What follows belongs to an exercise in optimizing a design on an open flow for a short achievable clock period and few clock cycles; a production flow would make more cautious choices. In this exercise RTL edits were held to simulation tests only and were not proved equivalent to the original. The series may have gaps, and a smaller design here may also do less where the tests do not look. No activity file was given, so power comes from the tool's default toggle rates.

## flow/run.sh

```bash
#!/bin/bash
# synth_recipe.tcl (not shown) runs the flow's synth.tcl, then flattens the netlist and writes it again
# the make line also repeats each setting of config.mk as NAME=value (left out here)
make -C /OpenROAD-flow-scripts/flow DESIGN_CONFIG=/design/flow/config.mk WORK_HOME=/design/flow/orfs CLKGATE_MAP_FILE= SYNTH_SCRIPT=/design/flow/synth_recipe.tcl finish
```

## flow/config.mk

```make
export PLATFORM = sky130hd
export DESIGN_NAME = riscvsingle
export DESIGN_NICKNAME = riscvsingle
export VERILOG_FILES = /design/flow/design.v
export SDC_FILE = /design/flow/constraint.sdc
export NUM_CORES = 4
export LEC_CHECK = 0
export CAP_MARGIN = 20
export CORE_MARGIN = 2
export CORE_UTILIZATION = 40
export SETUP_SLACK_MARGIN = 1.0
export SLEW_MARGIN = 20
```

## flow/constraint.sdc

```tcl
create_clock -name core_clock -period 29.0 [get_ports {clk}]
set_input_delay 5.8000 -clock core_clock [delete_from_list [all_inputs] [get_ports {clk}]]
set_output_delay 5.8000 -clock core_clock [all_outputs]
set_load 0.01 [all_outputs]
```

## flow/design.v

```verilog
module adder(
    a, 
    b, 
    ci, 
    sum,
    N,
    Z,
    C,
    V
);
    input [31:0] a, b;
    input ci;
    output [31:0] sum;
    output N, Z, C, V;
    wire c_msb;
    wire c_30;
    wire [2:0] w_carry;
    cla_8bit CLA_8bit_01 (.a(a[7:0]), .b(b[7:0]), .ci(ci), .s(sum[7:0]), .co(w_carry[0]), .c_30());
    cla_8bit CLA_8bit_02 (.a(a[15:8]),  .b(b[15:8]),  .ci(w_carry[0]), .s(sum[15:8]), .co(w_carry[1]), .c_30());
    cla_8bit CLA_8bit_03 (.a(a[23:16]), .b(b[23:16]), .ci(w_carry[1]), .s(sum[23:16]), .co(w_carry[2]), .c_30());
    cla_8bit CLA_8bit_04 (.a(a[31:24]), .b(b[31:24]), .ci(w_carry[2]), .s(sum[31:24]), .co(c_msb), .c_30(c_30));
    assign N = sum[31];
    assign Z = (sum == 32'h0) ? 1'b1 : 1'b0;
    assign C = c_msb;
    assign V = c_msb ^ c_30;
endmodule
module cla_8bit(
    a, 
    b, 
    ci, 
    s, 
    co,
    c_30
);
    input [7:0] a, b;
    input ci;
    output [7:0] s;
    output co, c_30;
    wire [7:0] g, p;
    wire [7:0] c;
    full_adder fa0(.a(a[0]), .b(b[0]), .ci(ci), .s(s[0]), .g(g[0]), .p(p[0]));
    full_adder fa1(.a(a[1]), .b(b[1]), .ci(c[0]), .s(s[1]), .g(g[1]), .p(p[1]));
    full_adder fa2(.a(a[2]), .b(b[2]), .ci(c[1]), .s(s[2]), .g(g[2]), .p(p[2]));
    full_adder fa3(.a(a[3]), .b(b[3]), .ci(c[2]), .s(s[3]), .g(g[3]), .p(p[3]));
    full_adder fa4(.a(a[4]), .b(b[4]), .ci(c[3]), .s(s[4]), .g(g[4]), .p(p[4]));
    full_adder fa5(.a(a[5]), .b(b[5]), .ci(c[4]), .s(s[5]), .g(g[5]), .p(p[5]));
    full_adder fa6(.a(a[6]), .b(b[6]), .ci(c[5]), .s(s[6]), .g(g[6]), .p(p[6]));
    full_adder fa7(.a(a[7]), .b(b[7]), .ci(c[6]), .s(s[7]), .g(g[7]), .p(p[7]));
    cla_unit_8bit u_cla_unit(
        .g(g), 
        .p(p), 
        .ci(ci), 
        .c(c)
    );
    assign co = c[7];
    assign c_30 = c[6];
endmodule
module cla_unit_8bit(
    g, 
    p, 
    ci, 
    c
);
    input [7:0] g, p;
    input ci;
    output [7:0] c;
    assign c[0] = g[0] | (p[0]&ci);
    assign c[1] = g[1] | (p[1]&c[0]);
    assign c[2] = g[2] | (p[2]&c[1]);
    assign c[3] = g[3] | (p[3]&c[2]);   
    assign c[4] = g[4] | (p[4]&c[3]);   
    assign c[5] = g[5] | (p[5]&c[4]);   
    assign c[6] = g[6] | (p[6]&c[5]);   
    assign c[7] = g[7] | (p[7]&c[6]); 
endmodule 
module full_adder(
    a, 
    b, 
    ci, 
    s, 
    g, 
    p
);
    input a, b, ci;
    output s, g, p;
    assign s = p^ci;
    assign g = a&b;
    assign p = a^b;
endmodule
module extend(
    ImmSrc,
    in,
    out
);
    input [2:0] ImmSrc;
    input [24:0] in;      
    output reg [31:0] out;
    always@(*) begin
        if (ImmSrc == 3'b000)                                          
            out = {{20{in[24]}}, in[24:13]};		 
        else if (ImmSrc == 3'b001)                                     
            out = {{20{in[24]}}, in[24:18], in[4:0]};		
        else if (ImmSrc == 3'b010)                                     
            out = {{20{in[24]}}, in[0], in[23:18], in[4:1], 1'b0};	 
        else if (ImmSrc == 3'b011)                                     
            out = {{12{in[24]}}, in[12:5], in[13], in[23:14], 1'b0};
		else if (ImmSrc == 3'b100)									   
			out = {in[24:5],12'h0};
		else if(ImmSrc == 3'b111)						   
			out = {{27{1'h0}},in[12:8]};							  
		else
            out = 32'h0;
    end
endmodule
module flopr(
    clk,
    n_rst,
    d,
    en,
    q
);
  parameter RESET_VALUE = 32'h0000_0033;
	input clk, n_rst;
    input [31:0] d;
    input en;
    output reg [31:0] q;	
    always@(posedge clk or negedge n_rst) begin 
        if(!n_rst) begin
            q <= RESET_VALUE;
        end
        else begin
            if(en)
                q <= d;
        end		
    end
endmodule
module mux2(
    in0,
    in1,
    sel,
    out
);
    input [31:0] in0, in1; 
    input sel;
    output [31:0] out;
	assign out = (sel) ? in1 : in0;
endmodule
module mux3(
    in0,
    in1,
    in2,
    sel,
    out
);
    input [31:0] in0, in1, in2; 
    input [1:0] sel;
    output reg [31:0] out;
    always@(*)begin
        if(sel == 2'b00)
            out = in0;
        else if(sel == 2'b01)
            out = in1;
        else if(sel == 2'b10)
            out = in2;
        else
            out = 32'h0;
    end
endmodule
module be_logic_load(
    RD,
    Addr_Last2,
    funct3,
    BE_RD
);
 input [31:0] RD;
 input [1:0] Addr_Last2;
 input [2:0] funct3;
output reg [31:0] BE_RD; 
	 always@(*) 
    begin
            if(funct3 == 3'b000)   
            begin
                if(Addr_Last2 == 2'b00) begin
                    BE_RD = {{24{RD[7]}},RD[7:0]};
                end
                else if(Addr_Last2 == 2'b01) begin
                    BE_RD = {{24{RD[15]}},RD[15:8]};
                end
                else if(Addr_Last2 == 2'b10) begin
                    BE_RD = {{24{RD[23]}},RD[23:16]};
                end
                else if(Addr_Last2 == 2'b11) begin
                    BE_RD = {{24{RD[31]}},RD[31:24]};
                end
                else begin
                    BE_RD = 32'b0;
                end
            end
            else if(funct3 == 3'b001 ) begin  
                if(Addr_Last2 == 2'b00) begin
                    BE_RD = {{16{RD[15]}},RD[15:0]};
                end
                else if(Addr_Last2 == 2'b10) begin
                    BE_RD = {{16{RD[31]}},RD[31:16]};
                end
                 else begin
                    BE_RD = 32'b0;
                end
            end
            else if(funct3 == 3'b010) begin  
                BE_RD = RD; 
            end
            else if(funct3 == 3'b100) begin  
                if(Addr_Last2 == 2'b00) begin
                    BE_RD = {24'h0,RD[7:0]}; 
				end
                else if(Addr_Last2 == 2'b01) begin
                    BE_RD = {24'h0,RD[15:8]}; 
                end
                else if(Addr_Last2 == 2'b10) begin
                    BE_RD = {24'h0,RD[23:16]}; 
                end
                else if(Addr_Last2 == 2'b11) begin
                    BE_RD = {24'h0,RD[31:24]}; 
                end
                 else begin
                    BE_RD = 32'b0;
                end
            end
            else if(funct3 == 3'b101) begin   
                if(Addr_Last2 == 2'b00) begin
                    BE_RD = {16'h0,RD[15:0]};
                end
                else if(Addr_Last2 == 2'b10) begin
                    BE_RD = {16'h0,RD[31:16]};
                 end
                 else begin
                    BE_RD = 32'b0;
                end
            end
            else begin
                BE_RD = RD;
               end      
    end
endmodule
module be_logic_store(
    WD,
    Addr_Last2,
    funct3,
    BE_WD,
	ByteEnable
);
 input [31:0] WD;
 input [1:0] Addr_Last2;
 input [2:0] funct3;
output reg [31:0] BE_WD;
output reg [3:0] ByteEnable; 
	always@(*)
	begin
		if(funct3 == 3'b000)begin  
			if(Addr_Last2 == 2'b00)begin
				BE_WD = {24'h0,WD[7:0]};
				ByteEnable = 4'b0001;
			end
			else if(Addr_Last2 == 2'b01)begin
                BE_WD = {16'h0,WD[7:0],8'h0};
				ByteEnable = 4'b0010;	
			end
			else if(Addr_Last2 == 2'b10)begin
                BE_WD = {8'h0,WD[7:0],16'h0};
				ByteEnable = 4'b0100;
			end
			else if(Addr_Last2 == 2'b11)begin
                BE_WD = {WD[7:0],24'h0};
				ByteEnable =4'b1000;
			end
			else begin
				BE_WD = 32'b0;
				ByteEnable = 4'b0000;
			end
		 end
 	   else if(funct3 == 3'b001)begin  
		   if(Addr_Last2 == 2'b00)begin
                BE_WD = {16'h0,WD[15:0]};
				ByteEnable = 4'b0011;
		   end
		   else if(Addr_Last2 == 2'b10)begin
                BE_WD = {WD[15:0],16'h0};
			    ByteEnable = 4'b1100;
		   end
		   else begin
			    BE_WD = 32'b0;
				ByteEnable = 4'b0000;
		   end
	   end
	  else if(funct3 == 3'b010)begin  
				BE_WD = WD;
				ByteEnable = 4'b1111;
	  end
	  else begin
		BE_WD = 32'b0;
		ByteEnable = 4'b0000;
	  end
	end
endmodule
module D_E_DFF #(
    parameter WIDTH = 32,
    parameter RESET_VALUE = 0
)
(
    clk,
    n_rst,
    en,
    Flush,
    din,
    dout
);
    input clk;
    input n_rst;
    input en;
    input Flush;
    input [WIDTH-1:0]din;
    output reg[WIDTH-1:0]dout;
always@(posedge clk or negedge n_rst)
begin
    if(!n_rst) 
    begin
        dout <= RESET_VALUE;
    end
    else 
    begin
        if(Flush)begin
            dout <= RESET_VALUE;
        end
        else if  (en) begin
            dout <= din;
        end
    end
end
endmodule
module E_M_DFF #(
    parameter WIDTH = 32,
    parameter RESET_VALUE = 0
)
(
    clk,
    n_rst,
    din,
    dout
);
    input clk;
    input n_rst;
    input [WIDTH-1:0]din;
    output reg[WIDTH-1:0]dout;
always@(posedge clk or negedge n_rst)
begin
    if(!n_rst) 
    begin
        dout <= RESET_VALUE;
    end
    else 
    begin
        dout <= din;
    end
end
endmodule
module F_D_DFF #(
    parameter WIDTH = 32,
    parameter RESET_VALUE = 0
)
(
    clk,
    n_rst,
    en,
    Flush,
    din,
    dout
);
    input clk;
    input n_rst;
    input en;
    input Flush;
    input [WIDTH-1:0]din;
    output reg[WIDTH-1:0]dout;
always@(posedge clk or negedge n_rst)
begin
    if(!n_rst) 
    begin
        dout <= RESET_VALUE;
    end
    else 
    begin
       if(Flush)begin
            dout <= RESET_VALUE;
        end
        else if(en)begin
            dout <= din;
        end
    end
end
endmodule
module M_W_DFF #(
    parameter WIDTH = 32,
    parameter RESET_VALUE = 0
)
(
    clk,
    n_rst,
    din,
    dout
);
    input clk;
    input n_rst;
    input [WIDTH-1:0]din;
    output reg[WIDTH-1:0]dout;
always@(posedge clk or negedge n_rst)
begin
    if(!n_rst) 
    begin
        dout <= RESET_VALUE;
    end
    else 
    begin
        dout <= din;
    end
end
endmodule
module delay #(
    parameter WIDTH = 32,
    parameter RESET_VALUE = 32'h0
)
(
    clk,
    n_rst,
    din,
    dout
);
    input clk;
    input n_rst;
    input [WIDTH-1:0]din;
    output reg[WIDTH-1:0]dout;
always@(posedge clk or negedge n_rst)
begin
    if(!n_rst) 
    begin
        dout <= RESET_VALUE;
    end
    else
    begin 
        dout <= din;
    end
end
endmodule
module sync_block (
		input [31:0]instr_temp,
		input [31:0]instr_temp_1d,
		input [31:0]PC,
		input FlushD_1d,
		input stall_1d,
		output reg[31:0]InstrD
);
always@(*)
begin
	if(FlushD_1d || PC == 32'h1000_0000)
	begin
		InstrD <= 32'h0000_0033;
	end
	else if(stall_1d)
	begin
		InstrD <= instr_temp_1d;
	end
	else
	begin 
		InstrD <= instr_temp;
	end
end
endmodule
module hazard_unit(
    input [4:0] rs1,
    input [4:0] rs2,
    input [4:0] rdm,
    input [4:0] rdw,
    input RegWriteM,
    input RegWriteW,
    output reg [1:0] ForwardAE,
    output reg [1:0] ForwardBE
);
always@(*)
begin
    if(((rs1 == rdm) && (RegWriteM)) &&(rs1 != 0))
    begin
        ForwardAE = 2'b10;
    end
    else if(((rs1 == rdw) && (RegWriteW)) &&(rs1 != 0))
    begin
        ForwardAE = 2'b01;
    end
    else
    begin
        ForwardAE = 2'b00;
    end
end
always@(*)
begin
    if(((rs2 == rdm) && (RegWriteM)) &&(rs2 != 0))
    begin
        ForwardBE = 2'b10;
    end
    else if(((rs2 == rdw) && (RegWriteW)) &&(rs2 != 0))
    begin
        ForwardBE = 2'b01;
    end
    else
    begin
        ForwardBE = 2'b00;
    end
end
endmodule
module stall(
    input [4:0] rs1,
    input [4:0] rs2,
    input [4:0] rde,
    input [1:0]ResultSrc,
    output reg  stall
);
always@(*)
begin
    if(((rs1 == rde) || (rs2 == rde)) &&(ResultSrc[0]))
    begin
        stall = 1'b1;
    end
    else
    begin
        stall = 1'b0;
    end
end
endmodule
module flush(
    input[1:0]PCSrc,
    input stall,
    output FlushD,
    output FlushE
);
assign FlushD = (PCSrc == 2'b01 || PCSrc ==2'b10)? 1'b1 : 1'b0;
assign FlushE = ((PCSrc == 2'b01 || PCSrc ==2'b10)|| (stall ==1'b1))? 1'b1 : 1'b0;
endmodule
module reg_file_async (
    input clk,
    input clkb,
    input we,
    input [4:0] ra1, ra2, wa,
    input [31:0] wd,
    output [31:0] rd1, rd2
);
    parameter DEPTH = 32;
    reg [31:0] mem [0:31];
    assign rd1 = (ra1 != 5'd0) ? mem[ra1] : 32'd0;
    assign rd2 = (ra2 != 5'd0) ? mem[ra2] : 32'd0;
    genvar i;
    generate
        for(i = 1; i < 32 ; i = i+1) begin : REG_FILE
            always @(posedge clkb) begin
                if(i == wa && we) begin
                    mem[i] <= wd;                    
                end
            end
        end
    endgenerate
endmodule
module Csr_Logic(
	input clk,
	input [6:0]opcode,
	input [2:0]funct3,
	input Csr,
	output [31:0] RD1_path,
	output [31:0] ImmExt_path,
	output reg [31:0] tohost_csr
);
always @(posedge clk)
begin
	if(Csr ==1'b1)
		begin
		case(funct3)
			3'b001: tohost_csr <= RD1_path;
			3'b101: tohost_csr <= ImmExt_path;
			default : tohost_csr <= 32'h0;
		endcase
		end
	else
		tohost_csr <= 32'h0;
end
endmodule
module alu(
    a_in,
    b_in,
    ALUControl,
    result,
    aZ,
	aN,
	aC,
	aV
);
    input [31:0] a_in, b_in;
    input [4:0] ALUControl;
    output reg [31:0] result; 
    output reg aZ,aN,aC,aV;  
    wire N, Z, C, V;
    wire [31:0] add_sub_b;
    wire [31:0] adder_result, and_result, or_result, SLT_result;
	wire [31:0] xor_result;
	wire [31:0] sll_result;
	wire [31:0] srl_result;
	wire sltu_result;
    wire signed [31:0] sra_result;
    wire signed [31:0] sra_a_in;
	wire ci;
	assign sra_a_in = a_in;
	assign add_sub_b = (ALUControl == 5'b00001 || ALUControl == 5'b00101 || ALUControl == 5'b01001) ? ~b_in : b_in;
	assign ci = (ALUControl == 5'b00001 || ALUControl == 5'b00101 || ALUControl == 5'b01001) ? 1'b1 : 1'b0;
	adder u_add_32bit_add(
        .a(a_in),
        .b(add_sub_b),
        .ci(ci),
        .sum(adder_result),
        .N(N),
        .Z(Z),
        .C(C),
        .V(V)
    );    
    always@(*)begin
        if (ALUControl == 5'b00000 || ALUControl == 5'b00001 || ALUControl == 5'b00101 || ALUControl == 5'b01001) begin
            {aN, aZ, aC, aV} = {N, Z, C, V};
        end
        else if (ALUControl == 5'b00010) begin
            aN = and_result[31];
            aZ = (and_result == 32'h0) ? 1'b1 : 1'b0;
            aC = 1'b0;
            aV = 1'b0;
        end
        else if (ALUControl == 5'b00011) begin
            aN = or_result[31];
            aZ = (or_result == 32'h0) ? 1'b1 : 1'b0;
            aC = 1'b0;
            aV = 1'b0;
        end
        else begin
            {aN, aZ, aC, aV} = 4'h0;	
        end
    end
    assign and_result = a_in & b_in;
    assign or_result = a_in | b_in;
    assign SLT_result = aN ^ aV;
	assign xor_result = a_in ^ b_in;
	assign sll_result = a_in << b_in[4:0];
	assign srl_result = a_in >> b_in[4:0];
	assign sra_result = sra_a_in >>> b_in[4:0];
	assign sltu_result = ~aC;
	always@(*) begin
        case(ALUControl)
            5'b00000 : result = adder_result;         
            5'b00001 : result = adder_result;         
            5'b00010 : result = and_result;           
            5'b00011 : result = or_result;            
		    5'b00101 : result = SLT_result;           
            5'b00100 : result = xor_result;           
            5'b00110 : result = sll_result;           
			5'b00111 : result = srl_result;           
			5'b01000 : result = sra_result;           
			5'b01001 : result ={31'b0,sltu_result};		  
			default : result = 32'h0;
        endcase
    end
endmodule
module aludec(
    opcode,
    funct3,
    funct7,
    ALUop,
    ALUControl
);
    input [6:0] opcode;
    input [2:0] funct3;
    input [1:0] ALUop;
    input funct7;
    output reg [4:0] ALUControl;
    always@(*)begin                 
        if(ALUop == 2'b00)
            ALUControl = 5'b00000;                                                                                                    
        else if(ALUop == 2'b01)begin
           	ALUControl = 5'b00001;                 
		end 						 
        else if(ALUop == 2'b10) begin
            if (funct3 == 3'b000 && ({opcode[5], funct7} == 2'b00 || {opcode[5], funct7} == 2'b01 || {opcode[5], funct7} == 2'b10))   
                ALUControl = 5'b00000;
            else if (funct3 == 3'b000 && {opcode[5], funct7} == 2'b11)																  
                ALUControl = 5'b00001;
            else if (funct3 == 3'b010)																								  
                ALUControl = 5'b00101;
            else if (funct3 == 3'b110)																								  
                ALUControl = 5'b00011;
            else if (funct3 == 3'b111)																							      
                ALUControl = 5'b00010;
			else if (funct3 == 3'b100)
				ALUControl = 5'b00100;
			else if (funct3 == 3'b001)
				ALUControl = 5'b00110;
			else if (funct3 == 3'b101 && ({opcode[5],funct7}==2'b00 || {opcode[5],funct7}==2'b10))
				ALUControl = 5'b00111;																								  
			else if (funct3 == 3'b101 && funct7 == 1'b1)
				ALUControl = 5'b01000;																							      
			else if (funct3 == 3'b011)
				ALUControl = 5'b01001;																								  
			else
                ALUControl = 5'h0;
		end
		else begin  
			if(funct3 == 3'b001)
				ALUControl = 5'b00110;																							      
			else if(funct3 == 3'b101 && funct7 == 1'b1)
				ALUControl = 5'b01000;																								  
			else if(funct3 == 3'b000 && ({opcode[5],funct7}==2'b00 || {opcode[5],funct7} == 2'b01 || {opcode[5],funct7} ==2'b10))  
				ALUControl = 5'b00000;
            else if (funct3 == 3'b000 && {opcode[5], funct7} == 2'b11)																  
                ALUControl = 5'b00001;
            else if (funct3 == 3'b010)																								  
                ALUControl = 5'b00101;
            else if (funct3 == 3'b110)																								  
				ALUControl = 5'b00011;
            else if (funct3 == 3'b111)																							      
                ALUControl = 5'b00010;
			else if (funct3 == 3'b100)
				ALUControl = 5'b00100;
			else if (funct3 == 3'b101 && ({opcode[5],funct7}==2'b00 || {opcode[5],funct7}==2'b10))
				ALUControl = 5'b00111;																								  
			else if(funct3 == 3'b011)
				ALUControl = 5'b01001;																								  
			else
				ALUControl = 5'h0;
		end
    end
endmodule
module maindec(
    opcode,
	Branch,
    ResultSrc,
    MemWrite,
    ALUSrcA,
	ALUSrcB,
    ImmSrc,
    RegWrite,
    Jump,
	Csr,
    ALUop
);
   	input [6:0] opcode;
    output reg [1:0]Jump;
    output reg Branch, MemWrite, ALUSrcB, RegWrite,Csr;
    output reg [1:0] ResultSrc,ALUSrcA;
	output reg [2:0] ImmSrc;
    output reg [1:0] ALUop;
    always@(*)begin
		if(opcode == 7'b111_0011)begin
			Csr = 1'b1;
		end
		else begin 
			Csr = 1'b0;
		end
	end
    always@(*) begin     
        case(opcode)
            7'b000_0011 : {RegWrite, ImmSrc, ALUSrcA, ALUSrcB, MemWrite, ResultSrc, Branch, ALUop, Jump} = 15'b10_0000_1001_00000;      
            7'b010_0011 : {RegWrite, ImmSrc, ALUSrcA, ALUSrcB, MemWrite, ResultSrc, Branch, ALUop, Jump} = 15'b00_0100_1100_00000;      
            7'b011_0011 : {RegWrite, ImmSrc, ALUSrcA, ALUSrcB, MemWrite, ResultSrc, Branch, ALUop, Jump} = 15'b10_0000_0000_01000;      
            7'b110_0011 : {RegWrite, ImmSrc, ALUSrcA, ALUSrcB, MemWrite, ResultSrc, Branch, ALUop, Jump} = 15'b00_1000_0000_10100;      
            7'b001_0011 : {RegWrite, ImmSrc, ALUSrcA, ALUSrcB, MemWrite, ResultSrc, Branch, ALUop, Jump} = 15'b10_0000_1000_01100;      
            7'b110_1111 : {RegWrite, ImmSrc, ALUSrcA, ALUSrcB, MemWrite, ResultSrc, Branch, ALUop, Jump} = 15'b10_1100_0010_00010;      
            7'b110_0111 : {RegWrite, ImmSrc, ALUSrcA, ALUSrcB, MemWrite, ResultSrc, Branch, ALUop, Jump} = 15'b10_0000_1010_00001;      
            7'b011_0111 : {RegWrite, ImmSrc, ALUSrcA, ALUSrcB, MemWrite, ResultSrc, Branch, ALUop, Jump} = 15'b11_0010_1000_00000;      
            7'b001_0111 : {RegWrite, ImmSrc, ALUSrcA, ALUSrcB, MemWrite, ResultSrc, Branch, ALUop, Jump} = 15'b11_0001_1000_00000;      
            7'b111_0011 : {RegWrite, ImmSrc, ALUSrcA, ALUSrcB, MemWrite, ResultSrc, Branch, ALUop, Jump} = 15'b01_1100_0000_00000;      
			default : {RegWrite, ImmSrc, ALUSrcA, ALUSrcB, MemWrite, ResultSrc, Branch, ALUop, Jump} = 15'h0;
        endcase
    end
endmodule
module controller(
    opcode,
    funct3,
    funct7,
    Branch,
	ResultSrc,
    MemWrite,
    ALUSrcA,
	ALUSrcB,
    ImmSrc,
    RegWrite,
    ALUControl,
	Csr,
    Jump
);
    input [6:0] opcode;
    input [2:0] funct3;
    input funct7;
    output Branch, MemWrite, ALUSrcB, RegWrite;
    output Csr;
    output [1:0] ResultSrc, ALUSrcA,Jump;
	output [2:0] ImmSrc;
    output [4:0] ALUControl;
    wire [1:0] ALUop;
    maindec mdec(
		.Branch(Branch),
		.opcode(opcode),
        .ResultSrc(ResultSrc),
        .MemWrite(MemWrite),
        .ALUSrcA(ALUSrcA),
		.ALUSrcB(ALUSrcB),
        .ImmSrc(ImmSrc),
        .RegWrite(RegWrite),
        .Jump(Jump),
		.Csr(Csr),
        .ALUop(ALUop)
    );
    aludec adec(
        .opcode(opcode),
        .funct3(funct3),
        .funct7(funct7),
        .ALUop(ALUop),
        .ALUControl(ALUControl)
    );
endmodule
module Branch_Logic(
    funct3,
    N,
    Z,
    C,
    V,
    Branch,
    Jump,
    PCSrc
);
    input [2:0] funct3;
    input N,Z,C,V;
    input Branch;
    input [1:0]Jump;
    reg Btaken;
    output reg [1:0] PCSrc;
    always@(*) begin
        if(Branch == 1'h1) begin
            if((funct3 == 3'b000) && (Z == 1'h1)) begin  
                Btaken = 1'h1;
            end  
            else if((funct3 == 3'b001) && (Z == 1'h0)) begin  
                Btaken = 1'h1;
            end  
			else if((funct3 == 3'b100) &&(N!=V))begin
				Btaken =1'h1;
			end  
			else if((funct3 == 3'b110) && (C== 1'h0))begin
				Btaken = 1'h1;
			end  
			else if((funct3 == 3'b111) && (C == 1'h1))begin
				Btaken = 1'h1;
			end  
			else if((funct3 == 3'b101) && (N==V))begin
				Btaken = 1'h1;
			end 
            else begin
                Btaken = 1'h0;
            end
        end
        else begin
            Btaken = 1'h0;
        end
    end
always@(*)
begin
	if(Btaken == 1'h1 || (Jump == 2'b10))begin
		PCSrc = 2'b01;
	end
	else if (Jump == 2'b01)begin
		PCSrc = 2'b10;
	end
	else begin
		PCSrc = 2'b00;
	end 
end
endmodule
module datapath(
    clk,
    n_rst,
    Instr,          
    ReadData,       
    PCSrc,          
    ResultSrc,
    ALUControl,
    ALUSrcA,
    ALUSrcB,
    ImmSrc,
    RegWrite,
    PC,             
    ALUResult,      
    WriteData,
    ByteEnable,
	N,
    Z,
    C,
    V,
    stall,
    FlushD,
    FlushE,
	Csr
);
	parameter RESET_PC = 32'h1000_0000;
    input clk, n_rst,  ALUSrcB, RegWrite;
    input [31:0] Instr, ReadData;
    input [1:0] ResultSrc, ALUSrcA, PCSrc; 
    input [2:0] ImmSrc;
    input [4:0] ALUControl;
    input Csr;
    input FlushD;
    input FlushE;
    output [31:0] PC, ALUResult;
    output [31:0] WriteData;
    output N,Z,C,V;
    output [3:0] ByteEnable;
    output stall;
    wire [31:0] PC_next, PC_target, PC_plus4;
    wire [31:0] ImmExt;                       
    wire [31:0] SrcA, bef_SrcB;
    wire [31:0] bef_SrcA, SrcB;
    wire [31:0] Result;
    wire [31:0] BE_WD,BE_RD;
	wire [31:0] tohost_csr;
    assign WriteData = BE_WD;
    wire [31:0] PCD;
    wire [31:0] PCE;
    wire [31:0] InstrE;
    wire [31:0] ImmExtE;
    wire [31:0] bef_SrcAE;
    wire [31:0] bef_SrcBE;
    wire [31:0] RdE;
    wire RegWriteE;
    wire [1:0] ResultSrcE;
    wire CsrE;
	wire [31:0] PC_plus4M;
    wire [31:0] InstrM;
    wire [31:0] WriteDataM;
    wire [31:0] ALUResultM;
    wire [31:0] RdM;
    wire RegWriteM;
    wire [1:0]ResultSrcM;
    wire [31:0]PCM;
    wire [31:0] PC_plus4W;
    wire [31:0] InstrW;
    wire [31:0] ALUResultW;
    wire [31:0] RdW;
    wire RegWriteW;
    wire [1:0]ResultSrcW;
    wire [1:0] ForwardAE;
    wire [1:0] ForwardBE;
    wire [1:0] ForwardAD;
    wire [1:0] ForwardBD;
    wire [31:0] bef_SrcAhz;
    wire [31:0] bef_SrcBhz;
    wire [31:0] hz_SrcA;
    wire [31:0] hz_SrcB;
    wire stall;
    mux3 u_pc_next_mux3(
        .in0(PC_plus4),
        .in1(PC_target),
        .in2(ALUResult),
        .sel(PCSrc),
        .out(PC_next)
    );
    flopr #(
		.RESET_VALUE(RESET_PC)
	)	u_pc_register(
        .clk(clk),
        .n_rst(n_rst),
        .en(~stall),
        .d(PC_next),
        .q(PC)
    );
    adder u_pc_plus4(
        .a(PC), 
        .b(32'h4), 
        .ci(1'b0), 
        .sum(PC_plus4),
        .N(),
        .Z(),
        .C(),
        .V()
    );
    F_D_DFF #(.WIDTH(32),.RESET_VALUE(RESET_PC)) PCF_D(.clk(clk),.n_rst(n_rst),.en(~stall),.Flush(FlushD),.din(PC),.dout(PCD));
    D_E_DFF #(.WIDTH(32),.RESET_VALUE(RESET_PC)) PCD_E(.clk(clk),.n_rst(n_rst),.en(~stall),.Flush(FlushE),.din(PCD),.dout(PCE));
    D_E_DFF #(.WIDTH(32),.RESET_VALUE(32'h0000_0033)) InstrD_E(.clk(clk),.n_rst(n_rst),.en(~stall),.Flush(FlushE),.din(Instr),.dout(InstrE));
    D_E_DFF #(.WIDTH(32),.RESET_VALUE(32'h0)) ImmExtD_E(.clk(clk),.n_rst(n_rst),.en(~stall),.Flush(FlushE),.din(ImmExt),.dout(ImmExtE));
    D_E_DFF #(.WIDTH(32),.RESET_VALUE(32'h0)) bef_SrcAD_E(.clk(clk),.n_rst(n_rst),.en(~stall),.Flush(FlushE),.din(bef_SrcAhz),.dout(bef_SrcAE)); 
    D_E_DFF #(.WIDTH(32),.RESET_VALUE(32'h0)) bef_SrcBD_E(.clk(clk),.n_rst(n_rst),.en(~stall),.Flush(FlushE),.din(bef_SrcBhz),.dout(bef_SrcBE)); 
    D_E_DFF #(.WIDTH(32),.RESET_VALUE(32'h0000_0033)) RdD_E(.clk(clk),.n_rst(n_rst),.en(~stall),.Flush(FlushE),.din(Instr),.dout(RdE));
    D_E_DFF #(.WIDTH(1),.RESET_VALUE(1'h0)) RegWriteD_E(.clk(clk),.n_rst(n_rst),.en(~stall),.Flush(FlushE),.din(RegWrite),.dout(RegWriteE));
    D_E_DFF #(.WIDTH(2),.RESET_VALUE(2'h0)) ResultSrcD_E(.clk(clk),.n_rst(n_rst),.en(~stall),.Flush(FlushE),.din(ResultSrc),.dout(ResultSrcE));
    D_E_DFF #(.WIDTH(1),.RESET_VALUE(1'h0)) CsrD_E(.clk(clk),.n_rst(n_rst),.en(~stall),.Flush(FlushE),.din(Csr),.dout(CsrE));
    E_M_DFF #(.WIDTH(32),.RESET_VALUE(32'h0000_0033)) InstrE_M(.clk(clk),.n_rst(n_rst),.din(InstrE),.dout(InstrM));
    E_M_DFF #(.WIDTH(32),.RESET_VALUE(32'h0)) WriteDataE_M(.clk(clk),.n_rst(n_rst),.din(hz_SrcB),.dout(WriteDataM));
    E_M_DFF #(.WIDTH(32),.RESET_VALUE(32'h0)) ALUResultE_M(.clk(clk),.n_rst(n_rst),.din(ALUResult),.dout(ALUResultM));
    E_M_DFF #(.WIDTH(32),.RESET_VALUE(32'h0000_0033)) RdE_M(.clk(clk),.n_rst(n_rst),.din(RdE),.dout(RdM));
    E_M_DFF #(.WIDTH(1),.RESET_VALUE(1'h0)) RegWriteE_M(.clk(clk),.n_rst(n_rst),.din(RegWriteE),.dout(RegWriteM));
    E_M_DFF #(.WIDTH(2),.RESET_VALUE(2'h0)) ResultSrcE_M(.clk(clk),.n_rst(n_rst),.din(ResultSrcE),.dout(ResultSrcM));
    E_M_DFF #(.WIDTH(32),.RESET_VALUE(RESET_PC)) PCE_M(.clk(clk),.n_rst(n_rst),.din(PCE),.dout(PCM));
    M_W_DFF #(.WIDTH(32),.RESET_VALUE(32'h0)) PC_plus4M_W(.clk(clk),.n_rst(n_rst),.din(PC_plus4M),.dout(PC_plus4W));
    M_W_DFF #(.WIDTH(32),.RESET_VALUE(32'h0)) ALUResultM_W(.clk(clk),.n_rst(n_rst),.din(ALUResultM),.dout(ALUResultW));
    M_W_DFF #(.WIDTH(32),.RESET_VALUE(32'h0000_0033)) InstrM_W(.clk(clk),.n_rst(n_rst),.din(InstrM),.dout(InstrW));
    M_W_DFF #(.WIDTH(32),.RESET_VALUE(32'h0000_0033)) RdM_W(.clk(clk),.n_rst(n_rst),.din(RdM),.dout(RdW));
    M_W_DFF #(.WIDTH(1),.RESET_VALUE(1'h0)) RegWriteM_W(.clk(clk),.n_rst(n_rst),.din(RegWriteM),.dout(RegWriteW));
    M_W_DFF #(.WIDTH(2),.RESET_VALUE(2'h0)) ResultSrcM_W(.clk(clk),.n_rst(n_rst),.din(ResultSrcM),.dout(ResultSrcW));
    hazard_unit u_hazardD_unit(.rs1(Instr[19:15]),.rs2(Instr[24:20]),.rdm(RdM[11:7]),.rdw(RdW[11:7]),.RegWriteM(RegWriteM),.RegWriteW(RegWriteW),.ForwardAE(ForwardAD),.ForwardBE(ForwardBD));
    mux3 hzD_alu_mux3(.in0(bef_SrcA),.in1(Result),.in2(ALUResultM),.sel(ForwardAD),.out(bef_SrcAhz));
    mux3 hzD_alu_mux2(.in0(bef_SrcB),.in1(Result),.in2(ALUResultM),.sel(ForwardBD),.out(bef_SrcBhz));
    mux3 hzE_alu_mux3(.in0(bef_SrcAE),.in1(Result),.in2(ALUResultM),.sel(ForwardAE),.out(hz_SrcA));
    mux3 hzE_alu_mux2(.in0(bef_SrcBE),.in1(Result),.in2(ALUResultM),.sel(ForwardBE),.out(hz_SrcB));
    hazard_unit u_hazardE_unit(.rs1(InstrE[19:15]),.rs2(InstrE[24:20]),.rdm(RdM[11:7]),.rdw(RdW[11:7]),.RegWriteM(RegWriteM),.RegWriteW(RegWriteW),.ForwardAE(ForwardAE),.ForwardBE(ForwardBE));
    stall u_stall(.rs1(Instr[19:15]),.rs2(Instr[24:20]),.rde(RdE[11:7]),.ResultSrc(ResultSrcE),.stall(stall));
    extend u_Extend(
        .ImmSrc(ImmSrc),
        .in(Instr[31:7]),
        .out(ImmExt)
    );
	Csr_Logic u_Csr_Logic(
        .clk(clk),
		.opcode(InstrE[6:0]),
		.funct3(InstrE[14:12]),
		.Csr(CsrE),
		.RD1_path(hz_SrcA),
		.ImmExt_path(ImmExtE),
		.tohost_csr(tohost_csr)
	);
	adder u_pc_target(
        .a(PCE), 
        .b(ImmExtE), 
        .ci(1'b0), 
        .sum(PC_target),
        .N(),
        .Z(),
        .C(),
        .V()
    );
    adder u_pc_plus4M(
        .a(PCM), 
        .b(32'h4), 
        .ci(1'b0), 
        .sum(PC_plus4M),
        .N(),
        .Z(),
        .C(),
        .V()
    );
    reg_file_async rf(
        .clk(clk),
		.clkb(clk),
        .ra1(Instr[19:15]),
        .ra2(Instr[24:20]),
        .we(RegWriteW),
        .wa(RdW[11:7]),
        .wd(Result),
        .rd1(bef_SrcA),
        .rd2(bef_SrcB)
    );
    mux3 u_alu_mux3(
        .in0(hz_SrcA),
        .in1(PCE),
        .in2(32'h0),
        .sel(ALUSrcA),
        .out(SrcA)
    );
    mux2 u_alu_mux2(
        .in0(hz_SrcB),
        .in1(ImmExtE),
        .sel(ALUSrcB),
        .out(SrcB)
    );
    alu u_ALU(
        .a_in(SrcA),
        .b_in(SrcB),
        .ALUControl(ALUControl),
        .result(ALUResult),
        .aN(N),
        .aZ(Z),
        .aC(C),
        .aV(V)
    );
    be_logic_load u_be_load(
        .RD(ReadData),
        .Addr_Last2(ALUResultW[1:0]),
        .funct3(InstrW[14:12]),
        .BE_RD(BE_RD)
    );
    be_logic_store u_be_store(
        .WD(WriteDataM),
        .Addr_Last2(ALUResultM[1:0]),
        .funct3(InstrM[14:12]),
        .BE_WD(BE_WD),
		.ByteEnable(ByteEnable)
    );
    mux3 u_result_mux3(
        .in0(ALUResultW),
        .in1(BE_RD),
        .in2(PC_plus4W),
        .sel(ResultSrcW),
        .out(Result)
    );
endmodule
module riscvsingle(
    clk,
    n_rst,
    PC,
    Instr,
    MemWriteE,
    ALUResult,
    WriteData,
	ByteEnable,
    ReadData
);
	parameter RESET_PC = 32'h1000_0000;
    input clk, n_rst;
    input [31:0] Instr, ReadData;
    output [31:0] PC, ALUResult, WriteData;
    output [3:0]ByteEnable;
	wire Branch, ALUSrcB, RegWrite, MemWrite, N, Z, C ,V;
    wire Csr; 
    wire [1:0] PCSrc,ALUSrcA,Jump;  
    wire [1:0] ResultSrc;
    wire [2:0] ImmSrc;
	wire [4:0] ALUControl;
    wire [31:0] InstrD;
    wire stall_1d;
    wire FlushD_1d;
    wire [31:0]instr_temp_1d;
    output MemWriteE;
    wire [31:0] InstrE;
    wire BranchE;
    wire [1:0] JumpE;
    wire [4:0]ALUControlE;
    wire [1:0] ALUSrcAE;
    wire ALUSrcBE;
    wire stall;
    wire FlushD;
    wire FlushE;
flush u_flush(.PCSrc(PCSrc),.stall(stall),.FlushD(FlushD),.FlushE(FlushE));
sync_block u_sync_block(.instr_temp(Instr),.instr_temp_1d(instr_temp_1d),.PC(PC),.FlushD_1d(FlushD_1d),.stall_1d(stall_1d),.InstrD(InstrD));
delay #(.WIDTH(1),.RESET_VALUE(1'h0)) u_stall_1d(.clk(clk),.n_rst(n_rst),.din(stall),.dout(stall_1d));
delay #(.WIDTH(1),.RESET_VALUE(1'h0)) u_FlushD_1d(.clk(clk),.n_rst(n_rst),.din(FlushD),.dout(FlushD_1d));
delay #(.WIDTH(32),.RESET_VALUE(32'h0000_0033)) InstrD_1d(.clk(clk),.n_rst(n_rst),.din(Instr),.dout(instr_temp_1d));
    controller u_controller(
		.Branch(Branch),
        .opcode(InstrD[6:0]),
        .funct3(InstrD[14:12]),
        .funct7(InstrD[30]),
        .ResultSrc(ResultSrc),
        .MemWrite(MemWrite),
        .ALUSrcA(ALUSrcA),
		.ALUSrcB(ALUSrcB),
        .ImmSrc(ImmSrc),
        .RegWrite(RegWrite),
        .ALUControl(ALUControl),
        .Csr(Csr),
		.Jump(Jump)
    );
D_E_DFF #(.WIDTH(32),.RESET_VALUE(32'h0000_0033)) InstrD_E(.clk(clk),.n_rst(n_rst),.en(~stall),.Flush(FlushE),.din(InstrD),.dout(InstrE));
D_E_DFF #(.WIDTH(1),.RESET_VALUE(1'h0)) BranchD_E(.clk(clk),.n_rst(n_rst),.en(~stall),.Flush(FlushE),.din(Branch),.dout(BranchE));
D_E_DFF #(.WIDTH(2),.RESET_VALUE(2'h0)) JumpD_E(.clk(clk),.n_rst(n_rst),.en(~stall),.Flush(FlushE),.din(Jump),.dout(JumpE));
D_E_DFF #(.WIDTH(1),.RESET_VALUE(1'h0)) MemWriteD_E(.clk(clk),.n_rst(n_rst),.en(~stall),.Flush(FlushE),.din(MemWrite),.dout(MemWriteE));
D_E_DFF #(.WIDTH(5),.RESET_VALUE(5'h0)) ALUControlD_E(.clk(clk),.n_rst(n_rst),.en(~stall),.Flush(FlushE),.din(ALUControl),.dout(ALUControlE));
D_E_DFF #(.WIDTH(2),.RESET_VALUE(2'h0)) ALUSrcAD_E(.clk(clk),.n_rst(n_rst),.en(~stall),.Flush(FlushE),.din(ALUSrcA),.dout(ALUSrcAE));
D_E_DFF #(.WIDTH(1),.RESET_VALUE(1'h0)) ALUSrcBD_E(.clk(clk),.n_rst(n_rst),.en(~stall),.Flush(FlushE),.din(ALUSrcB),.dout(ALUSrcBE));
	Branch_Logic u_branch(
		.funct3(InstrE[14:12]),
		.N(N),
		.Z(Z),
		.C(C),
		.V(V),
		.Branch(BranchE),
        .Jump(JumpE),
        .PCSrc(PCSrc)
	);
    datapath #(
			.RESET_PC(RESET_PC)
	) i_datapath(
        .clk(clk),
        .n_rst(n_rst),
        .Instr(InstrD),        
        .ReadData(ReadData),    
        .PCSrc(PCSrc),      
        .ResultSrc(ResultSrc),
        .ALUControl(ALUControlE),
        .ALUSrcA(ALUSrcAE),
        .ALUSrcB(ALUSrcBE),
		.ImmSrc(ImmSrc),
        .RegWrite(RegWrite),
        .PC(PC),            
        .ALUResult(ALUResult),   
        .WriteData(WriteData),      
        .ByteEnable(ByteEnable),
		.N(N),
        .Z(Z),
        .C(C),
        .V(V),
        .stall(stall),
        .FlushD(FlushD),
        .FlushE(FlushE),
		.Csr(Csr)
    );
endmodule
```

==> run_1/layout.png <==
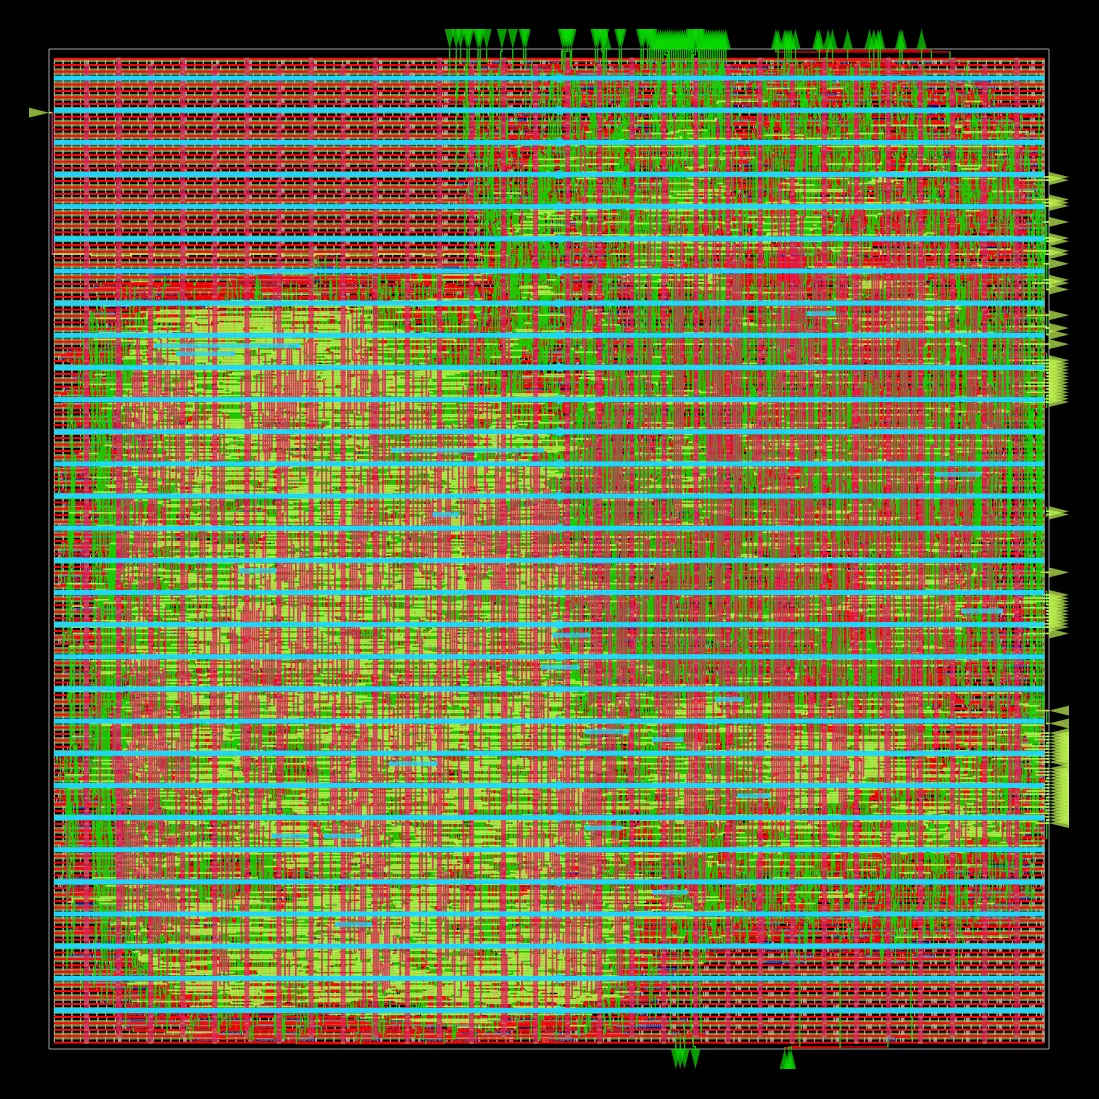
Die ar.: 179000 sq um
final core occ: 46.83%
die width: 423.0 um
fin cells: 8345

==> run_1/met2.png <==
Scale: 1 px per um. Cells faint in the background.
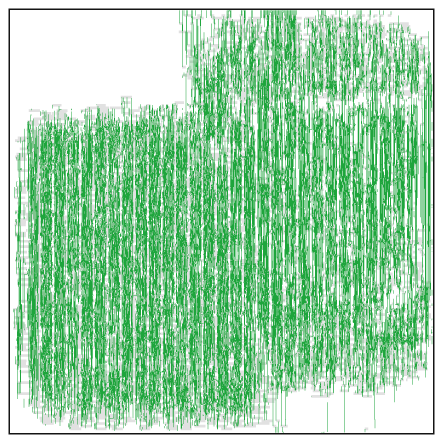
nets with wire on the layer: 5244
wire length on this layer: 157 mm
share of all routed wire: 41%
main direction: vertical
GR met2 Demand/Resource: 59.61%
Vias: 62.51k
Routed WL: 383400 um

==> run_1/met1.png <==
Scale: 1 px per um. Supply wires on this layer in gray.
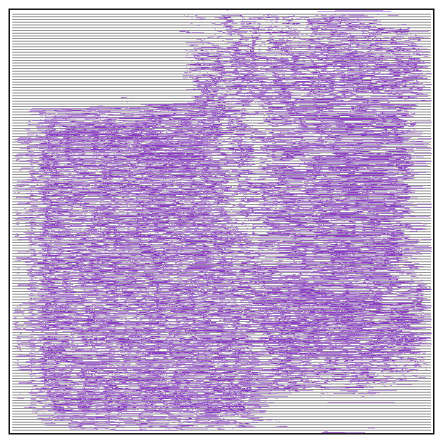
longest straight run: 95.7 um
wire length on this layer: 127 mm
GR Layer Usage met1: 48.90%

==> flow_summary.toml, run 1 <==
[timing]
relSlewSlack_pct = 11.06
clock.fmax_ghz = 0.03646
fin_setup_tns_ns = 0
drv_slew = 0

[critical_path]
startpoint_type = "primary input"
cp_common_cell = "fa_2"
cpMaxStageDelayCell = "fa_1"
critPathMaxStageDelay_ns = 0.47

[yosys]
synth_compound_area_share_pct = 20.83
postSynthAreaPerCell_sq_um = 12.27
netlist_area_sq_um = 70230
synth_area_leaders = "edfxtp_1 (42%), dfrtp_1 (15%), a22oi_1 (5.2%)"
synthArstFlopShare_pct = 30.73
synthMuxAreaShare_pct = 3.948

[power_and_ir_drop]
clock_power_share_pct = 30.2
p_seq_mw = 2.82
p_int_mw = 4.308
vdd_ir_drop_max_mv = 0.05493
power_leader = "registers"
power_frac_comb_pct = 28.4
power.leakage_nw = 28.89
power_clock_mw = 2.05

[route]
wl_per_cell_um = 45.95
ant_nets = 0
met1Wirelength_um = 126500
wl_met3_um = 58380
remaining_drc_errors = 0

[global_routing]
overflow = 0
grt_pass1_vias = 58730
busiest_layer = "met2"
grt_pass1_wl_um = 509500

[outcome]
status = "complete, no violations"

[clock_tree]
cts_tree = "done"
ctsResizeCount = 24
cts_setup_buffers = 1

[placement]
place.detailed.hpwl_um = 239600
Testbench counts for the RTL of run 1, summed over its fixed seeds: cycles 274,908.
-- run 1: state kept, by name (all words and copies together), names as in the netlist, 8 cells and up --
| signal | count |
|---|---|
| i_datapath.rf.mem | 992 |
| i_datapath.WriteDataE_M.dout | 32 |
| i_datapath.bef_SrcAD_E.dout | 32 |
| i_datapath.InstrE_M.dout | 8 |
| i_datapath.InstrM_W.dout | 8 |
| i_datapath.PCE_M.dout | 32 |
| i_datapath.PC_plus4M_W.dout | 32 |
| i_datapath.u_pc_register.q | 32 |
| InstrD_1d.dout | 32 |
| i_datapath.ALUResultE_M.dout | 32 |
| i_datapath.ALUResultM_W.dout | 32 |
| i_datapath.bef_SrcBD_E.dout | 32 |
| i_datapath.ImmExtD_E.dout | 32 |
| i_datapath.PCD_E.dout | 32 |
| i_datapath.InstrD_E.dout | 18 |
| i_datapath.PCF_D.dout | 32 |
-- run 1: area by class of cell --
| cell class | instances | area [sq um] |
|---|---|---|
| Fill cell | 15630 | 92620 |
| Sequential cell | 1432 | 40810 |
| Multi-Input combinational cell | 3709 | 28240 |
| Clock buffer | 201 | 4228 |
| Timing Repair Buffer | 465 | 3950 |
| Tap cell | 2325 | 2909 |
| Clock inverter | 79 | 955.9 |
| Inverter | 119 | 452.9 |
| Antenna cell | 15 | 37.54 |
-- run 1: synthesized netlist by cell type (36+ instances only) --
master,count
a222oi_1,77
a221oi_1,248
nor3_1,73
and3_1,51
fa_1,61
a211oi_1,79
nand3_1,115
mux2i_1,187
nor4_1,45
a21oi_1,227
buf_4,37
o22ai_1,60
buf_2,51
buf_1,39
nor2_1,321
a22o_1,219
nand2_1,310
edfxtp_1,992
mux2_2,76
a22oi_1,491
a31oi_1,38
clkbuf_1,338
o21ai_0,155
ha_1,123
o221ai_1,47
dfrtp_1,432
xnor2_1,56
inv_1,113
o211ai_1,36
nand4_1,175
-- run 1: layout by cell type, fill, tap and decap left out, types with 36 or more instances in the layout --
cell type	count
nor3_1	54
inv_1	109
dfrtp_1	429
mux2i_1	187
clkbuf_16	160
clkdlybuf4s50_1	164
nor2_1	247
nand2_1	309
a21oi_1	222
a221oi_1	245
a22o_1	219
o221ai_1	43
edfxtp_1	992
a211oi_1	79
nand4_1	175
xnor2_1	55
buf_4	295
ha_1	123
o22ai_1	59
a222oi_1	77
nand3_1	114
mux2_2	76
o211ai_1	36
o21ai_0	143
a22oi_1	491
nor2_4	74
and3_1	51
==> run_1/met3.png <==
Scale: 1.5 px per um. Cells faint in the background.
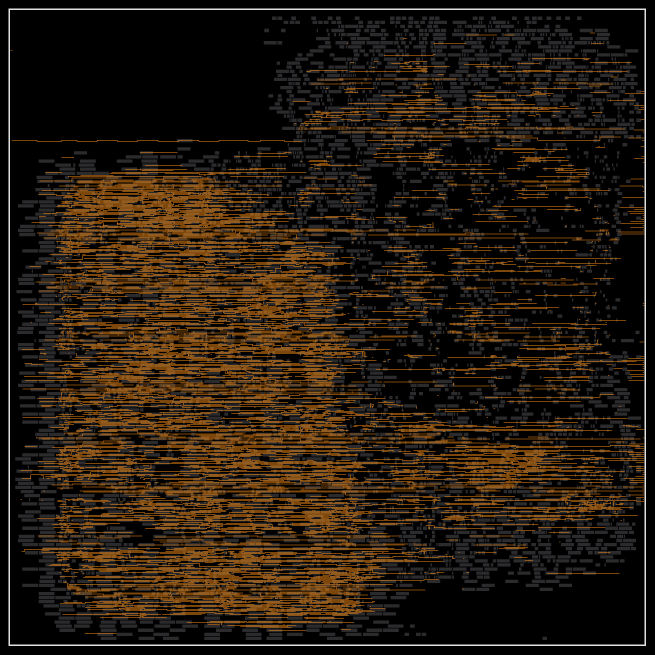

## Run 2: files that changed since run 1, shown whole
==> flow/design.v <==
module riscvsingle(
    clk,
    n_rst,
    PC,
    Instr,
    MemWriteE,
    ALUResult,
    WriteData,
    ByteEnable,
    ReadData
);
    parameter RESET_PC = 32'h1000_0000;
    input clk, n_rst;
    input [31:0] Instr, ReadData;
    output [31:0] PC, ALUResult, WriteData;
    output [3:0] ByteEnable;
    output MemWriteE;
    localparam [6:0] OP_LUI = 7'b0110111, OP_AUIPC = 7'b0010111,
                     OP_JAL = 7'b1101111, OP_JALR = 7'b1100111,
                     OP_BR = 7'b1100011, OP_LOAD = 7'b0000011,
                     OP_STORE = 7'b0100011, OP_IMM = 7'b0010011,
                     OP_REG = 7'b0110011;
    reg  [31:0] pc_f;           
    reg  [31:0] pc_i;           
    reg         kill_i;         
    reg  [31:0] sk, pc_sk;      
    reg         sk_v;
    reg         stall_1d;
    reg  [31:0] ir, pc_x;       
    reg         v_x;
    wire        stall;
    wire        redirect;
    wire [31:0] target;
    assign PC = pc_f;
    always @(posedge clk or negedge n_rst) begin
        if (!n_rst) begin
            pc_f     <= RESET_PC;
            pc_i     <= RESET_PC;
            kill_i   <= 1'b1;
            stall_1d <= 1'b0;
            sk_v     <= 1'b0;
            v_x      <= 1'b0;
        end else begin
            if (redirect)   pc_f <= target;
            else if (!stall) pc_f <= pc_f + 32'd4;
            pc_i     <= pc_f;
            kill_i   <= redirect;
            stall_1d <= stall;
            if (!stall_1d) sk_v <= ~kill_i;
            if (redirect)      v_x <= 1'b0;
            else if (!stall)   v_x <= stall_1d ? sk_v : ~kill_i;
        end
    end
    always @(posedge clk) begin
        if (!stall_1d) begin
            sk    <= Instr;
            pc_sk <= pc_i;
        end
        if (!stall) begin
            ir   <= stall_1d ? sk : Instr;
            pc_x <= stall_1d ? pc_sk : pc_i;
        end
    end
    wire [6:0] opc = ir[6:0];
    wire [2:0] f3  = ir[14:12];
    wire [4:0] rs1 = ir[19:15];
    wire [4:0] rs2 = ir[24:20];
    wire [4:0] rd  = ir[11:7];
    wire is_lui   = opc == OP_LUI;
    wire is_auipc = opc == OP_AUIPC;
    wire is_jal   = opc == OP_JAL;
    wire is_jalr  = opc == OP_JALR;
    wire is_br    = opc == OP_BR;
    wire is_load  = opc == OP_LOAD;
    wire is_store = opc == OP_STORE;
    wire is_imm   = opc == OP_IMM;
    wire is_reg   = opc == OP_REG;
    wire use1 = is_jalr | is_br | is_load | is_store | is_imm | is_reg;
    wire use2 = is_br | is_store | is_reg;
    wire wr_rd = (is_lui | is_auipc | is_jal | is_jalr | is_imm | is_reg) & (rd != 5'd0);
    wire ld_rd = is_load & (rd != 5'd0);
    wire [31:0] imm_i = {{20{ir[31]}}, ir[31:20]};
    wire [31:0] imm_s = {{20{ir[31]}}, ir[31:25], ir[11:7]};
    wire [31:0] imm_b = {{20{ir[31]}}, ir[7], ir[30:25], ir[11:8], 1'b0};
    wire [31:0] imm_j = {{12{ir[31]}}, ir[19:12], ir[20], ir[30:21], 1'b0};
    wire [31:0] imm_u = {ir[31:12], 12'h0};
    reg        m1_ld, m2_ld, m3_ld, m4_ld;
    reg [4:0]  m1_rd, m2_rd, m3_rd, m4_rd;
    reg [2:0]  m1_f3, m2_f3, m3_f3, m4_f3;
    reg [1:0]  m2_a, m3_a, m4_a;
    reg [31:0] rd_q;
    reg  [31:0] ld_data;
    wire [31:0] ld_w = rd_q >> {m4_a, 3'b000};
    always @(*) begin
        case (m4_f3)
            3'b000: ld_data = {{24{ld_w[7]}}, ld_w[7:0]};
            3'b001: ld_data = {{16{ld_w[15]}}, ld_w[15:0]};
            3'b100: ld_data = {24'h0, ld_w[7:0]};
            3'b101: ld_data = {16'h0, ld_w[15:0]};
            default: ld_data = rd_q;
        endcase
    end
    reg [31:0] rf [1:31];
    wire [31:0] rf1 = (rs1 == 5'd0) ? 32'h0 : rf[rs1];
    wire [31:0] rf2 = (rs2 == 5'd0) ? 32'h0 : rf[rs2];
    wire fw1 = m4_ld & (m4_rd == rs1);
    wire fw2 = m4_ld & (m4_rd == rs2);
    wire [31:0] a = fw1 ? ld_data : rf1;
    wire [31:0] b = fw2 ? ld_data : rf2;
    function automatic pend(input [4:0] r, input l1, input [4:0] r1,
                            input l2, input [4:0] r2, input l3, input [4:0] r3);
        pend = (r != 5'd0) & ((l1 & (r1 == r)) | (l2 & (r2 == r)) | (l3 & (r3 == r)));
    endfunction
    assign stall = v_x & ((use1 & pend(rs1, m1_ld, m1_rd, m2_ld, m2_rd, m3_ld, m3_rd)) |
                          (use2 & pend(rs2, m1_ld, m1_rd, m2_ld, m2_rd, m3_ld, m3_rd)));
    wire fire = v_x & ~stall;
    wire [31:0] opb = is_reg ? b : imm_i;
    wire        sub = is_reg & ir[30];
    wire [31:0] sum = a + (sub ? ~opb : opb) + {31'h0, sub};
    wire        lt  = {~a[31], a[30:0]} < {~opb[31], opb[30:0]};
    wire        ltu = a < opb;
    wire [4:0]  sh  = opb[4:0];
    wire [63:0] sra64 = {{32{a[31]}}, a} >> sh;
    wire [31:0] sra = sra64[31:0];
    wire [31:0] srl = a >> sh;
    reg  [31:0] alu;
    always @(*) begin
        case (f3)
            3'b000: alu = sum;
            3'b001: alu = a << sh;
            3'b010: alu = {31'h0, lt};
            3'b011: alu = {31'h0, ltu};
            3'b100: alu = a ^ opb;
            3'b101: alu = ir[30] ? sra : srl;
            3'b110: alu = a | opb;
            default: alu = a & opb;
        endcase
    end
    wire [31:0] pc4 = pc_x + 32'd4;
    reg  [31:0] res;
    always @(*) begin
        if (is_lui)                 res = imm_u;
        else if (is_auipc)          res = pc_x + imm_u;
        else if (is_jal | is_jalr)  res = pc4;
        else                        res = alu;
    end
    wire beq  = a == b;
    wire blt  = {~a[31], a[30:0]} < {~b[31], b[30:0]};
    wire bltu = a < b;
    reg  taken;
    always @(*) begin
        case (f3)
            3'b000: taken = beq;
            3'b001: taken = ~beq;
            3'b100: taken = blt;
            3'b101: taken = ~blt;
            3'b110: taken = bltu;
            3'b111: taken = ~bltu;
            default: taken = 1'b0;
        endcase
    end
    wire [31:0] jalr_t = a + imm_i;
    assign target = is_jalr ? {jalr_t[31:1], 1'b0} : pc_x + (is_jal ? imm_j : imm_b);
    assign redirect = fire & (is_jal | is_jalr | (is_br & taken));
    wire x_we = fire & wr_rd;
    wire x_wl = fire & (wr_rd | ld_rd);    
    genvar gi;
    generate
        for (gi = 1; gi < 32; gi = gi + 1) begin : RF
            always @(posedge clk) begin
                if (x_we && rd == gi)
                    rf[gi] <= res;
                else if (m4_ld && m4_rd == gi)
                    rf[gi] <= ld_data;
            end
        end
    endgenerate
    reg [31:0] addr_q;
    reg        mwe_q;
    reg [31:0] sd_q;
    reg [2:0]  sf3_q;
    reg [31:0] wd_q;
    reg [3:0]  be_q;
    assign ALUResult = addr_q;
    assign MemWriteE = mwe_q;
    assign WriteData = wd_q;
    assign ByteEnable = be_q;
    wire [31:0] addr_x = a + (is_store ? imm_s : imm_i);
    always @(posedge clk or negedge n_rst) begin
        if (!n_rst) begin
            mwe_q <= 1'b0;
            m1_ld <= 1'b0;
            m2_ld <= 1'b0;
            m3_ld <= 1'b0;
            m4_ld <= 1'b0;
        end else begin
            mwe_q <= fire & is_store;
            m1_ld <= fire & ld_rd;
            m2_ld <= m1_ld & ~(x_wl & (rd == m1_rd));
            m3_ld <= m2_ld & ~(x_wl & (rd == m2_rd));
            m4_ld <= m3_ld & ~(x_wl & (rd == m3_rd));
        end
    end
    always @(posedge clk) begin
        addr_q <= addr_x;
        sd_q   <= b;
        sf3_q  <= f3;
        m1_rd  <= rd;
        m1_f3  <= f3;
        m2_rd  <= m1_rd;  m2_f3 <= m1_f3;  m2_a <= addr_q[1:0];
        m3_rd  <= m2_rd;  m3_f3 <= m2_f3;  m3_a <= m2_a;
        m4_rd  <= m3_rd;  m4_f3 <= m3_f3;  m4_a <= m3_a;
        rd_q   <= ReadData;
        case (sf3_q)
            3'b000: begin
                wd_q <= {24'h0, sd_q[7:0]} << {addr_q[1:0], 3'b000};
                be_q <= 4'b0001 << addr_q[1:0];
            end
            3'b001: begin
                wd_q <= addr_q[1] ? {sd_q[15:0], 16'h0} : {16'h0, sd_q[15:0]};
                be_q <= addr_q[1] ? 4'b1100 : 4'b0011;
            end
            3'b010: begin
                wd_q <= sd_q;
                be_q <= 4'b1111;
            end
            default: begin
                wd_q <= 32'h0;
                be_q <= 4'b0000;
            end
        endcase
    end
endmodule
==> run_2/met3.png <==
Scale: 1 px per um. Cells faint in the background.
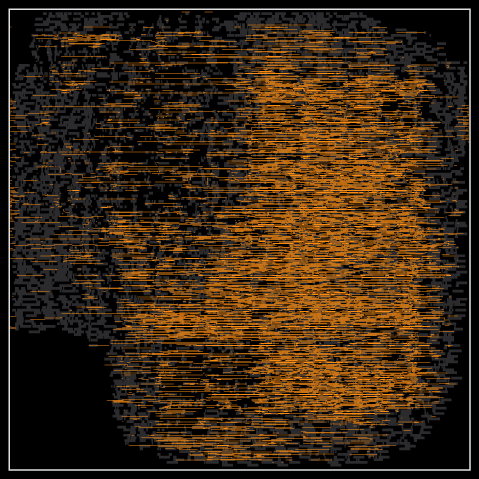
longest straight run: 216 um
share of all routed wire: 16%
nets with wire on the layer: 1640
main direction: horizontal
Routed WL: 499400 um
Vias: 84.89k
grt met3 use: 19.82%

==> run_2/met4.png <==
Scale: 1 px per um. Supply wires on this layer in gray.
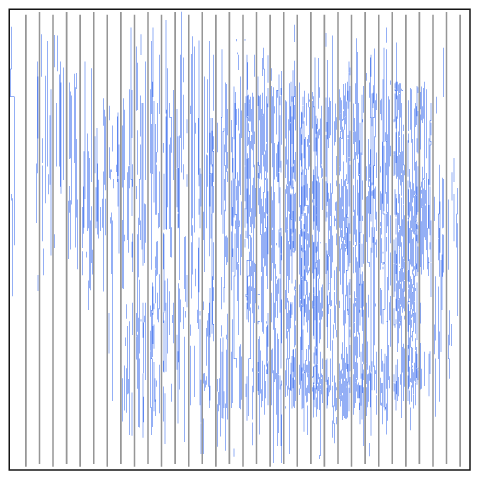
wire length on this layer: 49.8 mm
share of all routed wire: 10%
nets with wire on the layer: 569
longest straight run: 242 um

==> run 2 against run 1 <==
Non-clock buffer count is 78 higher. Synthesized cell count increased by 54%. Still clean on timing, DRC and antenna. Via count increased by 36%. Critical path depth down 23. Sequential power decreased by 15%. Routed wire length rose by 30%. Critical endpoint is now pc_f[31]$_DFFE_PN0P_. Utilization decreased by 1.4 points. Hold slack worse by 0.024 ns.
==> flow_summary.toml, run 2 <==
[global_routing]
grt_pass1_vias = 77500
grt_pass1_wl_um = 664200

[final_layout]
n_fill_cell = 19520
post-route-util_pct = 45.40
final_cell_mix = "edfxtp_1 (1056), nand2_1 (850), a21oi_1 (792)"
regMostFlops = "rf"
seqCellArea_sq_um = 38230

[power_and_ir_drop]
p_int_mw = 3.992
power_frac_comb_pct = 28.2
vdd_ir_drop_max_mv = 0.06894
power.leakage_nw = 35.59

[yosys]
synth_compound_area_share_pct = 22.02
postSynthAreaPerCell_sq_um = 9.418
netlist_area_sq_um = 82910
synthArstFlopShare_pct = 5.356
synthMuxAreaShare_pct = 5.706

[outcome]
status = "complete, no violations"

[critical_path]
startpoint_type = "flip-flop"
critPathMaxStageDelay_ns = 0.97

[route]
remaining_drc_errors = 0
wl_per_cell_um = 43.24

[floorplanning]
die_w_um = 459.3
die_area_sq_um = 210900

[timing]
relSlewSlack_pct = 9.121
drv_slew = 0
clock.fmax_ghz = 0.09473
Testbench counts for the RTL of run 2, summed over its fixed seeds: cycles 283,359.
==> run_2/met1.png <==
Scale: 1 px per um. Supply wires on this layer in gray.
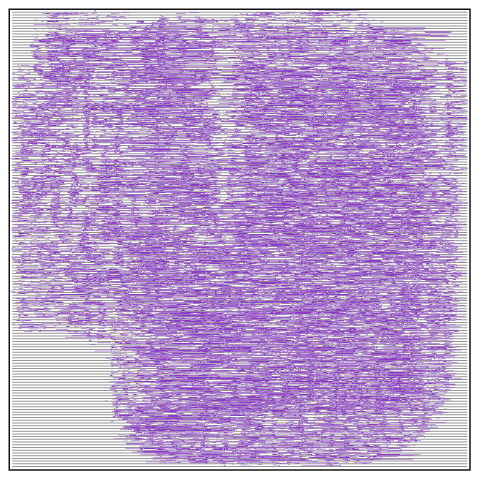
main direction: horizontal
nets with wire on the layer: 8584

==> run_2/cts_layout.png <==
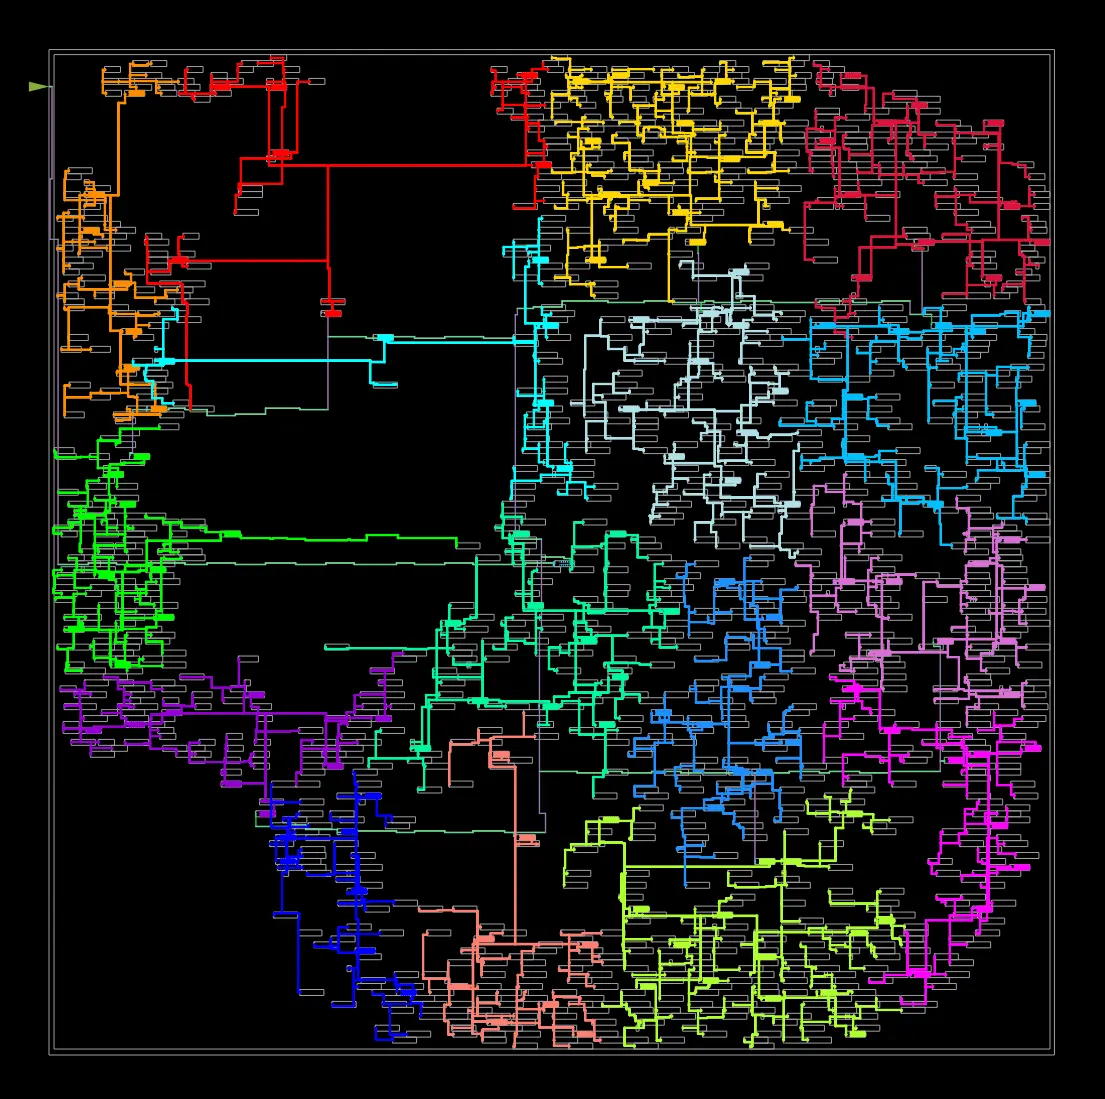
Sink Count: 1363
CTS root buf: clkbuf_16
H-tree lvl count: 4

## run 2: cell count changes after synthesis, sizes merged, moves of 183 or more
cell	previous run	this run
o21ai	161	723
clkbuf	338	596
a22oi	491	676
dfrtp	432	70
mux2	76	273
nor2	323	747
nand2	313	854
a221oi	257	36
dfxtp	0	234
a22o	219	36
a21oi	227	807
## run 2: area by class of cell
type | instances | share of cell area, %
tap | 2704 | 3.606
clock buffer | 197 | 4.492
inverter | 173 | 0.6922
multi-input combinational | 6437 | 44.46
antenna | 42 | 0.1120
timing repair buffer | 543 | 4.868
sequential | 1363 | 40.75
clock inverter | 91 | 1.022
## run 2: worst max path at each step
stage                         start                   end  slack (ns)  depth (start not counted)
6_report           ir[16]$_DFFE_PN_  pc_f[31]$_DFFE_PN0P_       18.44                         26
5_1_grt            ir[16]$_DFFE_PN_  pc_f[31]$_DFFE_PN0P_       18.27                         26
4_1_cts            ir[16]$_DFFE_PN_  pc_f[31]$_DFFE_PN0P_       19.10                         26
3_5_place_dp       ir[16]$_DFFE_PN_  pc_f[31]$_DFFE_PN0P_       19.17                         26
3_3_place_gp       ir[16]$_DFFE_PN_  pc_f[31]$_DFFE_PN0P_       19.30                         26
2_1_floorplan  pc_f[28]$_DFFE_PN1P_                PC[28]       22.64                          0
## run 2: layer usage
metal	part of all wire, %	track usage [%]	up-vias
met5	0.057	0.6659	-
met4	10	34.07	30
met3	16	19.82	2760
met2	40	64.14	8803
met1	35	55.12	40570
li1	-	-	32730
## run 2: kinds of logic after synthesis
kind of cell	count (synthesis)
AO/OA/AOI/OAI	2851
AND/OR/NAND/NOR	2695
flip-flops	1363
buffers and inverters	1003
multiplexers	436
adder cells (fa/ha/maj)	252
XOR/XNOR	203
## run 2: stage by stage
| step | cells | instance area (sq um) | hold slack, ns |
|---|---|---|---|
| finish | 11550 | 93810 | 0.3265 |
| global route | 11510 | 93720 | 0.3327 |
| CTS | 11510 | 93670 | 0.3280 |
| detailed placement | 11220 | 88500 | 0.3144 |
| global placement | 11220 | 88410 | 0.3106 |
| floorplan | 8803 | 82910 | 0.3096 |
## run 2: power groups by stage
stage                     combinational (mW)  clock [mW]  sequential, mW
after detailed placement                1.67           0            2.45
after global placement                  1.65           0            2.45
after global routing                    1.83        2.11            2.42
final                                   1.75        2.05            2.41
after CTS                               1.68        2.04            2.41
after floorplan                        0.990           0            2.41
==> run_2/met2.png <==
Scale: 1 px per um. Cells faint in the background.
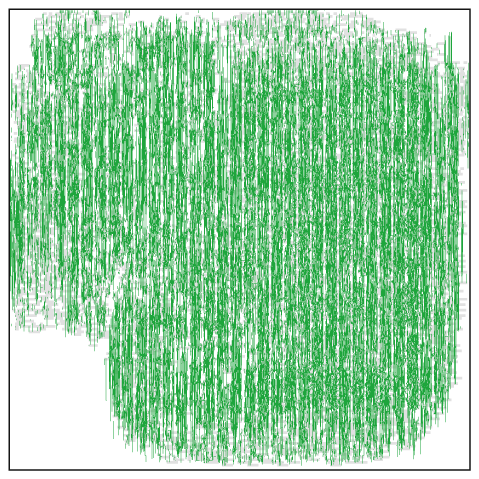

--- run 3 (diff from run 2) ---
--- a/flow/design.v
+++ b/flow/design.v
@@ -20,7 +20,10 @@
                      OP_BR = 7'b1100011, OP_LOAD = 7'b0000011,
                      OP_STORE = 7'b0100011, OP_IMM = 7'b0010011,
                      OP_REG = 7'b0110011;
-    reg  [31:0] pc_f;           
+    reg  [31:0] pc_fn;          
+    wire [31:0] pc_f = ~pc_fn;
+    reg  [31:0] pc_o;           
+    reg  [31:0] pc_nx;
     reg  [31:0] pc_i;           
     reg         kill_i;         
     reg  [31:0] sk, pc_sk;      
@@ -30,35 +33,72 @@
     reg         v_x;
     wire        stall;
     wire        redirect;
-    wire [31:0] target;
-    assign PC = pc_f;
+    assign PC = pc_o;
+    localparam BB = 4, NB = 1 << BB, TW = 10;
+    reg  [NB-1:0] btb_v;
+    reg  [TW-1:0] btb_tag [0:NB-1];
+    reg  [31:0]   btb_tgt [0:NB-1];
+    wire [BB-1:0] fidx = pc_f[BB+1:2];
+    wire          hit = btb_v[fidx] & (btb_tag[fidx] == pc_f[BB+TW+1:BB+2]);
+    wire [31:0]   pred_f = hit ? btb_tgt[fidx] : pc_f + 32'd4;
+    reg  [31:0]   pred_i, pred_sk, pred_x;    
+    reg           hit_i;
+    wire        i_jal = Instr[6:0] == OP_JAL;
+    wire        i_bbr = (Instr[6:0] == OP_BR) & Instr[31];
+    wire [31:0] i_imm_j = {{12{Instr[31]}}, Instr[19:12], Instr[20], Instr[30:21], 1'b0};
+    wire [31:0] i_imm_b = {{20{Instr[31]}}, Instr[7], Instr[30:25], Instr[11:8], 1'b0};
+    wire [31:0] i_tgt_j = pc_i + i_imm_j;
+    wire [31:0] i_tgt_b = pc_i + i_imm_b;
+    wire        er = (i_jal | i_bbr) & ~kill_i & ~hit_i & ~stall_1d & ~stall & ~redirect;
+    reg         er_x;
+    wire          btb_we;
+    wire [31:0]   npc_x;       
+    wire          taken_x;
     always @(posedge clk or negedge n_rst) begin
         if (!n_rst) begin
-            pc_f     <= RESET_PC;
+            pc_fn    <= ~RESET_PC;
+            pc_o     <= RESET_PC;
             pc_i     <= RESET_PC;
             kill_i   <= 1'b1;
             stall_1d <= 1'b0;
             sk_v     <= 1'b0;
             v_x      <= 1'b0;
+            btb_v    <= {NB{1'b0}};
         end else begin
-            if (redirect)   pc_f <= target;
-            else if (!stall) pc_f <= pc_f + 32'd4;
+            pc_fn    <= ~pc_nx;
+            pc_o     <= pc_nx;
             pc_i     <= pc_f;
-            kill_i   <= redirect;
+            kill_i   <= redirect | er;
             stall_1d <= stall;
             if (!stall_1d) sk_v <= ~kill_i;
             if (redirect)      v_x <= 1'b0;
             else if (!stall)   v_x <= stall_1d ? sk_v : ~kill_i;
-        end
+            if (btb_we) btb_v[pc_x[BB+1:2]] <= taken_x;
+        end
+    end
+    always @(*) begin
+        if (redirect)    pc_nx = npc_x;
+        else if (stall)  pc_nx = pc_f;
+        else if (er)     pc_nx = i_jal ? i_tgt_j : i_tgt_b;
+        else             pc_nx = pred_f;
     end
     always @(posedge clk) begin
+        pred_i <= pred_f;
+        hit_i  <= hit;
         if (!stall_1d) begin
-            sk    <= Instr;
-            pc_sk <= pc_i;
+            sk      <= Instr;
+            pc_sk   <= pc_i;
+            pred_sk <= pred_i;
         end
         if (!stall) begin
-            ir   <= stall_1d ? sk : Instr;
-            pc_x <= stall_1d ? pc_sk : pc_i;
+            ir     <= stall_1d ? sk : Instr;
+            pc_x   <= stall_1d ? pc_sk : pc_i;
+            pred_x <= stall_1d ? pred_sk : pred_i;
+            er_x   <= stall_1d ? 1'b0 : er;
+        end
+        if (btb_we) begin
+            btb_tag[pc_x[BB+1:2]] <= pc_x[BB+TW+1:BB+2];
+            btb_tgt[pc_x[BB+1:2]] <= npc_x;
         end
     end
     wire [6:0] opc = ir[6:0];
@@ -160,8 +200,16 @@
         endcase
     end
     wire [31:0] jalr_t = a + imm_i;
-    assign target = is_jalr ? {jalr_t[31:1], 1'b0} : pc_x + (is_jal ? imm_j : imm_b);
-    assign redirect = fire & (is_jal | is_jalr | (is_br & taken));
+    wire [31:0] tgt_r  = {jalr_t[31:1], 1'b0};
+    wire [31:0] tgt_bj = pc_x + (is_jal ? imm_j : imm_b);
+    assign taken_x = is_jal | is_jalr | (is_br & taken);
+    assign npc_x = taken_x ? (is_jalr ? tgt_r : tgt_bj) : pc4;
+    wire eq_seq = pred_x == pc4;
+    wire eq_bj  = pred_x == tgt_bj;
+    wire eq_r   = pred_x == tgt_r;
+    wire pred_ok = er_x ? taken_x : taken_x ? (is_jalr ? eq_r : eq_bj) : eq_seq;
+    assign redirect = fire & ~pred_ok;
+    assign btb_we = fire & (is_jal | is_jalr | is_br);
     wire x_we = fire & wr_rd;
     wire x_wl = fire & (wr_rd | ld_rd);    
     genvar gi;
==> flow/flow/run.sh (new file) <==
#!/bin/bash
# The standard layout, with timing repair aimed well below the clock period:
# repair_timing works on every path whose slack is under SETUP_SLACK_MARGIN,
# so a margin of 22 ns at the 29 ns clock makes it shorten paths to about 7 ns.
# The clock, constraints and synthesis are the standard flow's own.
set -uo pipefail
bash standard.sh SETUP_SLACK_MARGIN=22 finish > standard_flow.log 2>&1
==> flow/standard.sh (new file) <==
#!/bin/bash
# synth_recipe.tcl (not shown) runs the flow's synth.tcl, then flattens the netlist and writes it again
# the make line also repeats each setting of config.mk as NAME=value (left out here)
make -C /OpenROAD-flow-scripts/flow DESIGN_CONFIG=/design/flow/config.mk WORK_HOME=/design/flow/orfs CLKGATE_MAP_FILE= SYNTH_SCRIPT=/design/flow/synth_recipe.tcl "${@:-finish}"
--- a/flow/config.mk
+++ b/flow/config.mk
@@ -5,6 +5,7 @@
 export SDC_FILE = /design/flow/constraint.sdc
 export NUM_CORES = 4
 export LEC_CHECK = 0
+export ABC_CLOCK_PERIOD_IN_PS = 5000
 export CAP_MARGIN = 20
 export CORE_MARGIN = 2
 export CORE_UTILIZATION = 40
removed: flow/run.sh
==> run_3/met2.png <==
Scale: 1 px per um. Cells faint in the background.
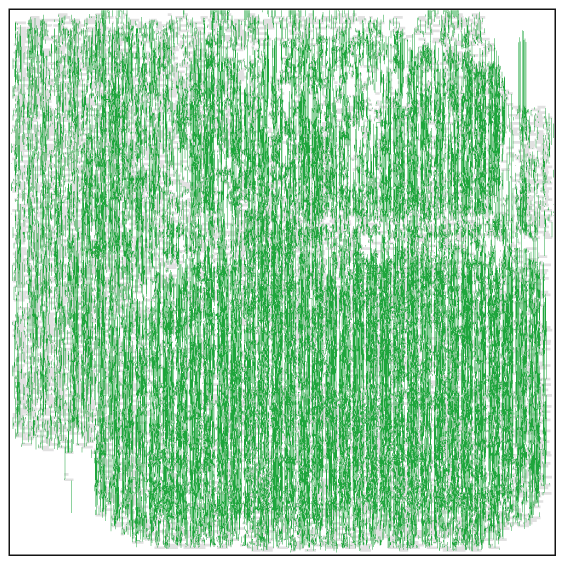
longest straight run: 141 um
share of all routed wire: 40%
nets with wire on the layer: 9806

==> run_3/met4.png <==
Scale: 1 px per um. Supply wires on this layer in gray.
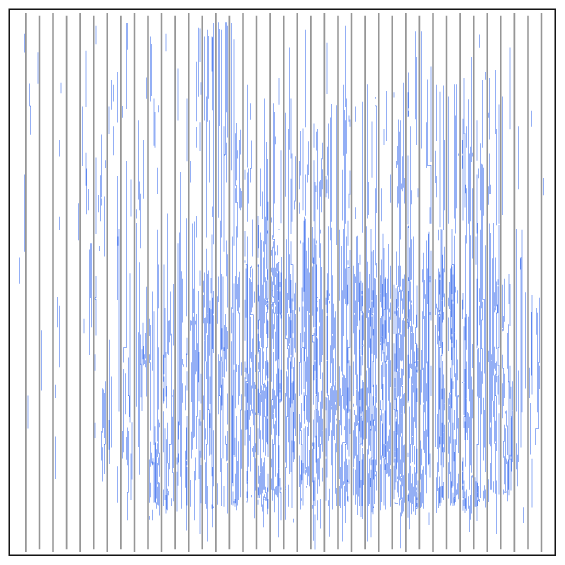
Routed WL: 688600 um
Vias: 110.9k

==> run_3/cts_layout.png <==
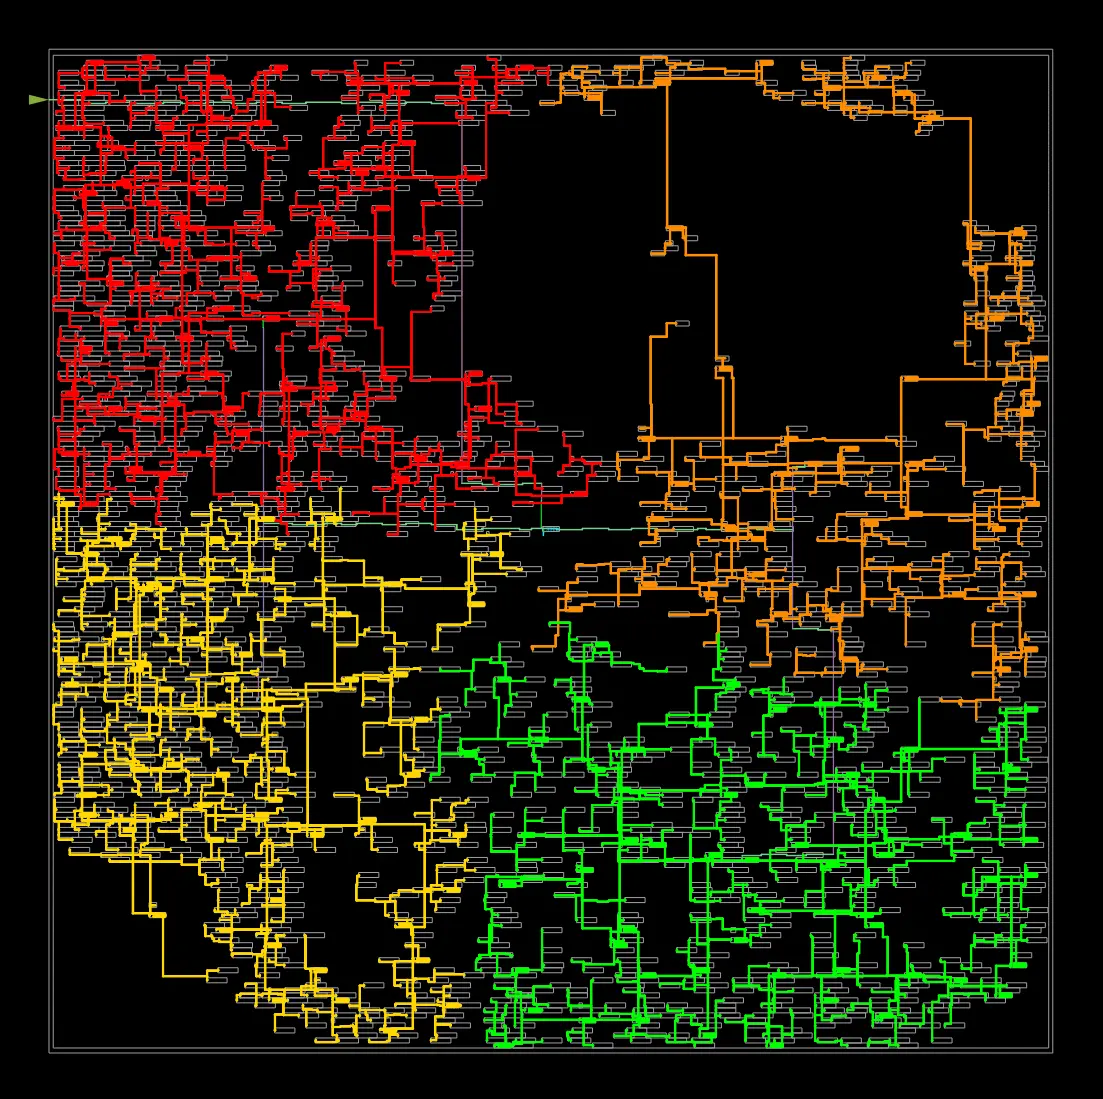
num sequential: 2181
Sink Count: 2181
clock buffer count from CTS: 240

==> run_3/met3.png <==
Scale: 1 px per um. Cells faint in the background.
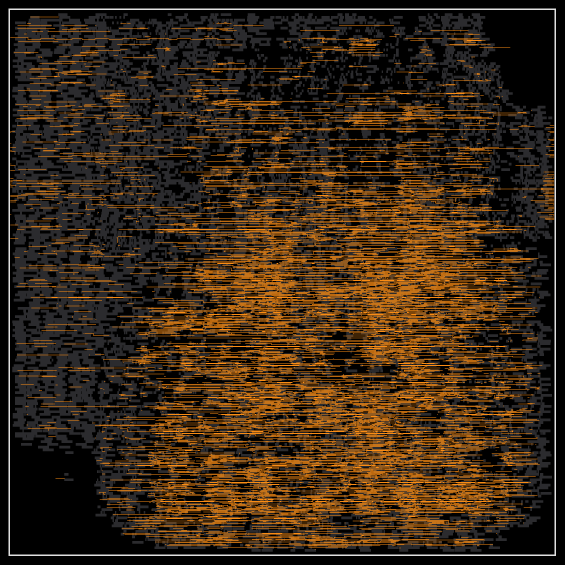
grt met3 use: 17.05%

==> run 3 against run 2 <==
Still clean. Critical path depth is 7 lower. Flip-flop and latch count is 818 higher. Global-route usage is 1.1 points lower.
==> flow_summary.toml, run 3 <==
[outcome]
status = "complete, no violations"

[global_routing]
met1_usage_pct = 57.24
overflow = 0
grt_pass1_vias = 100400
grt_pass1_wl_um = 899300
grt_use_met2_pct = 61.30
busiest_layer = "met2"
grt_max_degree = 76

[critical_path]
r2r_setup_slack_ns = 20.34
reg2reg_from = "ir[18]$_DFFE_PN_"
startpoint_type = "primary input"
critPathMaxStageDelay_ns = 0.63
r2r_cells = 38

[final_layout]
post-route-util_pct = 49.98
final_common_cell = "edfxtp_1"
drive_gt1_share_pct = 25.27
final_cell_mix = "edfxtp_1 (1761), nand2_1 (976), nor2_1 (918)"
regMostFlops = "rf"
n_fill_cell = 25750

[timing]
relSlewSlack_pct = 11.41
clock.fmax_ghz = 0.1058
drv_slew = 0

[yosys]
netlist_area_sq_um = 116900
synth_seq_area_share_pct = 52.99
postSynthAreaPerCell_sq_um = 10.67

[clock_tree]
root_buffer = "clkbuf_16"
htree_levels = 4
clk_latency_ns = 1.01

[placement]
gp_congestion = 1.029

[route]
wl_per_cell_um = 44.24
remaining_drc_errors = 0

[power_and_ir_drop]
power.leakage_nw = 53.30
Testbench counts for the RTL of run 3, summed over its fixed seeds: cycles 241,221.
## run 3: layer usage
layer,up-vias,routed length [um]
met5,-,568
met2,10600,272400
li1,42430,-
met3,2922,101200
met4,26,62460
met1,54900,252000
## run 3: worst max path at each step
stage	from	end	slack, ns	cells after the start
final	Instr[9]	pc_o[30]$_DFF_PN0_	19.55	19
after detailed placement	ir[19]$_DFFE_PN_	pc_o[4]$_DFF_PN0_	17.06	29
after floorplan	Instr[6]	pc_o[26]$_DFF_PN0_	19.07	20
after CTS	Instr[4]	pc_o[30]$_DFF_PN0_	19.63	23
after global placement	ir[19]$_DFFE_PN_	pc_o[4]$_DFF_PN0_	17.35	28
after global routing	Instr[4]	pc_o[30]$_DFF_PN0_	19.38	23
## run 3: cell type report
cell class	count	area (sq um)	share of cell area (%)
clock buffer	313	6495	4.468
multi-input combinational	7593	56560	38.91
tap	3900	4880	3.357
clock inverter	133	1339	0.9209
timing repair buffer	1146	12950	8.905
antenna	66	165.2	0.1136
sequential	2181	62020	42.66
inverter	235	972.2	0.6687
## run 3: metrics by stage
step	instances	cell area, sq um	hold WS (ns)	setup WS (ns)
2_1_floorplan	10950	117100	0.3096	19.07
3_3_place_gp	14510	124800	0.3129	17.35
3_5_place_dp	14510	124800	0.3121	17.06
4_1_cts	15400	142100	0.3256	19.63
5_1_grt	15510	145200	0.3305	19.38
6_report	15570	145400	0.3238	19.55
## run 3: worst max-delay path, delay by kind of cell
kind | cells | cell delay [ns]
buf+inv | 1 | 0.63
xor+xnor | 1 | 0.18
mux | 1 | 0.40
simple gates | 3 | 0.44
fa+ha+maj | 1 | 0.22
compound gates | 12 | 2.66
## run 3: report_power, final
group          internal, mW  switching [mW]  total [mW]
Combinational          1.50            2.31        3.82
Sequential             3.77           0.245        4.02
Clock                  1.75            1.38        3.13
## run 3: kinds of logic (layout without fill, tap and decap cells)
logic type,Yosys count,count (layout),share of synthesized area [%]
adders and majority gates,288,288,3.122
AOI/OAI and AO/OA,3169,3171,17.40
muxes,580,580,7.482
DFF,2181,2181,52.99
xor gates and xnor gates,268,268,2.008
other,0,66,0
buffers and inverters,1182,1827,3.947
and+or+nand+nor,3285,3286,13.05
## run 3: timing repair
item	CTS	global route
gates cloned	68	21
buffers inserted	367	82
endpoints found under the hold margin	0	0
resized for setup	1567	481
endpoints found under the setup margin	1873	1010
pin swaps	242	217

-- what the ideal ports hide --
No port has a modelled driver above. Below, the same layouts with a new extraction and two added sets of constraints. Step 1, drivers: a clkbuf_16 drives clk and a buf_2 each remaining input, both assumed. Step 2 times the ports against the registers' clock, not the clock port: input delays grow and output delays shrink by t, the midpoint of the rising clock arrivals with the driver on. a / b / c = ideal / step 1 / step 2; a / b = the first two.
run | shift t [ns] | slack for setup (ns) | worst setup path at the end | worst register clock-pin slew, ns
run 1 | 0.928 | 1.572 / 1.544 / 1.544 | input to output | 0.07 / 0.07
run 2 | 0.966 | 18.443 / 18.443 / 18.443 | register to register | 0.08 / 0.08
run 3 | 1.058 | 19.545 / 19.639 / 18.580 | input to register | 0.08 / 0.08
After both steps every run listed still meets setup and hold. For run 3, which loses most, drivers alone change the setup slack by +0.094 ns; drivers and shift together by -0.965 ns.
